What follows belongs to an exercise in optimizing a design on an open flow for small area; a production flow would make more cautious choices. At most, simulation tests tie the RTL to the original design; equivalence was not proved. The series may have gaps, and a smaller design here may also do less where the tests do not look. For runs 2 to 4, only the layout was checked, not whether the RTL still works. No activity file was given, so power comes from the tool's default toggle rates.

--- design/flow/run.sh ---
#!/bin/bash
# synth_recipe.tcl (not shown) runs the flow's synth.tcl, then flattens the netlist and writes it again
# the make line also repeats each setting of config.mk as NAME=value (left out here)
make -C /OpenROAD-flow-scripts/flow DESIGN_CONFIG=/design/flow/config.mk WORK_HOME=/design/flow/orfs CLKGATE_MAP_FILE= SYNTH_SCRIPT=/design/flow/synth_recipe.tcl finish
--- design/flow/config.mk ---
export PLATFORM = sky130hd
export DESIGN_NAME = top
export DESIGN_NICKNAME = top
export VERILOG_FILES = /design/flow/design.v
export SDC_FILE = /design/flow/constraint.sdc
export NUM_CORES = 4
export LEC_CHECK = 0
export CAP_MARGIN = 20
export CORE_MARGIN = 2
export CORE_UTILIZATION = 40
export SLEW_MARGIN = 20
--- design/flow/constraint.sdc ---
create_clock -name core_clock -period 10.0 [get_ports {clk}]
set_input_delay 2.0000 -clock core_clock [delete_from_list [all_inputs] [get_ports {clk}]]
set_output_delay 2.0000 -clock core_clock [all_outputs]
set_load 0.01 [all_outputs]
--- design/flow/design.v ---
module mux2_1(out, in1, in2, select);
output out;
input in1, in2, select;
wire T1, T2, selectbar;
and (T1, in2, select);
nor (T2, ~in1, select);
or (out, T1, T2);
endmodule
module mux2_1_10b(out, in1, in2, select);
input  [9:0] in1;
input  [9:0] in2;
input        select;
output [9:0] out;
mux2_1 mux0(.out(out[0]), .in1(in1[0]), .in2(in2[0]), .select(select));
mux2_1 mux1(.out(out[1]), .in1(in1[1]), .in2(in2[1]), .select(select));
mux2_1 mux2(.out(out[2]), .in1(in1[2]), .in2(in2[2]), .select(select));
mux2_1 mux3(.out(out[3]), .in1(in1[3]), .in2(in2[3]), .select(select));
mux2_1 mux4(.out(out[4]), .in1(in1[4]), .in2(in2[4]), .select(select));
mux2_1 mux5(.out(out[5]), .in1(in1[5]), .in2(in2[5]), .select(select));
mux2_1 mux6(.out(out[6]), .in1(in1[6]), .in2(in2[6]), .select(select));
mux2_1 mux7(.out(out[7]), .in1(in1[7]), .in2(in2[7]), .select(select));
mux2_1 mux8(.out(out[8]), .in1(in1[8]), .in2(in2[8]), .select(select));
mux2_1 mux9(.out(out[9]), .in1(in1[9]), .in2(in2[9]), .select(select));
endmodule 
module mux2_1_16b(out, in1, in2, select);
input  [15:0] in1;
input  [15:0] in2;
input         select;
output [15:0] out;
mux2_1 mux0 (.out(out[ 0]), .in1(in1[ 0]), .in2(in2[ 0]), .select(select));
mux2_1 mux1 (.out(out[ 1]), .in1(in1[ 1]), .in2(in2[ 1]), .select(select));
mux2_1 mux2 (.out(out[ 2]), .in1(in1[ 2]), .in2(in2[ 2]), .select(select));
mux2_1 mux3 (.out(out[ 3]), .in1(in1[ 3]), .in2(in2[ 3]), .select(select));
mux2_1 mux4 (.out(out[ 4]), .in1(in1[ 4]), .in2(in2[ 4]), .select(select));
mux2_1 mux5 (.out(out[ 5]), .in1(in1[ 5]), .in2(in2[ 5]), .select(select));
mux2_1 mux6 (.out(out[ 6]), .in1(in1[ 6]), .in2(in2[ 6]), .select(select));
mux2_1 mux7 (.out(out[ 7]), .in1(in1[ 7]), .in2(in2[ 7]), .select(select));
mux2_1 mux8 (.out(out[ 8]), .in1(in1[ 8]), .in2(in2[ 8]), .select(select));
mux2_1 mux9 (.out(out[ 9]), .in1(in1[ 9]), .in2(in2[ 9]), .select(select));
mux2_1 mux10(.out(out[10]), .in1(in1[10]), .in2(in2[10]), .select(select));
mux2_1 mux11(.out(out[11]), .in1(in1[11]), .in2(in2[11]), .select(select));
mux2_1 mux12(.out(out[12]), .in1(in1[12]), .in2(in2[12]), .select(select));
mux2_1 mux13(.out(out[13]), .in1(in1[13]), .in2(in2[13]), .select(select));
mux2_1 mux14(.out(out[14]), .in1(in1[14]), .in2(in2[14]), .select(select));
mux2_1 mux15(.out(out[15]), .in1(in1[15]), .in2(in2[15]), .select(select));
endmodule
module select_m(out, in, sel);
output [9:0] out;
input  [7:0] in;
input  [2:0] sel;
wire         _inv   = sel[2];
wire   [1:0] _shift = sel[1:0];
wire   [8:0] _in    = {in[7], in};  
wire   [8:0] in_b   = ~_in + 1'b1;
wire   [9:0] out1;
wire   [9:0] out2;
wire   [9:0] out3;
mux2_1_10b muxA(.out(out1), .in1({_in, 1'b0} ), .in2({_in[8], _in}  ), .select(_shift[0]));
mux2_1_10b muxB(.out(out2), .in1({in_b, 1'b0}), .in2({in_b[8], in_b}), .select(_shift[0]));
mux2_1_10b muxC(.out(out3), .in1(out1        ), .in2(out2           ), .select(_inv));
mux2_1_10b muxD(.out(out),  .in1(out3        ), .in2(10'b0          ), .select(~_shift[0] & ~_shift[1]));
endmodule
module booth_encoder(inv, shift, in);
output reg       inv;
output reg [1:0] shift;  
input  [2:0] in;
wire a = in[2];
wire b = in[1];
wire c = in[0];
reg high;
reg low;
always @(in) begin
	inv = a & ~(b & c);
	high = (~a & b & c) | ~(~a | b | c);
	low = ~(b | ~c) | ~(~b | c);
	shift = {high, low};
end
endmodule
module cla_1b(s, cin, p, g, a, b);
	input a, b, cin;
	output s;
    output p;
    output g;
    wire p;
    wire g;
    xor(p, a, b);
    xor(s, p, cin);
    and(g, a, b);
endmodule
module cla_logic(pg, gg, cout, p, g, cin);
  input [3:0] p;
  input [3:0] g;
  input cin;
  output reg [3:0] cout;
  output reg pg;
  output reg gg;
  always @(*) begin
    cout[0] = g[0] | (p[0] & cin);
    cout[1] = g[1] | (g[0] & p[1]) | (cin & p[0] & p[1]);
    cout[2] = g[2] | (g[1] & p[2]) | (g[0] & p[1] & p[2]) |
              (cin & p[0] & p[1] & p[2]);
    cout[3] = g[3] | (g[2] & p[3]) | (g[1] & p[2] & p[3]) |
              (g[0] & p[1] & p[2] & p[3]) | (cin & p[0] & p[1] & p[2] & p[3]);
    pg = p[0] & p[1] & p[2] & p[3];
    gg = g[3] | (g[2] & p[3]) | (g[1] & p[2] & p[3]) |
              (g[0] & p[1] & p[2] & p[3]);
  end
endmodule
module cla_4b(s, cin, pg, gg, cout, a, b);
  input [3:0] a;
  input [3:0] b;
  input       cin;
  output [3:0] s;
  output       pg;
  output       gg;
  output reg   cout;
  wire [3:0] p;
  wire [3:0] g;
  wire [3:0] c;
  cla_1b fa0(.s(s[0]), .cin(cin ), .p(p[0]), .g(g[0]), .a(a[0]), .b(b[0]));
  cla_1b fa1(.s(s[1]), .cin(c[0]), .p(p[1]), .g(g[1]), .a(a[1]), .b(b[1]));
  cla_1b fa2(.s(s[2]), .cin(c[1]), .p(p[2]), .g(g[2]), .a(a[2]), .b(b[2]));
  cla_1b fa3(.s(s[3]), .cin(c[2]), .p(p[3]), .g(g[3]), .a(a[3]), .b(b[3]));
  cla_logic cla_l1(.pg(pg), .gg(gg), .cout(c), .p(p), .g(g), .cin(cin));
  always @(*) begin
    cout = c[3];
  end
endmodule
module cla_16b(s, cin, pg, gg, cout, a, b);
  input [15:0] a;
  input [15:0] b;
  input        cin;
  output [15:0] s;
  output        pg;
  output        gg;
  output reg    cout;
  wire [3:0] p;
  wire [3:0] g;
  wire [3:0] c;
  cla_4b ca0(.s(s[3 :0 ]), .cin(cin ), .pg(p[0]), .gg(g[0]), .a(a[3 :0 ]), .b(b[3 :0 ]));
  cla_4b ca1(.s(s[7 :4 ]), .cin(c[0]), .pg(p[1]), .gg(g[1]), .a(a[7 :4 ]), .b(b[7 :4 ]));
  cla_4b ca2(.s(s[11:8 ]), .cin(c[1]), .pg(p[2]), .gg(g[2]), .a(a[11:8 ]), .b(b[11:8 ]));
  cla_4b ca3(.s(s[15:12]), .cin(c[2]), .pg(p[3]), .gg(g[3]), .a(a[15:12]), .b(b[15:12]));
  cla_logic cla_l2(.pg(pg), .gg(gg), .cout(c), .p(p), .g(g), .cin(cin));
  always @(*) begin
    cout = c[3];
  end
endmodule
module booth_mult(product, multiplicand, multiplier);
input  [8-1:0]   multiplicand;
input  [8-1:0]   multiplier;
output [2*8-1:0] product;
wire   [8-1:0]   m   = multiplier;
wire   [8-1:0]   md  = multiplicand;
wire [3:0] inv;
wire [1:0] shift [0:3];
wire [8+1:0]   temp_a [0:3];  
wire [2*8-1:0] a      [0:3];  
wire [2*8-1:0] p_sum  [0:1];  
wire [2*8-1:0] sum;           
assign product = sum;
booth_encoder be1(.inv(inv[0]), .shift(shift[0]), .in({m[1:0], 1'b0}));
booth_encoder be2(.inv(inv[1]), .shift(shift[1]), .in(m[3:1]        ));
booth_encoder be3(.inv(inv[2]), .shift(shift[2]), .in(m[5:3]        ));
booth_encoder be4(.inv(inv[3]), .shift(shift[3]), .in(m[7:5]        ));
select_m sm1(.out(temp_a[0]), .in(md), .sel({inv[0], shift[0]}));
select_m sm2(.out(temp_a[1]), .in(md), .sel({inv[1], shift[1]}));
select_m sm3(.out(temp_a[2]), .in(md), .sel({inv[2], shift[2]}));
select_m sm4(.out(temp_a[3]), .in(md), .sel({inv[3], shift[3]}));
mux2_1_16b m1(.out(a[0]), .in1({6'b0, temp_a[0]}      ), .in2({6'b11_1111, temp_a[0]}      ), .select(temp_a[0][8+1]));
mux2_1_16b m2(.out(a[1]), .in1({4'b0, temp_a[1], 2'b0}), .in2({4'b1111,    temp_a[1], 2'b0}), .select(temp_a[1][8+1]));
mux2_1_16b m3(.out(a[2]), .in1({2'b0, temp_a[2], 4'b0}), .in2({2'b11,      temp_a[2], 4'b0}), .select(temp_a[2][8+1]));
mux2_1_16b m4(.out(a[3]), .in1({      temp_a[3], 6'b0}), .in2({            temp_a[3], 6'b0}), .select(temp_a[3][8+1]));
cla_16b cla_16b_1(.s(p_sum[0]), .cin(1'b0), .a(a[0]    ), .b(a[1]    ));
cla_16b cla_16b_2(.s(p_sum[1]), .cin(1'b0), .a(a[2]    ), .b(a[3]    ));
cla_16b cla_16b_3(.s(sum     ), .cin(1'b0), .a(p_sum[0]), .b(p_sum[1]));
endmodule
module dff_16b(dout, din, clk, rst);
  input             clk;
  input             rst;
  input [15:0]      din;
  output reg [15:0] dout;
  always @(posedge clk) begin
    if (rst)
      dout <= 0;
    else 
      dout <= din;
    end
endmodule
module top(y, x, c0, c1, c2, clk, rst);
input                        clk;
input                        rst;
input  [8-1:0]   x;
input  [8-1:0]   c0;
input  [8-1:0]   c1;
input  [8-1:0]   c2;
output [2*8-1:0] y;
wire   [8-1:0]   c      [0:2];
wire   [2*8-1:0] cx     [0:2];
wire   [2*8-1:0] dff_in;
wire   [2*8-1:0] dff    [0:1];
assign c[0] = c0;
assign c[1] = c1;
assign c[2] = c2;
booth_mult m1(.product(cx[0]), .multiplicand(x), .multiplier(c[0]));
booth_mult m2(.product(cx[1]), .multiplicand(x), .multiplier(c[1]));
booth_mult m3(.product(cx[2]), .multiplicand(x), .multiplier(c[2]));
dff_16b d1(.clk(clk), .rst(rst), .din(cx[0] ), .dout(dff[0]));
dff_16b d2(.clk(clk), .rst(rst), .din(dff_in), .dout(dff[1]));
cla_16b ca1(.s(dff_in), .cin(1'b0), .a(dff[0]), .b(cx[1]));
cla_16b ca2(.s(y),      .cin(1'b0), .a(dff[1]), .b(cx[2]));
endmodule
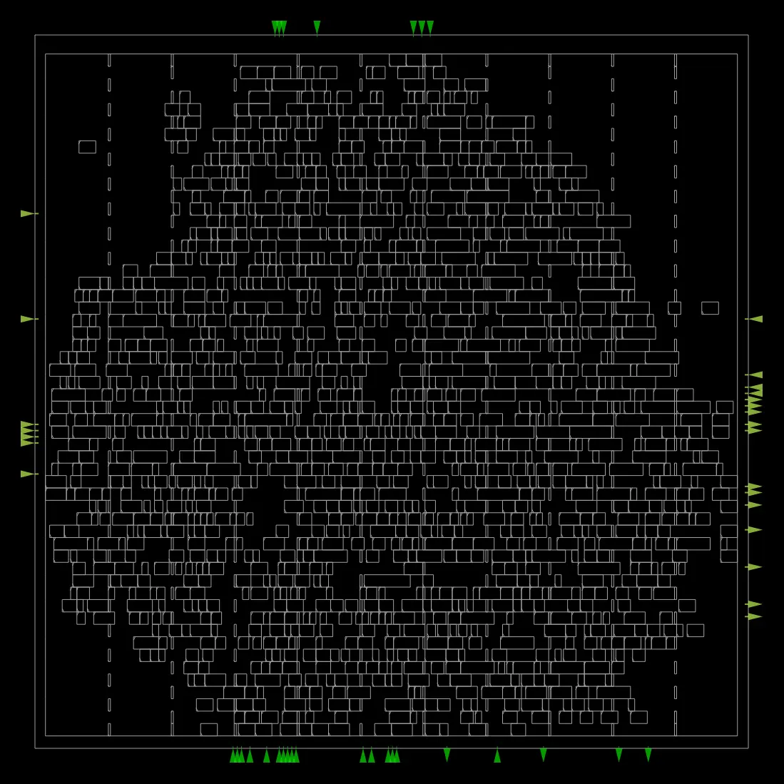
run_1/final_placement.png
final core utilization: 0.486
Rows: 55

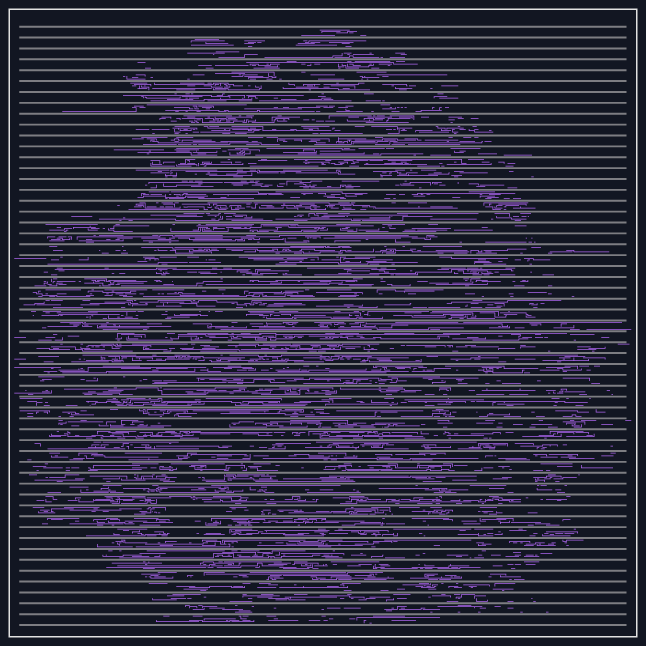
run_1/met1.png
Drawn at 4 px/um. Supply wires on this layer in gray.
nets with wire on the layer: 1,447
main direction: horizontal
wire length on this layer: 12,500 um
Total Routed Length: 26.2 mm
met1 usage: 0.298
Via Count: 8,608

==> reports/qor.yml, run 1 <==
outcome: "finished clean"
core-area_mm2: 0.0227
skew_ps: 4.25
fin_hold_ws_ps: 601
avgSynthCellArea_um2: 7.51
clock-sinks: 32
io_buffers: 49
start_kind: "primary input"
grt_overflow: 0
dieArea_mm2: 0.0245
min_period_over_period: 0.965
worst_ep_arrival_time_ps: 7650
synthFlopType: "dfxtp_1"
gp_congestion: 0.929
fill_cells: 2248
syn_nets: 1463
diodes: 0
synth_top_area_frac: 0.206
powerDensity_mw_per_mm2: 254
syn_to_final_growth_pct: 18.6
start_util: 0.410
finalWorstSetupSlack_ps: 354
drc: 0
nets: 1562
worst_pin_slew_ps: 995
cts_root_buf: "clkbuf_16"
synth-seq-cells: 32
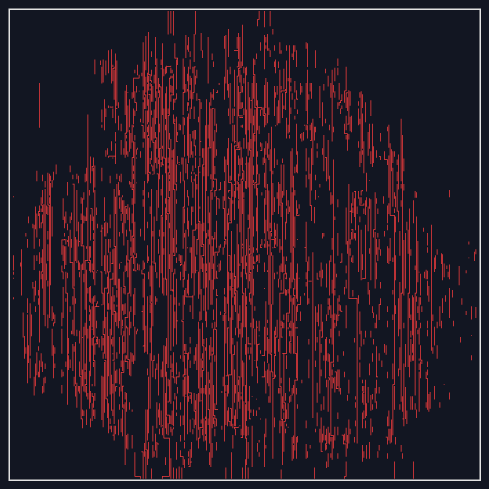
run_1/met2.png
Drawn at 3 px/um.
share of all routed wire: 46%
nets with wire on the layer: 1,219
longest straight run: 97.6 um
wire length on this layer: 12,000 um
main direction: vertical
M2 GR Usage: 0.361

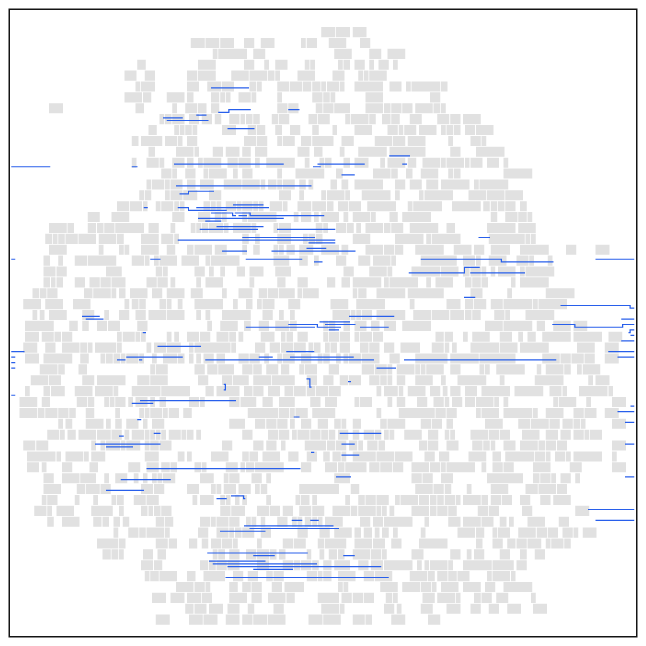
run_1/met3.png
Drawn at 4 px/um.
nets with wire on the layer: 90
longest straight run: 41.9 um
main direction: horizontal
grt met3 use: 0.0150

==> run 1: routing by layer <==
metal / routed length [um] / up-vias / part of all wire / track usage
li1: - / 4401 / - / -
met1: 12500 / 3974 / 0.48 / 0.298
met2: 12000 / 206 / 0.46 / 0.361
met3: 1150 / 27 / 0.044 / 0.0150
met4: 509 / 0 / 0.019 / 0.0520
met5: 0 / - / 0 / 0
==> run 1: worst max-delay path, delay by kind of cell <==
| family | cells | cell delay, ps |
|---|---|---|
| adder cells (fa/ha/maj) | 7 | 1830 |
| AO/OA/AOI/OAI | 10 | 1370 |
| AND/OR/NAND/NOR | 5 | 1110 |
| buffers and inverters | 7 | 770 |
| XOR/XNOR | 4 | 570 |
==> run 1: sequential cells by signal, summed over array words and instances (netlist names) <==
| name | flops |
|---|---|
| d1.dout | 16 |
| d2.dout | 16 |
==> run 1: cell type report <==
cell class              instances  area [um^2]  share of cell area
clock buffers                   7          153              0.0138
inverters                      85          319              0.0289
multi-input cells            1036         8090               0.733
flip-flops and latches         32          641              0.0581
well taps                     285          357              0.0323
repair buffers                177         1470               0.133
==> run 1: cell families (layout without fill, tap and decap cells) <==
| kind of cell | after synthesis | after routing | share of synthesized area |
|---|---|---|---|
| adder cells (fa/ha/maj) | 191 | 191 | 0.288 |
| flip-flops | 32 | 32 | 0.0689 |
| XOR/XNOR | 131 | 131 | 0.125 |
| multiplexers | 26 | 26 | 0.0289 |
| AO/OA/AOI/OAI | 296 | 296 | 0.218 |
| buffers and inverters | 170 | 269 | 0.0772 |
| AND/OR/NAND/NOR | 392 | 392 | 0.195 |
==> run 1: worst paths after layout <==
check / startpoint / to / slack (ps) / depth (start not counted)
max: x[1] / y[15] / 350 / 33
min: d1.dout[0]$_SDFF_PP0_ / d2.dout[0]$_SDFF_PP0_ / 600 / 2
max reg2reg: d1.dout[1]$_SDFF_PP0_ / d2.dout[15]$_SDFF_PP0_ / 6430 / 15
min reg2reg: d1.dout[0]$_SDFF_PP0_ / d2.dout[0]$_SDFF_PP0_ / 600 / 2
==> run 1: timing repair <==
item / in CTS / in global routing
hold endpoints to repair: 0 / 0
endpoints found under the setup margin: 2 / 4
pin swaps: 3 / 28
gates resized for setup: 12 / 42
buffers inserted: 0 / 7
==> run 1: power breakdown <==
group	leakage [uW]	internal, uW	switching, uW
Clock	0.0000760	104	50.4
Sequential	0.000266	179	26.6
Combinational	0.00495	1220	1220
Total	0.00530	1510	1300
## Run 2: files that changed since run 1, shown whole
==> design/flow/design.v <==
module top(y, x, c0, c1, c2, clk, rst);
input clk;
input rst;
input [7:0] x;
input [7:0] c0;
input [7:0] c1;
input [7:0] c2;
output [15:0] y;
reg [7:0] xd;
reg [7:0] c0d;
reg [15:0] s2q;
wire [7:0] xg = x & {8{~rst}};
wire [7:0] xdg = xd & {8{~rst}};
wire [15:0] s2n;
wire p1;
wire p2;
wire p3;
wire p4;
wire p5;
wire p6;
wire p7;
wire p8;
wire p9;
wire p10;
wire p11;
wire p12;
wire p13;
wire p14;
wire p15;
wire p16;
wire p17;
wire p18;
wire p19;
wire p20;
wire p21;
wire p22;
wire p23;
wire p24;
wire p25;
wire p26;
wire p27;
wire p28;
wire p29;
wire p30;
wire p31;
wire p32;
wire p33;
wire p34;
wire p35;
wire p36;
wire p37;
wire p38;
wire p39;
wire p40;
wire p41;
wire p42;
wire p43;
wire p44;
wire p45;
wire p46;
wire p47;
wire p48;
wire p49;
wire p50;
wire p51;
wire p52;
wire p53;
wire p54;
wire p55;
wire p56;
wire p57;
wire p58;
wire p59;
wire p60;
wire p61;
wire p62;
wire p63;
wire p64;
wire p65;
wire p66;
wire p67;
wire p68;
wire p69;
wire p70;
wire p71;
wire p72;
wire p73;
wire p74;
wire p75;
wire p76;
wire p77;
wire p78;
wire p79;
wire p80;
wire p81;
wire p82;
wire p83;
wire p84;
wire p85;
wire p86;
wire p87;
wire p88;
wire p89;
wire p90;
wire p91;
wire p92;
wire p93;
wire p94;
wire p95;
wire p96;
wire p97;
wire p98;
wire p99;
wire p100;
wire p101;
wire p102;
wire p103;
wire p104;
wire p105;
wire p106;
wire p107;
wire p108;
wire p109;
wire p110;
wire p111;
wire p112;
wire p113;
wire p114;
wire p115;
wire p116;
wire p117;
wire p118;
wire p119;
wire p120;
wire p121;
wire p122;
wire p123;
wire p124;
wire p125;
wire p126;
wire p127;
wire p128;
wire n129;
wire n130;
wire s131;
wire c132;
wire s133;
wire c134;
wire n135;
wire s136;
wire c137;
wire s138;
wire c139;
wire s140;
wire c141;
wire s142;
wire c143;
wire n144;
wire n145;
wire s146;
wire c147;
wire s148;
wire c149;
wire s150;
wire c151;
wire s152;
wire c153;
wire s154;
wire c155;
wire s156;
wire c157;
wire n158;
wire s159;
wire c160;
wire s161;
wire c162;
wire s163;
wire c164;
wire s165;
wire c166;
wire s167;
wire c168;
wire s169;
wire c170;
wire s171;
wire c172;
wire s173;
wire c174;
wire n175;
wire s176;
wire c177;
wire s178;
wire c179;
wire s180;
wire c181;
wire s182;
wire c183;
wire s184;
wire c185;
wire s186;
wire c187;
wire s188;
wire c189;
wire s190;
wire c191;
wire s192;
wire c193;
wire s194;
wire c195;
wire n196;
wire s197;
wire c198;
wire s199;
wire c200;
wire s201;
wire c202;
wire s203;
wire c204;
wire s205;
wire c206;
wire s207;
wire c208;
wire s209;
wire c210;
wire s211;
wire c212;
wire s213;
wire c214;
wire s215;
wire c216;
wire s217;
wire c218;
wire s219;
wire c220;
wire n221;
wire s222;
wire c223;
wire s224;
wire c225;
wire s226;
wire c227;
wire s228;
wire c229;
wire s230;
wire c231;
wire s232;
wire c233;
wire s234;
wire c235;
wire s236;
wire c237;
wire s238;
wire c239;
wire s240;
wire c241;
wire s242;
wire c243;
wire s244;
wire c245;
wire s246;
wire c247;
wire s248;
wire c249;
wire n250;
wire s251;
wire c252;
wire s253;
wire c254;
wire s255;
wire c256;
wire s257;
wire c258;
wire s259;
wire c260;
wire s261;
wire c262;
wire s263;
wire c264;
wire s265;
wire c266;
wire s267;
wire c268;
wire s269;
wire c270;
wire s271;
wire c272;
wire s273;
wire c274;
wire s275;
wire c276;
wire s277;
wire c278;
wire n279;
wire s280;
wire c281;
wire s282;
wire c283;
wire s284;
wire c285;
wire s286;
wire c287;
wire s288;
wire c289;
wire s290;
wire c291;
wire s292;
wire c293;
wire s294;
wire c295;
wire s296;
wire c297;
wire s298;
wire c299;
wire s300;
wire c301;
wire s302;
wire c303;
wire s304;
wire c305;
wire s306;
wire c307;
wire s308;
wire c309;
wire s310;
wire c311;
wire s312;
wire c313;
wire s314;
wire c315;
wire s316;
wire c317;
wire s318;
wire c319;
wire s320;
wire c321;
wire s322;
wire c323;
wire s324;
wire c325;
wire s326;
wire c327;
wire s328;
wire c329;
wire s330;
wire c331;
wire s332;
wire c333;
wire s334;
wire c335;
wire s336;
wire c337;
wire s338;
wire c339;
wire s340;
wire c341;
wire s342;
wire c343;
wire s344;
wire c345;
wire s346;
wire c347;
wire s348;
wire c349;
wire s350;
wire c351;
wire s352;
wire c353;
wire s354;
wire c355;
wire s356;
wire c357;
wire s358;
wire c359;
wire s360;
wire c361;
wire s362;
wire c363;
wire s364;
wire c365;
wire s366;
wire c367;
wire s368;
wire c369;
wire s370;
wire c371;
wire s372;
wire c373;
wire s374;
wire c375;
wire s376;
wire c377;
wire x378;
wire x379;
wire p380;
wire p381;
wire p382;
wire p383;
wire p384;
wire p385;
wire p386;
wire p387;
wire p388;
wire p389;
wire p390;
wire p391;
wire p392;
wire p393;
wire p394;
wire p395;
wire p396;
wire p397;
wire p398;
wire p399;
wire p400;
wire p401;
wire p402;
wire p403;
wire p404;
wire p405;
wire p406;
wire p407;
wire p408;
wire p409;
wire p410;
wire p411;
wire p412;
wire p413;
wire p414;
wire p415;
wire p416;
wire p417;
wire p418;
wire p419;
wire p420;
wire p421;
wire p422;
wire p423;
wire p424;
wire p425;
wire p426;
wire p427;
wire p428;
wire p429;
wire p430;
wire p431;
wire p432;
wire p433;
wire p434;
wire p435;
wire p436;
wire p437;
wire p438;
wire p439;
wire p440;
wire p441;
wire p442;
wire p443;
wire n444;
wire s445;
wire c446;
wire s447;
wire c448;
wire n449;
wire s450;
wire c451;
wire s452;
wire c453;
wire n454;
wire s455;
wire c456;
wire n457;
wire s458;
wire c459;
wire s460;
wire c461;
wire s462;
wire c463;
wire n464;
wire s465;
wire c466;
wire n467;
wire s468;
wire c469;
wire s470;
wire c471;
wire n472;
wire s473;
wire c474;
wire s475;
wire c476;
wire s477;
wire c478;
wire n479;
wire s480;
wire c481;
wire s482;
wire c483;
wire s484;
wire c485;
wire s486;
wire c487;
wire s488;
wire c489;
wire n490;
wire s491;
wire c492;
wire n493;
wire s494;
wire c495;
wire s496;
wire c497;
wire s498;
wire c499;
wire s500;
wire c501;
wire n502;
wire s503;
wire c504;
wire s505;
wire c506;
wire s507;
wire c508;
wire n509;
wire s510;
wire c511;
wire s512;
wire c513;
wire s514;
wire c515;
wire n516;
wire s517;
wire c518;
wire s519;
wire c520;
wire s521;
wire c522;
wire s523;
wire c524;
wire s525;
wire c526;
wire n527;
wire s528;
wire c529;
wire s530;
wire c531;
wire s532;
wire c533;
wire s534;
wire c535;
wire s536;
wire c537;
wire s538;
wire c539;
wire s540;
wire c541;
wire s542;
wire c543;
wire n544;
wire s545;
wire c546;
wire s547;
wire c548;
wire s549;
wire c550;
wire s551;
wire c552;
wire s553;
wire c554;
wire s555;
wire c556;
wire s557;
wire c558;
wire n559;
wire s560;
wire c561;
wire n562;
wire s563;
wire c564;
wire s565;
wire c566;
wire s567;
wire c568;
wire s569;
wire c570;
wire s571;
wire c572;
wire s573;
wire c574;
wire n575;
wire s576;
wire c577;
wire s578;
wire c579;
wire s580;
wire c581;
wire s582;
wire c583;
wire s584;
wire c585;
wire n586;
wire s587;
wire c588;
wire s589;
wire c590;
wire s591;
wire c592;
wire s593;
wire c594;
wire n595;
wire s596;
wire c597;
wire s598;
wire c599;
wire s600;
wire c601;
wire n602;
wire s603;
wire c604;
wire s605;
wire c606;
wire n607;
wire x608;
wire x609;
nand_cell u1 (.a(xdg[0]), .b(c0d[0]), .y(p1));
nand_cell u2 (.a(xdg[0]), .b(c0d[1]), .y(p2));
nand_cell u3 (.a(xdg[0]), .b(c0d[2]), .y(p3));
nand_cell u4 (.a(xdg[0]), .b(c0d[3]), .y(p4));
nand_cell u5 (.a(xdg[0]), .b(c0d[4]), .y(p5));
nand_cell u6 (.a(xdg[0]), .b(c0d[5]), .y(p6));
nand_cell u7 (.a(xdg[0]), .b(c0d[6]), .y(p7));
and_cell u8 (.a(xdg[0]), .b(c0d[7]), .y(p8));
nand_cell u9 (.a(xdg[1]), .b(c0d[0]), .y(p9));
nand_cell u10 (.a(xdg[1]), .b(c0d[1]), .y(p10));
nand_cell u11 (.a(xdg[1]), .b(c0d[2]), .y(p11));
nand_cell u12 (.a(xdg[1]), .b(c0d[3]), .y(p12));
nand_cell u13 (.a(xdg[1]), .b(c0d[4]), .y(p13));
nand_cell u14 (.a(xdg[1]), .b(c0d[5]), .y(p14));
nand_cell u15 (.a(xdg[1]), .b(c0d[6]), .y(p15));
and_cell u16 (.a(xdg[1]), .b(c0d[7]), .y(p16));
nand_cell u17 (.a(xdg[2]), .b(c0d[0]), .y(p17));
nand_cell u18 (.a(xdg[2]), .b(c0d[1]), .y(p18));
nand_cell u19 (.a(xdg[2]), .b(c0d[2]), .y(p19));
nand_cell u20 (.a(xdg[2]), .b(c0d[3]), .y(p20));
nand_cell u21 (.a(xdg[2]), .b(c0d[4]), .y(p21));
nand_cell u22 (.a(xdg[2]), .b(c0d[5]), .y(p22));
nand_cell u23 (.a(xdg[2]), .b(c0d[6]), .y(p23));
and_cell u24 (.a(xdg[2]), .b(c0d[7]), .y(p24));
nand_cell u25 (.a(xdg[3]), .b(c0d[0]), .y(p25));
nand_cell u26 (.a(xdg[3]), .b(c0d[1]), .y(p26));
nand_cell u27 (.a(xdg[3]), .b(c0d[2]), .y(p27));
nand_cell u28 (.a(xdg[3]), .b(c0d[3]), .y(p28));
nand_cell u29 (.a(xdg[3]), .b(c0d[4]), .y(p29));
nand_cell u30 (.a(xdg[3]), .b(c0d[5]), .y(p30));
nand_cell u31 (.a(xdg[3]), .b(c0d[6]), .y(p31));
and_cell u32 (.a(xdg[3]), .b(c0d[7]), .y(p32));
nand_cell u33 (.a(xdg[4]), .b(c0d[0]), .y(p33));
nand_cell u34 (.a(xdg[4]), .b(c0d[1]), .y(p34));
nand_cell u35 (.a(xdg[4]), .b(c0d[2]), .y(p35));
nand_cell u36 (.a(xdg[4]), .b(c0d[3]), .y(p36));
nand_cell u37 (.a(xdg[4]), .b(c0d[4]), .y(p37));
nand_cell u38 (.a(xdg[4]), .b(c0d[5]), .y(p38));
nand_cell u39 (.a(xdg[4]), .b(c0d[6]), .y(p39));
and_cell u40 (.a(xdg[4]), .b(c0d[7]), .y(p40));
nand_cell u41 (.a(xdg[5]), .b(c0d[0]), .y(p41));
nand_cell u42 (.a(xdg[5]), .b(c0d[1]), .y(p42));
nand_cell u43 (.a(xdg[5]), .b(c0d[2]), .y(p43));
nand_cell u44 (.a(xdg[5]), .b(c0d[3]), .y(p44));
nand_cell u45 (.a(xdg[5]), .b(c0d[4]), .y(p45));
nand_cell u46 (.a(xdg[5]), .b(c0d[5]), .y(p46));
nand_cell u47 (.a(xdg[5]), .b(c0d[6]), .y(p47));
and_cell u48 (.a(xdg[5]), .b(c0d[7]), .y(p48));
nand_cell u49 (.a(xdg[6]), .b(c0d[0]), .y(p49));
nand_cell u50 (.a(xdg[6]), .b(c0d[1]), .y(p50));
nand_cell u51 (.a(xdg[6]), .b(c0d[2]), .y(p51));
nand_cell u52 (.a(xdg[6]), .b(c0d[3]), .y(p52));
nand_cell u53 (.a(xdg[6]), .b(c0d[4]), .y(p53));
nand_cell u54 (.a(xdg[6]), .b(c0d[5]), .y(p54));
nand_cell u55 (.a(xdg[6]), .b(c0d[6]), .y(p55));
and_cell u56 (.a(xdg[6]), .b(c0d[7]), .y(p56));
and_cell u57 (.a(xdg[7]), .b(c0d[0]), .y(p57));
and_cell u58 (.a(xdg[7]), .b(c0d[1]), .y(p58));
and_cell u59 (.a(xdg[7]), .b(c0d[2]), .y(p59));
and_cell u60 (.a(xdg[7]), .b(c0d[3]), .y(p60));
and_cell u61 (.a(xdg[7]), .b(c0d[4]), .y(p61));
and_cell u62 (.a(xdg[7]), .b(c0d[5]), .y(p62));
and_cell u63 (.a(xdg[7]), .b(c0d[6]), .y(p63));
nand_cell u64 (.a(xdg[7]), .b(c0d[7]), .y(p64));
nand_cell u65 (.a(xg[0]), .b(c1[0]), .y(p65));
nand_cell u66 (.a(xg[0]), .b(c1[1]), .y(p66));
nand_cell u67 (.a(xg[0]), .b(c1[2]), .y(p67));
nand_cell u68 (.a(xg[0]), .b(c1[3]), .y(p68));
nand_cell u69 (.a(xg[0]), .b(c1[4]), .y(p69));
nand_cell u70 (.a(xg[0]), .b(c1[5]), .y(p70));
nand_cell u71 (.a(xg[0]), .b(c1[6]), .y(p71));
and_cell u72 (.a(xg[0]), .b(c1[7]), .y(p72));
nand_cell u73 (.a(xg[1]), .b(c1[0]), .y(p73));
nand_cell u74 (.a(xg[1]), .b(c1[1]), .y(p74));
nand_cell u75 (.a(xg[1]), .b(c1[2]), .y(p75));
nand_cell u76 (.a(xg[1]), .b(c1[3]), .y(p76));
nand_cell u77 (.a(xg[1]), .b(c1[4]), .y(p77));
nand_cell u78 (.a(xg[1]), .b(c1[5]), .y(p78));
nand_cell u79 (.a(xg[1]), .b(c1[6]), .y(p79));
and_cell u80 (.a(xg[1]), .b(c1[7]), .y(p80));
nand_cell u81 (.a(xg[2]), .b(c1[0]), .y(p81));
nand_cell u82 (.a(xg[2]), .b(c1[1]), .y(p82));
nand_cell u83 (.a(xg[2]), .b(c1[2]), .y(p83));
nand_cell u84 (.a(xg[2]), .b(c1[3]), .y(p84));
nand_cell u85 (.a(xg[2]), .b(c1[4]), .y(p85));
nand_cell u86 (.a(xg[2]), .b(c1[5]), .y(p86));
nand_cell u87 (.a(xg[2]), .b(c1[6]), .y(p87));
and_cell u88 (.a(xg[2]), .b(c1[7]), .y(p88));
nand_cell u89 (.a(xg[3]), .b(c1[0]), .y(p89));
nand_cell u90 (.a(xg[3]), .b(c1[1]), .y(p90));
nand_cell u91 (.a(xg[3]), .b(c1[2]), .y(p91));
nand_cell u92 (.a(xg[3]), .b(c1[3]), .y(p92));
nand_cell u93 (.a(xg[3]), .b(c1[4]), .y(p93));
nand_cell u94 (.a(xg[3]), .b(c1[5]), .y(p94));
nand_cell u95 (.a(xg[3]), .b(c1[6]), .y(p95));
and_cell u96 (.a(xg[3]), .b(c1[7]), .y(p96));
nand_cell u97 (.a(xg[4]), .b(c1[0]), .y(p97));
nand_cell u98 (.a(xg[4]), .b(c1[1]), .y(p98));
nand_cell u99 (.a(xg[4]), .b(c1[2]), .y(p99));
nand_cell u100 (.a(xg[4]), .b(c1[3]), .y(p100));
nand_cell u101 (.a(xg[4]), .b(c1[4]), .y(p101));
nand_cell u102 (.a(xg[4]), .b(c1[5]), .y(p102));
nand_cell u103 (.a(xg[4]), .b(c1[6]), .y(p103));
and_cell u104 (.a(xg[4]), .b(c1[7]), .y(p104));
nand_cell u105 (.a(xg[5]), .b(c1[0]), .y(p105));
nand_cell u106 (.a(xg[5]), .b(c1[1]), .y(p106));
nand_cell u107 (.a(xg[5]), .b(c1[2]), .y(p107));
nand_cell u108 (.a(xg[5]), .b(c1[3]), .y(p108));
nand_cell u109 (.a(xg[5]), .b(c1[4]), .y(p109));
nand_cell u110 (.a(xg[5]), .b(c1[5]), .y(p110));
nand_cell u111 (.a(xg[5]), .b(c1[6]), .y(p111));
and_cell u112 (.a(xg[5]), .b(c1[7]), .y(p112));
nand_cell u113 (.a(xg[6]), .b(c1[0]), .y(p113));
nand_cell u114 (.a(xg[6]), .b(c1[1]), .y(p114));
nand_cell u115 (.a(xg[6]), .b(c1[2]), .y(p115));
nand_cell u116 (.a(xg[6]), .b(c1[3]), .y(p116));
nand_cell u117 (.a(xg[6]), .b(c1[4]), .y(p117));
nand_cell u118 (.a(xg[6]), .b(c1[5]), .y(p118));
nand_cell u119 (.a(xg[6]), .b(c1[6]), .y(p119));
and_cell u120 (.a(xg[6]), .b(c1[7]), .y(p120));
and_cell u121 (.a(xg[7]), .b(c1[0]), .y(p121));
and_cell u122 (.a(xg[7]), .b(c1[1]), .y(p122));
and_cell u123 (.a(xg[7]), .b(c1[2]), .y(p123));
and_cell u124 (.a(xg[7]), .b(c1[3]), .y(p124));
and_cell u125 (.a(xg[7]), .b(c1[4]), .y(p125));
and_cell u126 (.a(xg[7]), .b(c1[5]), .y(p126));
and_cell u127 (.a(xg[7]), .b(c1[6]), .y(p127));
nand_cell u128 (.a(xg[7]), .b(c1[7]), .y(p128));
assign n129 = ~p1;
assign n130 = ~p65;
ha_cell u132 (.a(n129), .b(n130), .s(s131), .co(c132));
fa_cell u134 (.a(p2), .b(p9), .c(p66), .s(s133), .co(c134));
assign n135 = ~c132;
fa_cell u137 (.a(p73), .b(n135), .c(s133), .s(s136), .co(c137));
fa_cell u139 (.a(p3), .b(p10), .c(p17), .s(s138), .co(c139));
fa_cell u141 (.a(p67), .b(p74), .c(p81), .s(s140), .co(c141));
fa_cell u143 (.a(c134), .b(s138), .c(s140), .s(s142), .co(c143));
assign n144 = ~c137;
assign n145 = ~s142;
ha_cell u147 (.a(n144), .b(n145), .s(s146), .co(c147));
fa_cell u149 (.a(p4), .b(p11), .c(p18), .s(s148), .co(c149));
fa_cell u151 (.a(p25), .b(p68), .c(p75), .s(s150), .co(c151));
fa_cell u153 (.a(p82), .b(p89), .c(c139), .s(s152), .co(c153));
fa_cell u155 (.a(c141), .b(s148), .c(s150), .s(s154), .co(c155));
fa_cell u157 (.a(s152), .b(c143), .c(s154), .s(s156), .co(c157));
assign n158 = ~s156;
ha_cell u160 (.a(c147), .b(n158), .s(s159), .co(c160));
fa_cell u162 (.a(p5), .b(p12), .c(p19), .s(s161), .co(c162));
fa_cell u164 (.a(p26), .b(p33), .c(p69), .s(s163), .co(c164));
fa_cell u166 (.a(p76), .b(p83), .c(p90), .s(s165), .co(c166));
fa_cell u168 (.a(p97), .b(c149), .c(c151), .s(s167), .co(c168));
fa_cell u170 (.a(s161), .b(s163), .c(s165), .s(s169), .co(c170));
fa_cell u172 (.a(c153), .b(s167), .c(c155), .s(s171), .co(c172));
fa_cell u174 (.a(s169), .b(c157), .c(s171), .s(s173), .co(c174));
assign n175 = ~s173;
ha_cell u177 (.a(c160), .b(n175), .s(s176), .co(c177));
fa_cell u179 (.a(p6), .b(p13), .c(p20), .s(s178), .co(c179));
fa_cell u181 (.a(p27), .b(p34), .c(p41), .s(s180), .co(c181));
fa_cell u183 (.a(p70), .b(p77), .c(p84), .s(s182), .co(c183));
fa_cell u185 (.a(p91), .b(p98), .c(p105), .s(s184), .co(c185));
fa_cell u187 (.a(c162), .b(c164), .c(c166), .s(s186), .co(c187));
fa_cell u189 (.a(s178), .b(s180), .c(s182), .s(s188), .co(c189));
fa_cell u191 (.a(s184), .b(c168), .c(s186), .s(s190), .co(c191));
fa_cell u193 (.a(c170), .b(s188), .c(c172), .s(s192), .co(c193));
fa_cell u195 (.a(s190), .b(c174), .c(s192), .s(s194), .co(c195));
assign n196 = ~s194;
ha_cell u198 (.a(c177), .b(n196), .s(s197), .co(c198));
fa_cell u200 (.a(p7), .b(p14), .c(p21), .s(s199), .co(c200));
fa_cell u202 (.a(p28), .b(p35), .c(p42), .s(s201), .co(c202));
fa_cell u204 (.a(p49), .b(p71), .c(p78), .s(s203), .co(c204));
fa_cell u206 (.a(p85), .b(p92), .c(p99), .s(s205), .co(c206));
fa_cell u208 (.a(p106), .b(p113), .c(c179), .s(s207), .co(c208));
fa_cell u210 (.a(c181), .b(c183), .c(c185), .s(s209), .co(c210));
fa_cell u212 (.a(s199), .b(s201), .c(s203), .s(s211), .co(c212));
fa_cell u214 (.a(s205), .b(c187), .c(s207), .s(s213), .co(c214));
fa_cell u216 (.a(s209), .b(c189), .c(s211), .s(s215), .co(c216));
fa_cell u218 (.a(c191), .b(s213), .c(s215), .s(s217), .co(c218));
fa_cell u220 (.a(c193), .b(s217), .c(c195), .s(s219), .co(c220));
assign n221 = ~s219;
ha_cell u223 (.a(c198), .b(n221), .s(s222), .co(c223));
fa_cell u225 (.a(p8), .b(p15), .c(p22), .s(s224), .co(c225));
fa_cell u227 (.a(p29), .b(p36), .c(p43), .s(s226), .co(c227));
fa_cell u229 (.a(p50), .b(p57), .c(p72), .s(s228), .co(c229));
fa_cell u231 (.a(p79), .b(p86), .c(p93), .s(s230), .co(c231));
fa_cell u233 (.a(p100), .b(p107), .c(p114), .s(s232), .co(c233));
fa_cell u235 (.a(p121), .b(c200), .c(c202), .s(s234), .co(c235));
fa_cell u237 (.a(c204), .b(c206), .c(s224), .s(s236), .co(c237));
fa_cell u239 (.a(s226), .b(s228), .c(s230), .s(s238), .co(c239));
fa_cell u241 (.a(s232), .b(c208), .c(c210), .s(s240), .co(c241));
fa_cell u243 (.a(s234), .b(c212), .c(s236), .s(s242), .co(c243));
fa_cell u245 (.a(s238), .b(c214), .c(s240), .s(s244), .co(c245));
fa_cell u247 (.a(c216), .b(s242), .c(s244), .s(s246), .co(c247));
fa_cell u249 (.a(c218), .b(s246), .c(c220), .s(s248), .co(c249));
assign n250 = ~s248;
ha_cell u252 (.a(c223), .b(n250), .s(s251), .co(c252));
ha_cell u254 (.a(p16), .b(p23), .s(s253), .co(c254));
fa_cell u256 (.a(p30), .b(p37), .c(p44), .s(s255), .co(c256));
fa_cell u258 (.a(p51), .b(p58), .c(p80), .s(s257), .co(c258));
fa_cell u260 (.a(p87), .b(p94), .c(p101), .s(s259), .co(c260));
fa_cell u262 (.a(p108), .b(p115), .c(p122), .s(s261), .co(c262));
fa_cell u264 (.a(s253), .b(c225), .c(c227), .s(s263), .co(c264));
fa_cell u266 (.a(c229), .b(c231), .c(c233), .s(s265), .co(c266));
fa_cell u268 (.a(s255), .b(s257), .c(s259), .s(s267), .co(c268));
fa_cell u270 (.a(s261), .b(c235), .c(c237), .s(s269), .co(c270));
fa_cell u272 (.a(s263), .b(s265), .c(c239), .s(s271), .co(c272));
fa_cell u274 (.a(s267), .b(c241), .c(c243), .s(s273), .co(c274));
fa_cell u276 (.a(s269), .b(s271), .c(c245), .s(s275), .co(c276));
fa_cell u278 (.a(s273), .b(c247), .c(s275), .s(s277), .co(c278));
assign n279 = ~c252;
fa_cell u281 (.a(s277), .b(c249), .c(n279), .s(s280), .co(c281));
ha_cell u283 (.a(p24), .b(p31), .s(s282), .co(c283));
fa_cell u285 (.a(p38), .b(p45), .c(p52), .s(s284), .co(c285));
fa_cell u287 (.a(p59), .b(p88), .c(p95), .s(s286), .co(c287));
fa_cell u289 (.a(p102), .b(p109), .c(p116), .s(s288), .co(c289));
fa_cell u291 (.a(p123), .b(c254), .c(s282), .s(s290), .co(c291));
fa_cell u293 (.a(c256), .b(c258), .c(c260), .s(s292), .co(c293));
fa_cell u295 (.a(c262), .b(s284), .c(s286), .s(s294), .co(c295));
fa_cell u297 (.a(s288), .b(s290), .c(c264), .s(s296), .co(c297));
fa_cell u299 (.a(c266), .b(s292), .c(c268), .s(s298), .co(c299));
fa_cell u301 (.a(s294), .b(c270), .c(s296), .s(s300), .co(c301));
fa_cell u303 (.a(c272), .b(s298), .c(c274), .s(s302), .co(c303));
fa_cell u305 (.a(s300), .b(c276), .c(s302), .s(s304), .co(c305));
fa_cell u307 (.a(c278), .b(s304), .c(c281), .s(s306), .co(c307));
fa_cell u309 (.a(p32), .b(p39), .c(p46), .s(s308), .co(c309));
fa_cell u311 (.a(p53), .b(p60), .c(p96), .s(s310), .co(c311));
fa_cell u313 (.a(p103), .b(p110), .c(p117), .s(s312), .co(c313));
fa_cell u315 (.a(p124), .b(c283), .c(c285), .s(s314), .co(c315));
fa_cell u317 (.a(c287), .b(c289), .c(s308), .s(s316), .co(c317));
fa_cell u319 (.a(s310), .b(s312), .c(c291), .s(s318), .co(c319));
fa_cell u321 (.a(c293), .b(s314), .c(c295), .s(s320), .co(c321));
fa_cell u323 (.a(s316), .b(s318), .c(c297), .s(s322), .co(c323));
fa_cell u325 (.a(c299), .b(s320), .c(s322), .s(s324), .co(c325));
fa_cell u327 (.a(c301), .b(c303), .c(s324), .s(s326), .co(c327));
fa_cell u329 (.a(c305), .b(s326), .c(c307), .s(s328), .co(c329));
fa_cell u331 (.a(p40), .b(p47), .c(p54), .s(s330), .co(c331));
fa_cell u333 (.a(p61), .b(p104), .c(p111), .s(s332), .co(c333));
fa_cell u335 (.a(p118), .b(p125), .c(c309), .s(s334), .co(c335));
fa_cell u337 (.a(c311), .b(c313), .c(s330), .s(s336), .co(c337));
fa_cell u339 (.a(s332), .b(c315), .c(c317), .s(s338), .co(c339));
fa_cell u341 (.a(s334), .b(s336), .c(c319), .s(s340), .co(c341));
fa_cell u343 (.a(c321), .b(s338), .c(s340), .s(s342), .co(c343));
fa_cell u345 (.a(c323), .b(s342), .c(c325), .s(s344), .co(c345));
fa_cell u347 (.a(c327), .b(s344), .c(c329), .s(s346), .co(c347));
fa_cell u349 (.a(p48), .b(p55), .c(p62), .s(s348), .co(c349));
fa_cell u351 (.a(p112), .b(p119), .c(p126), .s(s350), .co(c351));
fa_cell u353 (.a(c331), .b(c333), .c(s348), .s(s352), .co(c353));
fa_cell u355 (.a(s350), .b(c335), .c(c337), .s(s354), .co(c355));
fa_cell u357 (.a(s352), .b(c339), .c(s354), .s(s356), .co(c357));
fa_cell u359 (.a(c341), .b(s356), .c(c343), .s(s358), .co(c359));
fa_cell u361 (.a(s358), .b(c345), .c(c347), .s(s360), .co(c361));
fa_cell u363 (.a(p56), .b(p63), .c(p120), .s(s362), .co(c363));
fa_cell u365 (.a(p127), .b(c349), .c(c351), .s(s364), .co(c365));
fa_cell u367 (.a(s362), .b(c353), .c(s364), .s(s366), .co(c367));
fa_cell u369 (.a(c355), .b(s366), .c(c357), .s(s368), .co(c369));
fa_cell u371 (.a(s368), .b(c359), .c(c361), .s(s370), .co(c371));
fa_cell u373 (.a(p64), .b(p128), .c(c363), .s(s372), .co(c373));
fa_cell u375 (.a(c365), .b(s372), .c(c367), .s(s374), .co(c375));
fa_cell u377 (.a(s374), .b(c369), .c(c371), .s(s376), .co(c377));
assign x378 = c373 ^ c375;
assign x379 = x378 ^ c377;
nand_cell u380 (.a(x[0]), .b(c2[0]), .y(p380));
nand_cell u381 (.a(x[0]), .b(c2[1]), .y(p381));
nand_cell u382 (.a(x[0]), .b(c2[2]), .y(p382));
nand_cell u383 (.a(x[0]), .b(c2[3]), .y(p383));
nand_cell u384 (.a(x[0]), .b(c2[4]), .y(p384));
nand_cell u385 (.a(x[0]), .b(c2[5]), .y(p385));
nand_cell u386 (.a(x[0]), .b(c2[6]), .y(p386));
and_cell u387 (.a(x[0]), .b(c2[7]), .y(p387));
nand_cell u388 (.a(x[1]), .b(c2[0]), .y(p388));
nand_cell u389 (.a(x[1]), .b(c2[1]), .y(p389));
nand_cell u390 (.a(x[1]), .b(c2[2]), .y(p390));
nand_cell u391 (.a(x[1]), .b(c2[3]), .y(p391));
nand_cell u392 (.a(x[1]), .b(c2[4]), .y(p392));
nand_cell u393 (.a(x[1]), .b(c2[5]), .y(p393));
nand_cell u394 (.a(x[1]), .b(c2[6]), .y(p394));
and_cell u395 (.a(x[1]), .b(c2[7]), .y(p395));
nand_cell u396 (.a(x[2]), .b(c2[0]), .y(p396));
nand_cell u397 (.a(x[2]), .b(c2[1]), .y(p397));
nand_cell u398 (.a(x[2]), .b(c2[2]), .y(p398));
nand_cell u399 (.a(x[2]), .b(c2[3]), .y(p399));
nand_cell u400 (.a(x[2]), .b(c2[4]), .y(p400));
nand_cell u401 (.a(x[2]), .b(c2[5]), .y(p401));
nand_cell u402 (.a(x[2]), .b(c2[6]), .y(p402));
and_cell u403 (.a(x[2]), .b(c2[7]), .y(p403));
nand_cell u404 (.a(x[3]), .b(c2[0]), .y(p404));
nand_cell u405 (.a(x[3]), .b(c2[1]), .y(p405));
nand_cell u406 (.a(x[3]), .b(c2[2]), .y(p406));
nand_cell u407 (.a(x[3]), .b(c2[3]), .y(p407));
nand_cell u408 (.a(x[3]), .b(c2[4]), .y(p408));
nand_cell u409 (.a(x[3]), .b(c2[5]), .y(p409));
nand_cell u410 (.a(x[3]), .b(c2[6]), .y(p410));
and_cell u411 (.a(x[3]), .b(c2[7]), .y(p411));
nand_cell u412 (.a(x[4]), .b(c2[0]), .y(p412));
nand_cell u413 (.a(x[4]), .b(c2[1]), .y(p413));
nand_cell u414 (.a(x[4]), .b(c2[2]), .y(p414));
nand_cell u415 (.a(x[4]), .b(c2[3]), .y(p415));
nand_cell u416 (.a(x[4]), .b(c2[4]), .y(p416));
nand_cell u417 (.a(x[4]), .b(c2[5]), .y(p417));
nand_cell u418 (.a(x[4]), .b(c2[6]), .y(p418));
and_cell u419 (.a(x[4]), .b(c2[7]), .y(p419));
nand_cell u420 (.a(x[5]), .b(c2[0]), .y(p420));
nand_cell u421 (.a(x[5]), .b(c2[1]), .y(p421));
nand_cell u422 (.a(x[5]), .b(c2[2]), .y(p422));
nand_cell u423 (.a(x[5]), .b(c2[3]), .y(p423));
nand_cell u424 (.a(x[5]), .b(c2[4]), .y(p424));
nand_cell u425 (.a(x[5]), .b(c2[5]), .y(p425));
nand_cell u426 (.a(x[5]), .b(c2[6]), .y(p426));
and_cell u427 (.a(x[5]), .b(c2[7]), .y(p427));
nand_cell u428 (.a(x[6]), .b(c2[0]), .y(p428));
nand_cell u429 (.a(x[6]), .b(c2[1]), .y(p429));
nand_cell u430 (.a(x[6]), .b(c2[2]), .y(p430));
nand_cell u431 (.a(x[6]), .b(c2[3]), .y(p431));
nand_cell u432 (.a(x[6]), .b(c2[4]), .y(p432));
nand_cell u433 (.a(x[6]), .b(c2[5]), .y(p433));
nand_cell u434 (.a(x[6]), .b(c2[6]), .y(p434));
and_cell u435 (.a(x[6]), .b(c2[7]), .y(p435));
and_cell u436 (.a(x[7]), .b(c2[0]), .y(p436));
and_cell u437 (.a(x[7]), .b(c2[1]), .y(p437));
and_cell u438 (.a(x[7]), .b(c2[2]), .y(p438));
and_cell u439 (.a(x[7]), .b(c2[3]), .y(p439));
and_cell u440 (.a(x[7]), .b(c2[4]), .y(p440));
and_cell u441 (.a(x[7]), .b(c2[5]), .y(p441));
and_cell u442 (.a(x[7]), .b(c2[6]), .y(p442));
nand_cell u443 (.a(x[7]), .b(c2[7]), .y(p443));
assign n444 = ~p380;
ha_cell u446 (.a(s2q[0]), .b(n444), .s(s445), .co(c446));
fa_cell u448 (.a(s2q[1]), .b(p381), .c(p388), .s(s447), .co(c448));
assign n449 = ~s447;
ha_cell u451 (.a(c446), .b(n449), .s(s450), .co(c451));
fa_cell u453 (.a(p382), .b(p389), .c(p396), .s(s452), .co(c453));
assign n454 = ~s2q[2];
fa_cell u456 (.a(n454), .b(c448), .c(s452), .s(s455), .co(c456));
assign n457 = ~s455;
ha_cell u459 (.a(c451), .b(n457), .s(s458), .co(c459));
fa_cell u461 (.a(p383), .b(p390), .c(p397), .s(s460), .co(c461));
fa_cell u463 (.a(p404), .b(c453), .c(s460), .s(s462), .co(c463));
assign n464 = ~s2q[3];
fa_cell u466 (.a(n464), .b(c456), .c(s462), .s(s465), .co(c466));
assign n467 = ~s465;
ha_cell u469 (.a(c459), .b(n467), .s(s468), .co(c469));
fa_cell u471 (.a(p384), .b(p391), .c(p398), .s(s470), .co(c471));
assign n472 = ~s2q[4];
fa_cell u474 (.a(n472), .b(p405), .c(p412), .s(s473), .co(c474));
fa_cell u476 (.a(c461), .b(s470), .c(s473), .s(s475), .co(c476));
fa_cell u478 (.a(c463), .b(s475), .c(c466), .s(s477), .co(c478));
assign n479 = ~s477;
ha_cell u481 (.a(c469), .b(n479), .s(s480), .co(c481));
fa_cell u483 (.a(p385), .b(p392), .c(p399), .s(s482), .co(c483));
fa_cell u485 (.a(p406), .b(p413), .c(p420), .s(s484), .co(c485));
fa_cell u487 (.a(c471), .b(c474), .c(s482), .s(s486), .co(c487));
fa_cell u489 (.a(s484), .b(c476), .c(s486), .s(s488), .co(c489));
assign n490 = ~s2q[5];
fa_cell u492 (.a(n490), .b(s488), .c(c478), .s(s491), .co(c492));
assign n493 = ~s491;
ha_cell u495 (.a(c481), .b(n493), .s(s494), .co(c495));
fa_cell u497 (.a(p386), .b(p393), .c(p400), .s(s496), .co(c497));
fa_cell u499 (.a(p407), .b(p414), .c(p421), .s(s498), .co(c499));
fa_cell u501 (.a(p428), .b(c483), .c(c485), .s(s500), .co(c501));
assign n502 = ~s2q[6];
fa_cell u504 (.a(n502), .b(s496), .c(s498), .s(s503), .co(c504));
fa_cell u506 (.a(c487), .b(s500), .c(s503), .s(s505), .co(c506));
fa_cell u508 (.a(c489), .b(s505), .c(c492), .s(s507), .co(c508));
assign n509 = ~s507;
ha_cell u511 (.a(c495), .b(n509), .s(s510), .co(c511));
fa_cell u513 (.a(p387), .b(p394), .c(p401), .s(s512), .co(c513));
fa_cell u515 (.a(p408), .b(p415), .c(p422), .s(s514), .co(c515));
assign n516 = ~s2q[7];
fa_cell u518 (.a(n516), .b(p429), .c(p436), .s(s517), .co(c518));
fa_cell u520 (.a(c497), .b(c499), .c(s512), .s(s519), .co(c520));
fa_cell u522 (.a(s514), .b(s517), .c(c501), .s(s521), .co(c522));
fa_cell u524 (.a(c504), .b(s519), .c(s521), .s(s523), .co(c524));
fa_cell u526 (.a(c506), .b(s523), .c(c508), .s(s525), .co(c526));
assign n527 = ~s525;
ha_cell u529 (.a(c511), .b(n527), .s(s528), .co(c529));
fa_cell u531 (.a(s2q[8]), .b(p395), .c(p402), .s(s530), .co(c531));
fa_cell u533 (.a(p409), .b(p416), .c(p423), .s(s532), .co(c533));
fa_cell u535 (.a(p430), .b(p437), .c(c513), .s(s534), .co(c535));
fa_cell u537 (.a(c515), .b(c518), .c(s530), .s(s536), .co(c537));
fa_cell u539 (.a(s532), .b(c520), .c(s534), .s(s538), .co(c539));
fa_cell u541 (.a(s536), .b(c522), .c(s538), .s(s540), .co(c541));
fa_cell u543 (.a(c524), .b(s540), .c(c526), .s(s542), .co(c543));
assign n544 = ~s542;
ha_cell u546 (.a(c529), .b(n544), .s(s545), .co(c546));
fa_cell u548 (.a(s2q[9]), .b(p403), .c(p410), .s(s547), .co(c548));
fa_cell u550 (.a(p417), .b(p424), .c(p431), .s(s549), .co(c550));
fa_cell u552 (.a(p438), .b(c531), .c(c533), .s(s551), .co(c552));
fa_cell u554 (.a(s547), .b(s549), .c(c535), .s(s553), .co(c554));
fa_cell u556 (.a(c537), .b(s551), .c(s553), .s(s555), .co(c556));
fa_cell u558 (.a(c539), .b(s555), .c(c541), .s(s557), .co(c558));
assign n559 = ~c546;
fa_cell u561 (.a(s557), .b(c543), .c(n559), .s(s560), .co(c561));
assign n562 = ~s560;
fa_cell u564 (.a(s2q[10]), .b(p411), .c(p418), .s(s563), .co(c564));
fa_cell u566 (.a(p425), .b(p432), .c(p439), .s(s565), .co(c566));
fa_cell u568 (.a(c548), .b(c550), .c(s563), .s(s567), .co(c568));
fa_cell u570 (.a(s565), .b(c552), .c(s567), .s(s569), .co(c570));
fa_cell u572 (.a(c554), .b(s569), .c(c556), .s(s571), .co(c572));
fa_cell u574 (.a(s571), .b(c558), .c(c561), .s(s573), .co(c574));
assign n575 = ~s573;
fa_cell u577 (.a(s2q[11]), .b(p419), .c(p426), .s(s576), .co(c577));
fa_cell u579 (.a(p433), .b(p440), .c(c564), .s(s578), .co(c579));
fa_cell u581 (.a(c566), .b(s576), .c(c568), .s(s580), .co(c581));
fa_cell u583 (.a(s578), .b(c570), .c(s580), .s(s582), .co(c583));
fa_cell u585 (.a(s582), .b(c572), .c(c574), .s(s584), .co(c585));
assign n586 = ~s584;
fa_cell u588 (.a(s2q[12]), .b(p427), .c(p434), .s(s587), .co(c588));
fa_cell u590 (.a(p441), .b(c577), .c(s587), .s(s589), .co(c590));
fa_cell u592 (.a(c579), .b(s589), .c(c581), .s(s591), .co(c592));
fa_cell u594 (.a(s591), .b(c583), .c(c585), .s(s593), .co(c594));
assign n595 = ~s593;
fa_cell u597 (.a(s2q[13]), .b(p435), .c(p442), .s(s596), .co(c597));
fa_cell u599 (.a(c588), .b(s596), .c(c590), .s(s598), .co(c599));
fa_cell u601 (.a(s598), .b(c592), .c(c594), .s(s600), .co(c601));
assign n602 = ~s600;
fa_cell u604 (.a(s2q[14]), .b(p443), .c(c597), .s(s603), .co(c604));
fa_cell u606 (.a(s603), .b(c599), .c(c601), .s(s605), .co(c606));
assign n607 = ~s605;
assign x608 = s2q[15] ^ c604;
assign x609 = x608 ^ c606;
assign y[0] = s445;
assign s2n[0] = s131;
assign y[1] = s450;
assign s2n[1] = s136;
assign y[2] = s458;
assign s2n[2] = s146;
assign y[3] = s468;
assign s2n[3] = s159;
assign y[4] = s480;
assign s2n[4] = s176;
assign y[5] = s494;
assign s2n[5] = s197;
assign y[6] = s510;
assign s2n[6] = s222;
assign y[7] = s528;
assign s2n[7] = s251;
assign y[8] = s545;
assign s2n[8] = s280;
assign y[9] = n562;
assign s2n[9] = s306;
assign y[10] = n575;
assign s2n[10] = s328;
assign y[11] = n586;
assign s2n[11] = s346;
assign y[12] = n595;
assign s2n[12] = s360;
assign y[13] = n602;
assign s2n[13] = s370;
assign y[14] = n607;
assign s2n[14] = s376;
assign y[15] = x609;
assign s2n[15] = x379;
always @(posedge clk) begin
  xd <= xg;
  c0d <= c0;
  s2q <= s2n;
end
endmodule
module fa_cell(input a, input b, input c, output s, output co);
assign s = a ^ b ^ c;
assign co = (a & b) | (a & c) | (b & c);
endmodule
module ha_cell(input a, input b, output s, output co);
assign s = a ^ b;
assign co = a & b;
endmodule
module nand_cell(input a, input b, output y);
assign y = ~(a & b);
endmodule
module and_cell(input a, input b, output y);
assign y = a & b;
endmodule
==> design/flow/config.mk <==
export PLATFORM = sky130hd
export DESIGN_NAME = top
export DESIGN_NICKNAME = top
export VERILOG_FILES = /design/flow/design.v
export SDC_FILE = /design/flow/constraint.sdc
export NUM_CORES = 4
export LEC_CHECK = 0
export CAP_MARGIN = 20
export CORE_MARGIN = 2
export CORE_UTILIZATION = 40
export SLEW_MARGIN = 20
export SYNTH_HIERARCHICAL = 1
export SYNTH_MINIMUM_KEEP_SIZE = 0
==> reports/qor.yml, run 2 <==
setup_viol: 2
cp-startpoint: "x[0]"
hold-path-endpoint: "s2q[0]$_DFF_P_"
grt_overflow: 0  # unchanged
worst_pin_slew_ps: 481  # -514 ps
r2r_start: "xd[1]$_DFF_P_"
synth-seq-cells: 32  # unchanged
finalWorstSetupSlack_ps: -21.3  # -376 ps
drt-met1-wl_mm: 4.54  # -64%
min_period_over_period: 1.00  # +0.0376
multi_input_area_mm2: 0.00470  # -42%
wl_met3_um: 673  # -41%
fill_cells: 1232  # -45%
start_util: 0.413  # +0.00339
core-area_mm2: 0.0134  # -41%
so_faults: "setup timing"
cts_root_buf: "clkbuf_16"
regToRegSetupSlack_ps: 2990  # -3440 ps
powerDensity_mw_per_mm2: 283  # +11%
diodes: 0  # unchanged
regMostFlops: "s2q"
largest_reg_flops: 16
io_buffers: 49  # unchanged
rr_worst_depth: 20  # +5
regArea_um2: 641  # unchanged
skew_ps: 3.14  # -1.11 ps
synth_top_area_frac: 0.622  # +0.416
hold_depth: 3  # +1
syn_to_final_growth_pct: 20.3
dr_wl_met2_mm: 6.83  # -43%
rows: 42  # -24%
outcome: "finished with violations"
drc: 0  # unchanged
start_kind: "primary input"
top_layer: "met4"
worst_ep_arrival_time_ps: 8020  # +370 ps
avgSynthCellArea_um2: 11.5  # +53%
## run 2: final cells by class
cell class	instances	area share
Timing Repair Buffer	90	0.123
Clock buffer	6	0.0209
Tap cell	176	0.0331
Inverter	33	0.0186
Sequential cell	32	0.0962
Clock inverter	2	0.00150
Multi-Input combinational cell	400	0.707
## run 2: modules after synthesis, one instance, submodules excluded
module	cells inside	area, um^2
ha_cell	1	12.5
and_cell	1	6.26
top	100	1040
nand_cell	1	3.75
fa_cell	1	20.0
## run 2: worst max-delay path: cells and delay by family
kind,cells,cell delay (ps)
adder cells (fa/ha/maj),15,5610
buffers and inverters,5,350
AND/OR/NAND/NOR,1,50
## run 2: report_power, final
group	internal, uW	switching (uW)	leakage, uW
Combinational	845	698	0.00214
Sequential	169	17.5	0.000269
Clock	98.0	56.1	0.0000766
Total	1110	771	0.00249
## run 2: worst max path at each step
stage / slack, ps / end
6_report: -20 / y[14]
5_1_grt: -210 / y[15]
4_1_cts: -380 / y[14]
3_5_place_dp: -1300 / y[15]
3_3_place_gp: -1190 / y[15]
2_1_floorplan: 7 / y[15]
## run 2: per-stage QoR
| stage | cells | TNS [ps] |
|---|---|---|
| 4_1_cts | 738 | -751 |
| 5_1_grt | 739 | -401 |
| 2_1_floorplan | 482 | 0 |
| 3_5_place_dp | 727 | -3700 |
| 6_report | 739 | -31.2 |
| 3_3_place_gp | 727 | -3280 |
## run 2: layer usage
layer,vias to the layer above,GRT usage
met5,-,0
met4,0,0.0402
met2,113,0.358
li1,1583,-
met1,1938,0.237
met3,18,0.0286
## run 2: cells by family (layout without fill, tap and decap cells)
logic type	count (synthesis)	count (layout)	share of synthesized area
flip-flops	32	32	0.116
XOR/XNOR	2	2	0.00859
adder cells (fa/ha/maj)	190	190	0.663
buffers and inverters	50	131	0.0454
AND/OR/NAND/NOR	208	208	0.167
## run 2: what timing repair did
item,in CTS,in global routing
endpoints found under the hold margin,0,0
setup buffers,3,1
hold buffers,0,0
pin swaps,18,17
gates resized for setup,71,14
endpoints found under the setup margin,5,4
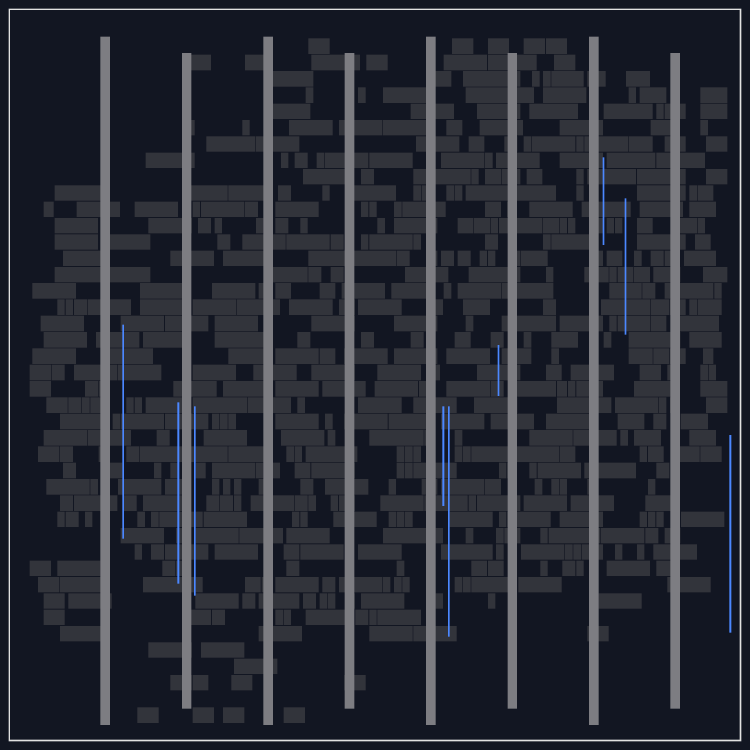
run_2/met4.png
Drawn at 6 px/um. Supply wires on this layer in gray.
nets with wire on the layer: 9
longest straight run: 38.1 um
share of all routed wire: 1.9%
main direction: vertical
Via Count: 3,652
Total Routed Length: 12.3 mm

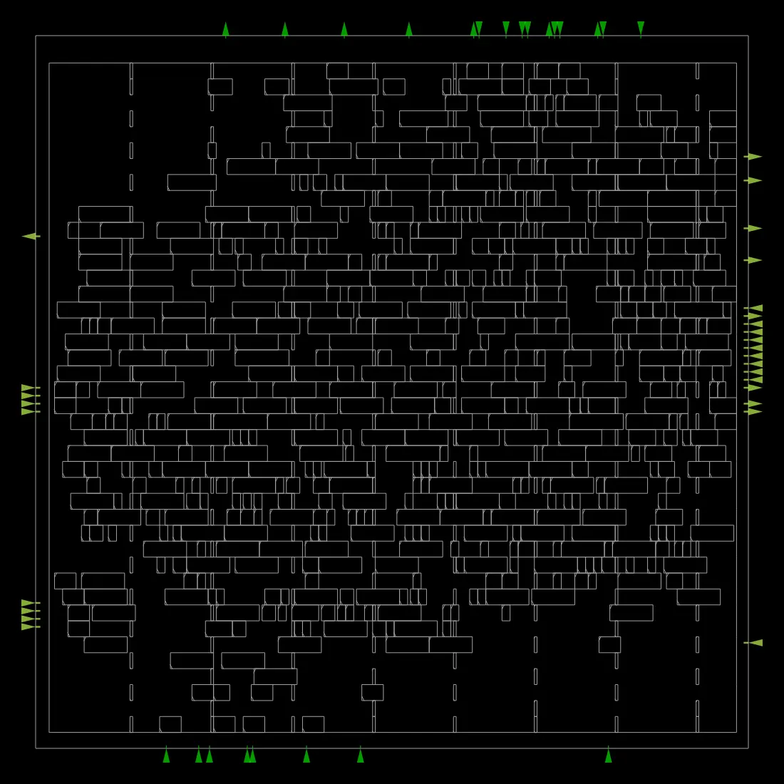
run_2/final_placement.png
Seq Cell Count: 32
final core utilization: 0.497
post-route insts no fill: 739
fraction of area in registers: 0.0962

## Run 3: large edit since run 2, in outline
design/flow/design.v: 1094 -> 1081 lines; modules unchanged: 2
  top: edited, 1080 -> 1066 lines
  inc_and6: new, 7 lines
  removed: nand_cell, and_cell
==> module inc_and6 as of run 3 <==
module inc_and6(input [5:0] a, output [5:0] t);
genvar i;
assign t[0] = a[0];
generate for (i = 1; i < 6; i = i + 1) begin : g
  assign t[i] = &a[i:0];
end endgenerate
endmodule
==> reports/qor.yml, run 3 <==
outcome: "finished clean"
switchingPower_uw: 776  # +0.68%
worst_ep_arrival_time_ps: 7780  # -240 ps
start_kind: "primary input"
use_met2: 0.297  # -0.0603
drt-met1-wl_mm: 4.89  # +7.6%
synth_top_area_frac: 0.592  # -0.0297
dr_wl_met2_mm: 6.24  # -8.6%
p_leak_uw: 0.00254
syn_nets: 732
synth.cell_area_mm2: 0.00578
cp-startpoint: "x[1]"
rr_worst_depth: 20  # unchanged
regArea_um2: 641  # unchanged
fill_cells: 1316  # +6.8%
io_buffers: 49  # unchanged
skew_ps: 7.80  # +4.67 ps
rows: 43  # +2.4%
dr.pass1.iters: 6
via_per_inst: 4.90
start_util: 0.413  # about the same
p_int_uw: 1110  # -0.25%
wl_met3_um: 715  # +6.2%
reg2reg_to: "s2q[15]$_DFF_P_"
gr-max-usage-layer: "met2"
top_layer: "met4"
synth-seq-cells: 32  # unchanged
total_power_uw: 1890
core-area_mm2: 0.0140  # +4.4%
combPwrFrac: 0.819  # about the same
r2r_start: "xd[3]$_DFF_P_"
setup_viol: 0  # -2
switching_share: 0.412  # +0.00227
ctsHoldBuffers: 0  # unchanged
worst_pin_slew_ps: 465  # -16.1 ps
grt_overflow: 0  # unchanged
avgSynthCellArea_um2: 11.4  # -0.93%
regToRegSetupSlack_ps: 2860  # -130 ps
pwr-share-seq: 0.099  # about the same
regMostFlops: "s2q"
syn_to_final_growth_pct: 15.1
critPathCapture: "y[13]"
multi_input_area_mm2: 0.00483  # +2.7%
cts_root_buf: "clkbuf_16"
drc: 0  # unchanged
largest_reg_flops: 16  # unchanged
yosys.area.top_type: "fa_1"
p_clk_frac: 0.082  # about the same
powerDensity_mw_per_mm2: 284  # +0.21%
run 3: power by group through the flow:
stage               Clock (uW)  Combinational [uW]  Sequential [uW]
floorplan                    0                1270              182
global placement             0                1570              190
detailed placement           0                1590              189
CTS                        160                1600              187
global route               165                1760              190
finish                     155                1550              186
run 3: timing repair:
item / 4_1_cts / 5_1_grt
setup buffers: 0 / 0
gates resized for setup: 6 / 5
endpoints found under the setup margin: 1 / 2
run 3: cell families after synthesis:
| kind of cell | share of synthesized area |
|---|---|
| xor gates and xnor gates | 0.0152 |
| buffers and inverters | 0.0531 |
| DFF | 0.111 |
| and+or+nand+nor | 0.187 |
| adders and majority gates | 0.634 |
run 3: worst min-delay path by stage:
stage / to / slack, ps / cells past startpoint / start
global placement: s2q[0]$_DFF_P_ / 590 / 2 / c0d[0]$_DFF_P_
finish: s2q[0]$_DFF_P_ / 590 / 2 / c0d[0]$_DFF_P_
floorplan: s2q[0]$_DFF_P_ / 550 / 2 / c0d[0]$_DFF_P_
CTS: s2q[0]$_DFF_P_ / 590 / 2 / c0d[0]$_DFF_P_
global route: s2q[0]$_DFF_P_ / 610 / 2 / c0d[0]$_DFF_P_
detailed placement: s2q[0]$_DFF_P_ / 580 / 2 / c0d[0]$_DFF_P_
run 3: area by class of cell:
| type | count | share of cell area |
|---|---|---|
| inverter | 17 | 0.00959 |
| clock inverter | 2 | 0.00150 |
| timing repair buffer | 82 | 0.111 |
| tap | 180 | 0.0339 |
| clock buffer | 6 | 0.0209 |
| multi-input combinational | 418 | 0.727 |
| sequential | 32 | 0.0963 |
run 3: worst max-delay path: cells and delay by family:
family                   cells  cell delay [ps]
XOR/XNOR                     1              150
buffers and inverters        3             1250
AND/OR/NAND/NOR              3              500
adder cells (fa/ha/maj)     10             3880
run 3: per-module statistics from Yosys (local to each module, per instance):
module,area (um^2),flip-flops and latches,cells
fa_cell,20.0,0,1
inc_and6,51.3,0,9
ha_cell,12.5,0,1
top,2070,32,309
run 3: through the flow:
stage | setup slack (ps) | setup TNS (ps) | utilization | cells | hold slack [ps]
floorplan | 990 | 0 | - | 508 | 545
global placement | -5.99 | -5.99 | 0.465 | 729 | 587
detailed placement | -54.4 | -54.4 | 0.465 | 729 | 577
CTS | 5.70 | 0 | 0.475 | 737 | 594
global route | 11.3 | 0 | 0.476 | 737 | 608
finish | 222 | 0 | 0.476 | 737 | 586
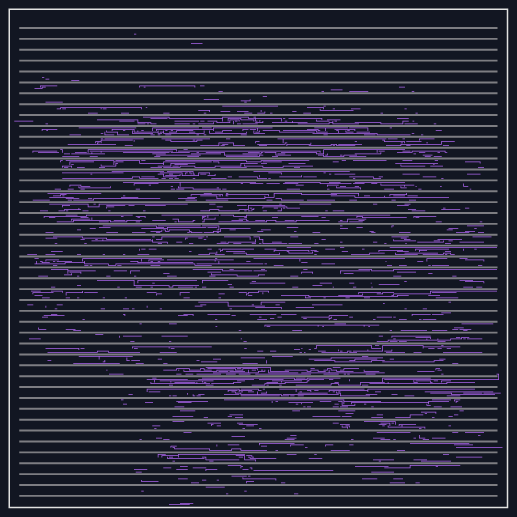
run_3/met1.png
Drawn at 4 px/um. Supply wires on this layer in gray.
share of all routed wire: 41%
nets with wire on the layer: 662
main direction: horizontal
wire length on this layer: 4,890 um
longest straight run: 37.7 um
Via Count: 3,610
Total Routed Length: 12.0 mm
met1 usage: 0.224

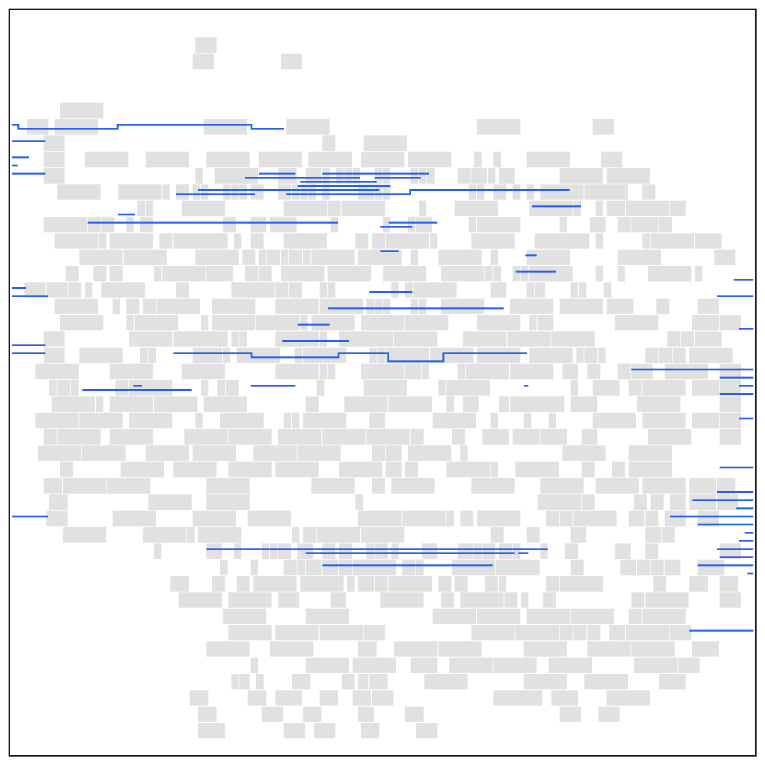
run_3/met3.png
Drawn at 6 px/um.
wire length on this layer: 715 um
longest straight run: 56.6 um
share of all routed wire: 6.0%
nets with wire on the layer: 53
main direction: horizontal
grt met3 use: 0.0366

--- run 4: outline of the changes from run 3 ---
design/flow/design.v: 1081 -> 1084 lines; modules unchanged: 2
  top: edited, 1066 -> 1076 lines
  removed: inc_and6
==> design/flow/flow/run.sh (new file) <==
#!/bin/bash
# The standard layout (standard.sh, unchanged synthesis and steps), with
# one difference: the buffers that global placement puts on every input and
# output port are the platform's smallest buffer, not the delay buffer that
# buffer_ports picks by default. The resizer may still upsize them later.
set -euo pipefail
export BUFFER_PORTS_ARGS="-buffer_cell sky130_fd_sc_hd__buf_1"
bash standard.sh > standard.log 2>&1
==> design/flow/standard.sh (new file) <==
#!/bin/bash
# synth_recipe.tcl (not shown) runs the flow's synth.tcl, then flattens the netlist and writes it again
# the make line also repeats each setting of config.mk as NAME=value (left out here)
make -C /OpenROAD-flow-scripts/flow DESIGN_CONFIG=/design/flow/config.mk WORK_HOME=/design/flow/orfs CLKGATE_MAP_FILE= SYNTH_SCRIPT=/design/flow/synth_recipe.tcl "${@:-finish}"
removed: design/flow/run.sh
==> reports/qor.yml, run 4 <==
outcome: "finished clean"
dr_wl_met2_mm: 6.82  # +9.2%
rr_worst_depth: 21  # +5.0%
drt-met1-wl_mm: 5.65  # +16%
regToRegSetupSlack_ps: 3160  # +300 ps
powerDensity_mw_per_mm2: 263  # -7.3%
setup_viol: 0  # unchanged
tritoncts: "built"
hold_start: "c0d[0]$_DFF_P_"
yosys.area.top_type: "fa_1"
fin_util: 0.438  # -0.0377
start_kind: "primary input"
cts_setup_buffers: 0  # unchanged
core-area_mm2: 0.0151  # +8.3%
worst_ep_arrival_time_ps: 7790  # about the same
grt_use_met3: 0.0288  # -0.00783
grt_pass1_vias: 4346
multi_input_area_mm2: 0.00507  # +4.8%
skew_ps: 6.57  # -1.23 ps
top_layer: "met4"
avgSynthCellArea_um2: 11.9  # +4.2%
r2r_start: "c0d[3]$_DFF_P_"
largest_reg_flops: 16  # unchanged
instances_no_fill: 725  # -1.6%
hold_depth: 2  # unchanged
hold-path-endpoint: "s2q[0]$_DFF_P_"
rows: 45  # +4.7%
drv_slew: 0
p_leak_uw: 0.00239  # -5.6%
ys_top_cells_by_count: "fa_1 (172), nand3b_1 (98), nand2_1 (49), dfxtp_1 (32), and3b_1 (30)"
clk_pin_slew_ps: 60
drc: 0  # unchanged
max_freq_mhz: 102
synth_top_area_frac: 0.559  # -0.0337
grt_overflow: 0  # unchanged
top_regs: "s2q (16), c0d (8), xd (8)"
dp_cells: 717  # -1.6%
wl_met3_um: 799  # +12%
start_util: 0.407  # -0.00620
synth.cell_area_mm2: 0.00616  # +6.6%
fill_cells: 1414  # +7.4%
worst_pin_slew_ps: 525  # +60.8 ps
gr-max-usage-layer: "met2"
cts_root_buf: "clkbuf_16"
regMostFlops: "s2q"
drv_cap: 0
endpoint_kind: "output port"
io_buffers: 49  # unchanged
dr.pass1.iters: 7  # +1
synth-seq-cells: 32  # unchanged
fin_hold_ws_ps: 880  # +294 ps
ctsHoldBuffers: 0  # unchanged
use_met2: 0.299  # +0.00199
reg2reg_to: "s2q[15]$_DFF_P_"
syn_to_final_growth_pct: 7.61
regArea_um2: 641  # unchanged
syn_nets: 744  # +1.6%
via_per_inst: 5.26  # +7.3%
[run 4: changes by cell type in the layout (fill, tap and decap cells not counted), sizes merged, moves of 10 or more]
cell           delta
buf              +42
and3b            +30
nand3b           +98
and2             -66
nor2b            -10
nand2            -64
clkdlybuf4s50    -39
inv              +11
[run 4: how the worst max path moves through the flow]
stage | from | endpoint | slack [ps] | cells past startpoint
after CTS | x[3] | y[15] | 40 | 21
after global routing | x[3] | y[15] | 30 | 21
after detailed placement | x[2] | y[15] | -210 | 20
after global placement | x[2] | y[15] | -130 | 20
after floorplan | x[2] | y[15] | 10 | 21
final | x[3] | y[14] | 210 | 21
[run 4: report_power, final]
part	switching (uW)	internal, uW	total (uW)
Clock	63.8	131	195
Combinational	742	610	1350
Sequential	24.5	172	197
[run 4: area by class of cell]
class	count	share of cell area
Clock buffer	7	0.0230
Clock inverter	1	0.00453
Inverter	28	0.0158
Multi-Input combinational cell	392	0.764
Sequential cell	32	0.0966
Tap cell	188	0.0355
Timing Repair Buffer	77	0.0604
[run 4: metrics by stage]
stage | TNS (ps) | total power [uW] | setup slack [ps] | instance area, um^2
floorplan | 0 | 1480 | 14.1 | 6180
finish | 0 | 1740 | 211 | 6630
detailed placement | -340 | 1580 | -210 | 6420
CTS | 0 | 1800 | 43.6 | 6620
global placement | -155 | 1560 | -128 | 6420
global route | 0 | 2010 | 25.1 | 6630
[run 4: cell families (layout without fill, tap and decap cells)]
logic type               Yosys count  in the layout  share of synthesized area
AND/OR/NAND/NOR                  200            200                      0.215
adder cells (fa/ha/maj)          190            190                      0.595
buffers and inverters             96            113                     0.0778
flip-flops                        32             32                      0.104
XOR/XNOR                           2              2                    0.00772
[run 4: modules after synthesis (local to each module, per instance)]
module / cells / flops+latches
ha_cell: 1 / 0
top: 330 / 32
fa_cell: 1 / 0
[run 4: critical path, cell delays in order]
cell and delay, ps:
buf_1 70, buf_4 150, nand2_1 70, fa_1 380, fa_2 360, fa_1 490, fa_2 370, fa_1 380
fa_1 390, fa_1 430, inv_1 60, ha_1 150, inv_1 50, fa_2 340, fa_2 350, fa_2 340
fa_2 350, fa_2 350, fa_2 530, inv_1 40, buf_1 110
[run 4: repair_timing]
| action | 4_1_cts | 5_1_grt |
|---|---|---|
| pin swaps | 0 | 1 |
| resized for setup | 8 | 6 |
| cloned | 0 | 0 |
| endpoints found under the setup margin | 2 | 2 |
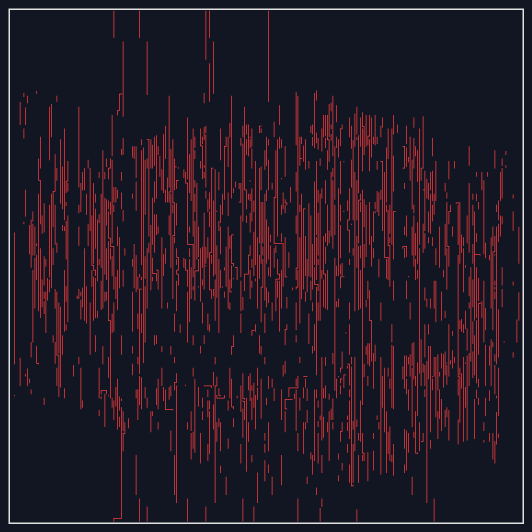
run_4/met2.png
Drawn at 4 px/um.
nets with wire on the layer: 697
share of all routed wire: 51%
longest straight run: 53.7 um
wire length on this layer: 6,820 um
main direction: vertical
Total Routed Length: 13.4 mm
Via Count: 3,811

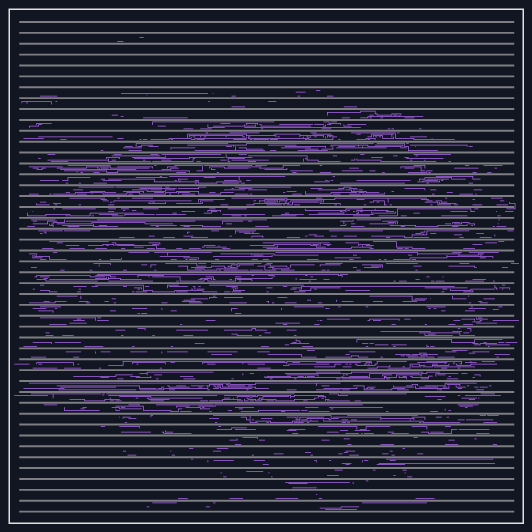
run_4/met1.png
Drawn at 4 px/um. Supply wires on this layer in gray.
nets with wire on the layer: 646
main direction: horizontal
met1 usage: 0.250

==> afterwards: timing with drivers on the ports <==
No port has a modelled driver above. Below, the same layouts with a new extraction and two added sets of constraints. Step 1 assumes that a clkbuf_16 drives the clock port and a buf_2 every other input. Step 2 moves the port delays by t, midway between the first and last clock arrival at a register: inputs arrive t later, outputs are due t later. That takes back most of the time a late clock gives input paths. Three values: ideal ports, drivers, drivers and shift; two values: the first two.
run | shift t [ns] | slack for setup (ns) | latest minus earliest clock arrival (ns) | slew at the worst register clock pin (ns) | pins driven straight from the clock port
run 1 | 0.308 | 0.354 / 0.332 / 0.332 | 0.004 / 0.004 | 0.05 / 0.05 | 1
run 2 | 0.311 | -0.021 / -0.083 / -0.083 | 0.004 / 0.003 | 0.05 / 0.05 | 1
run 3 | 0.317 | 0.222 / 0.190 / 0.190 | 0.009 / 0.009 | 0.06 / 0.06 | 1
run 4 | 0.318 | 0.211 / 0.175 / 0.175 | 0.006 / 0.007 | 0.06 / 0.06 | 1
The setup slack of run 2, which loses most, moves by -0.062 ns with the drivers and by -0.062 ns with both steps.
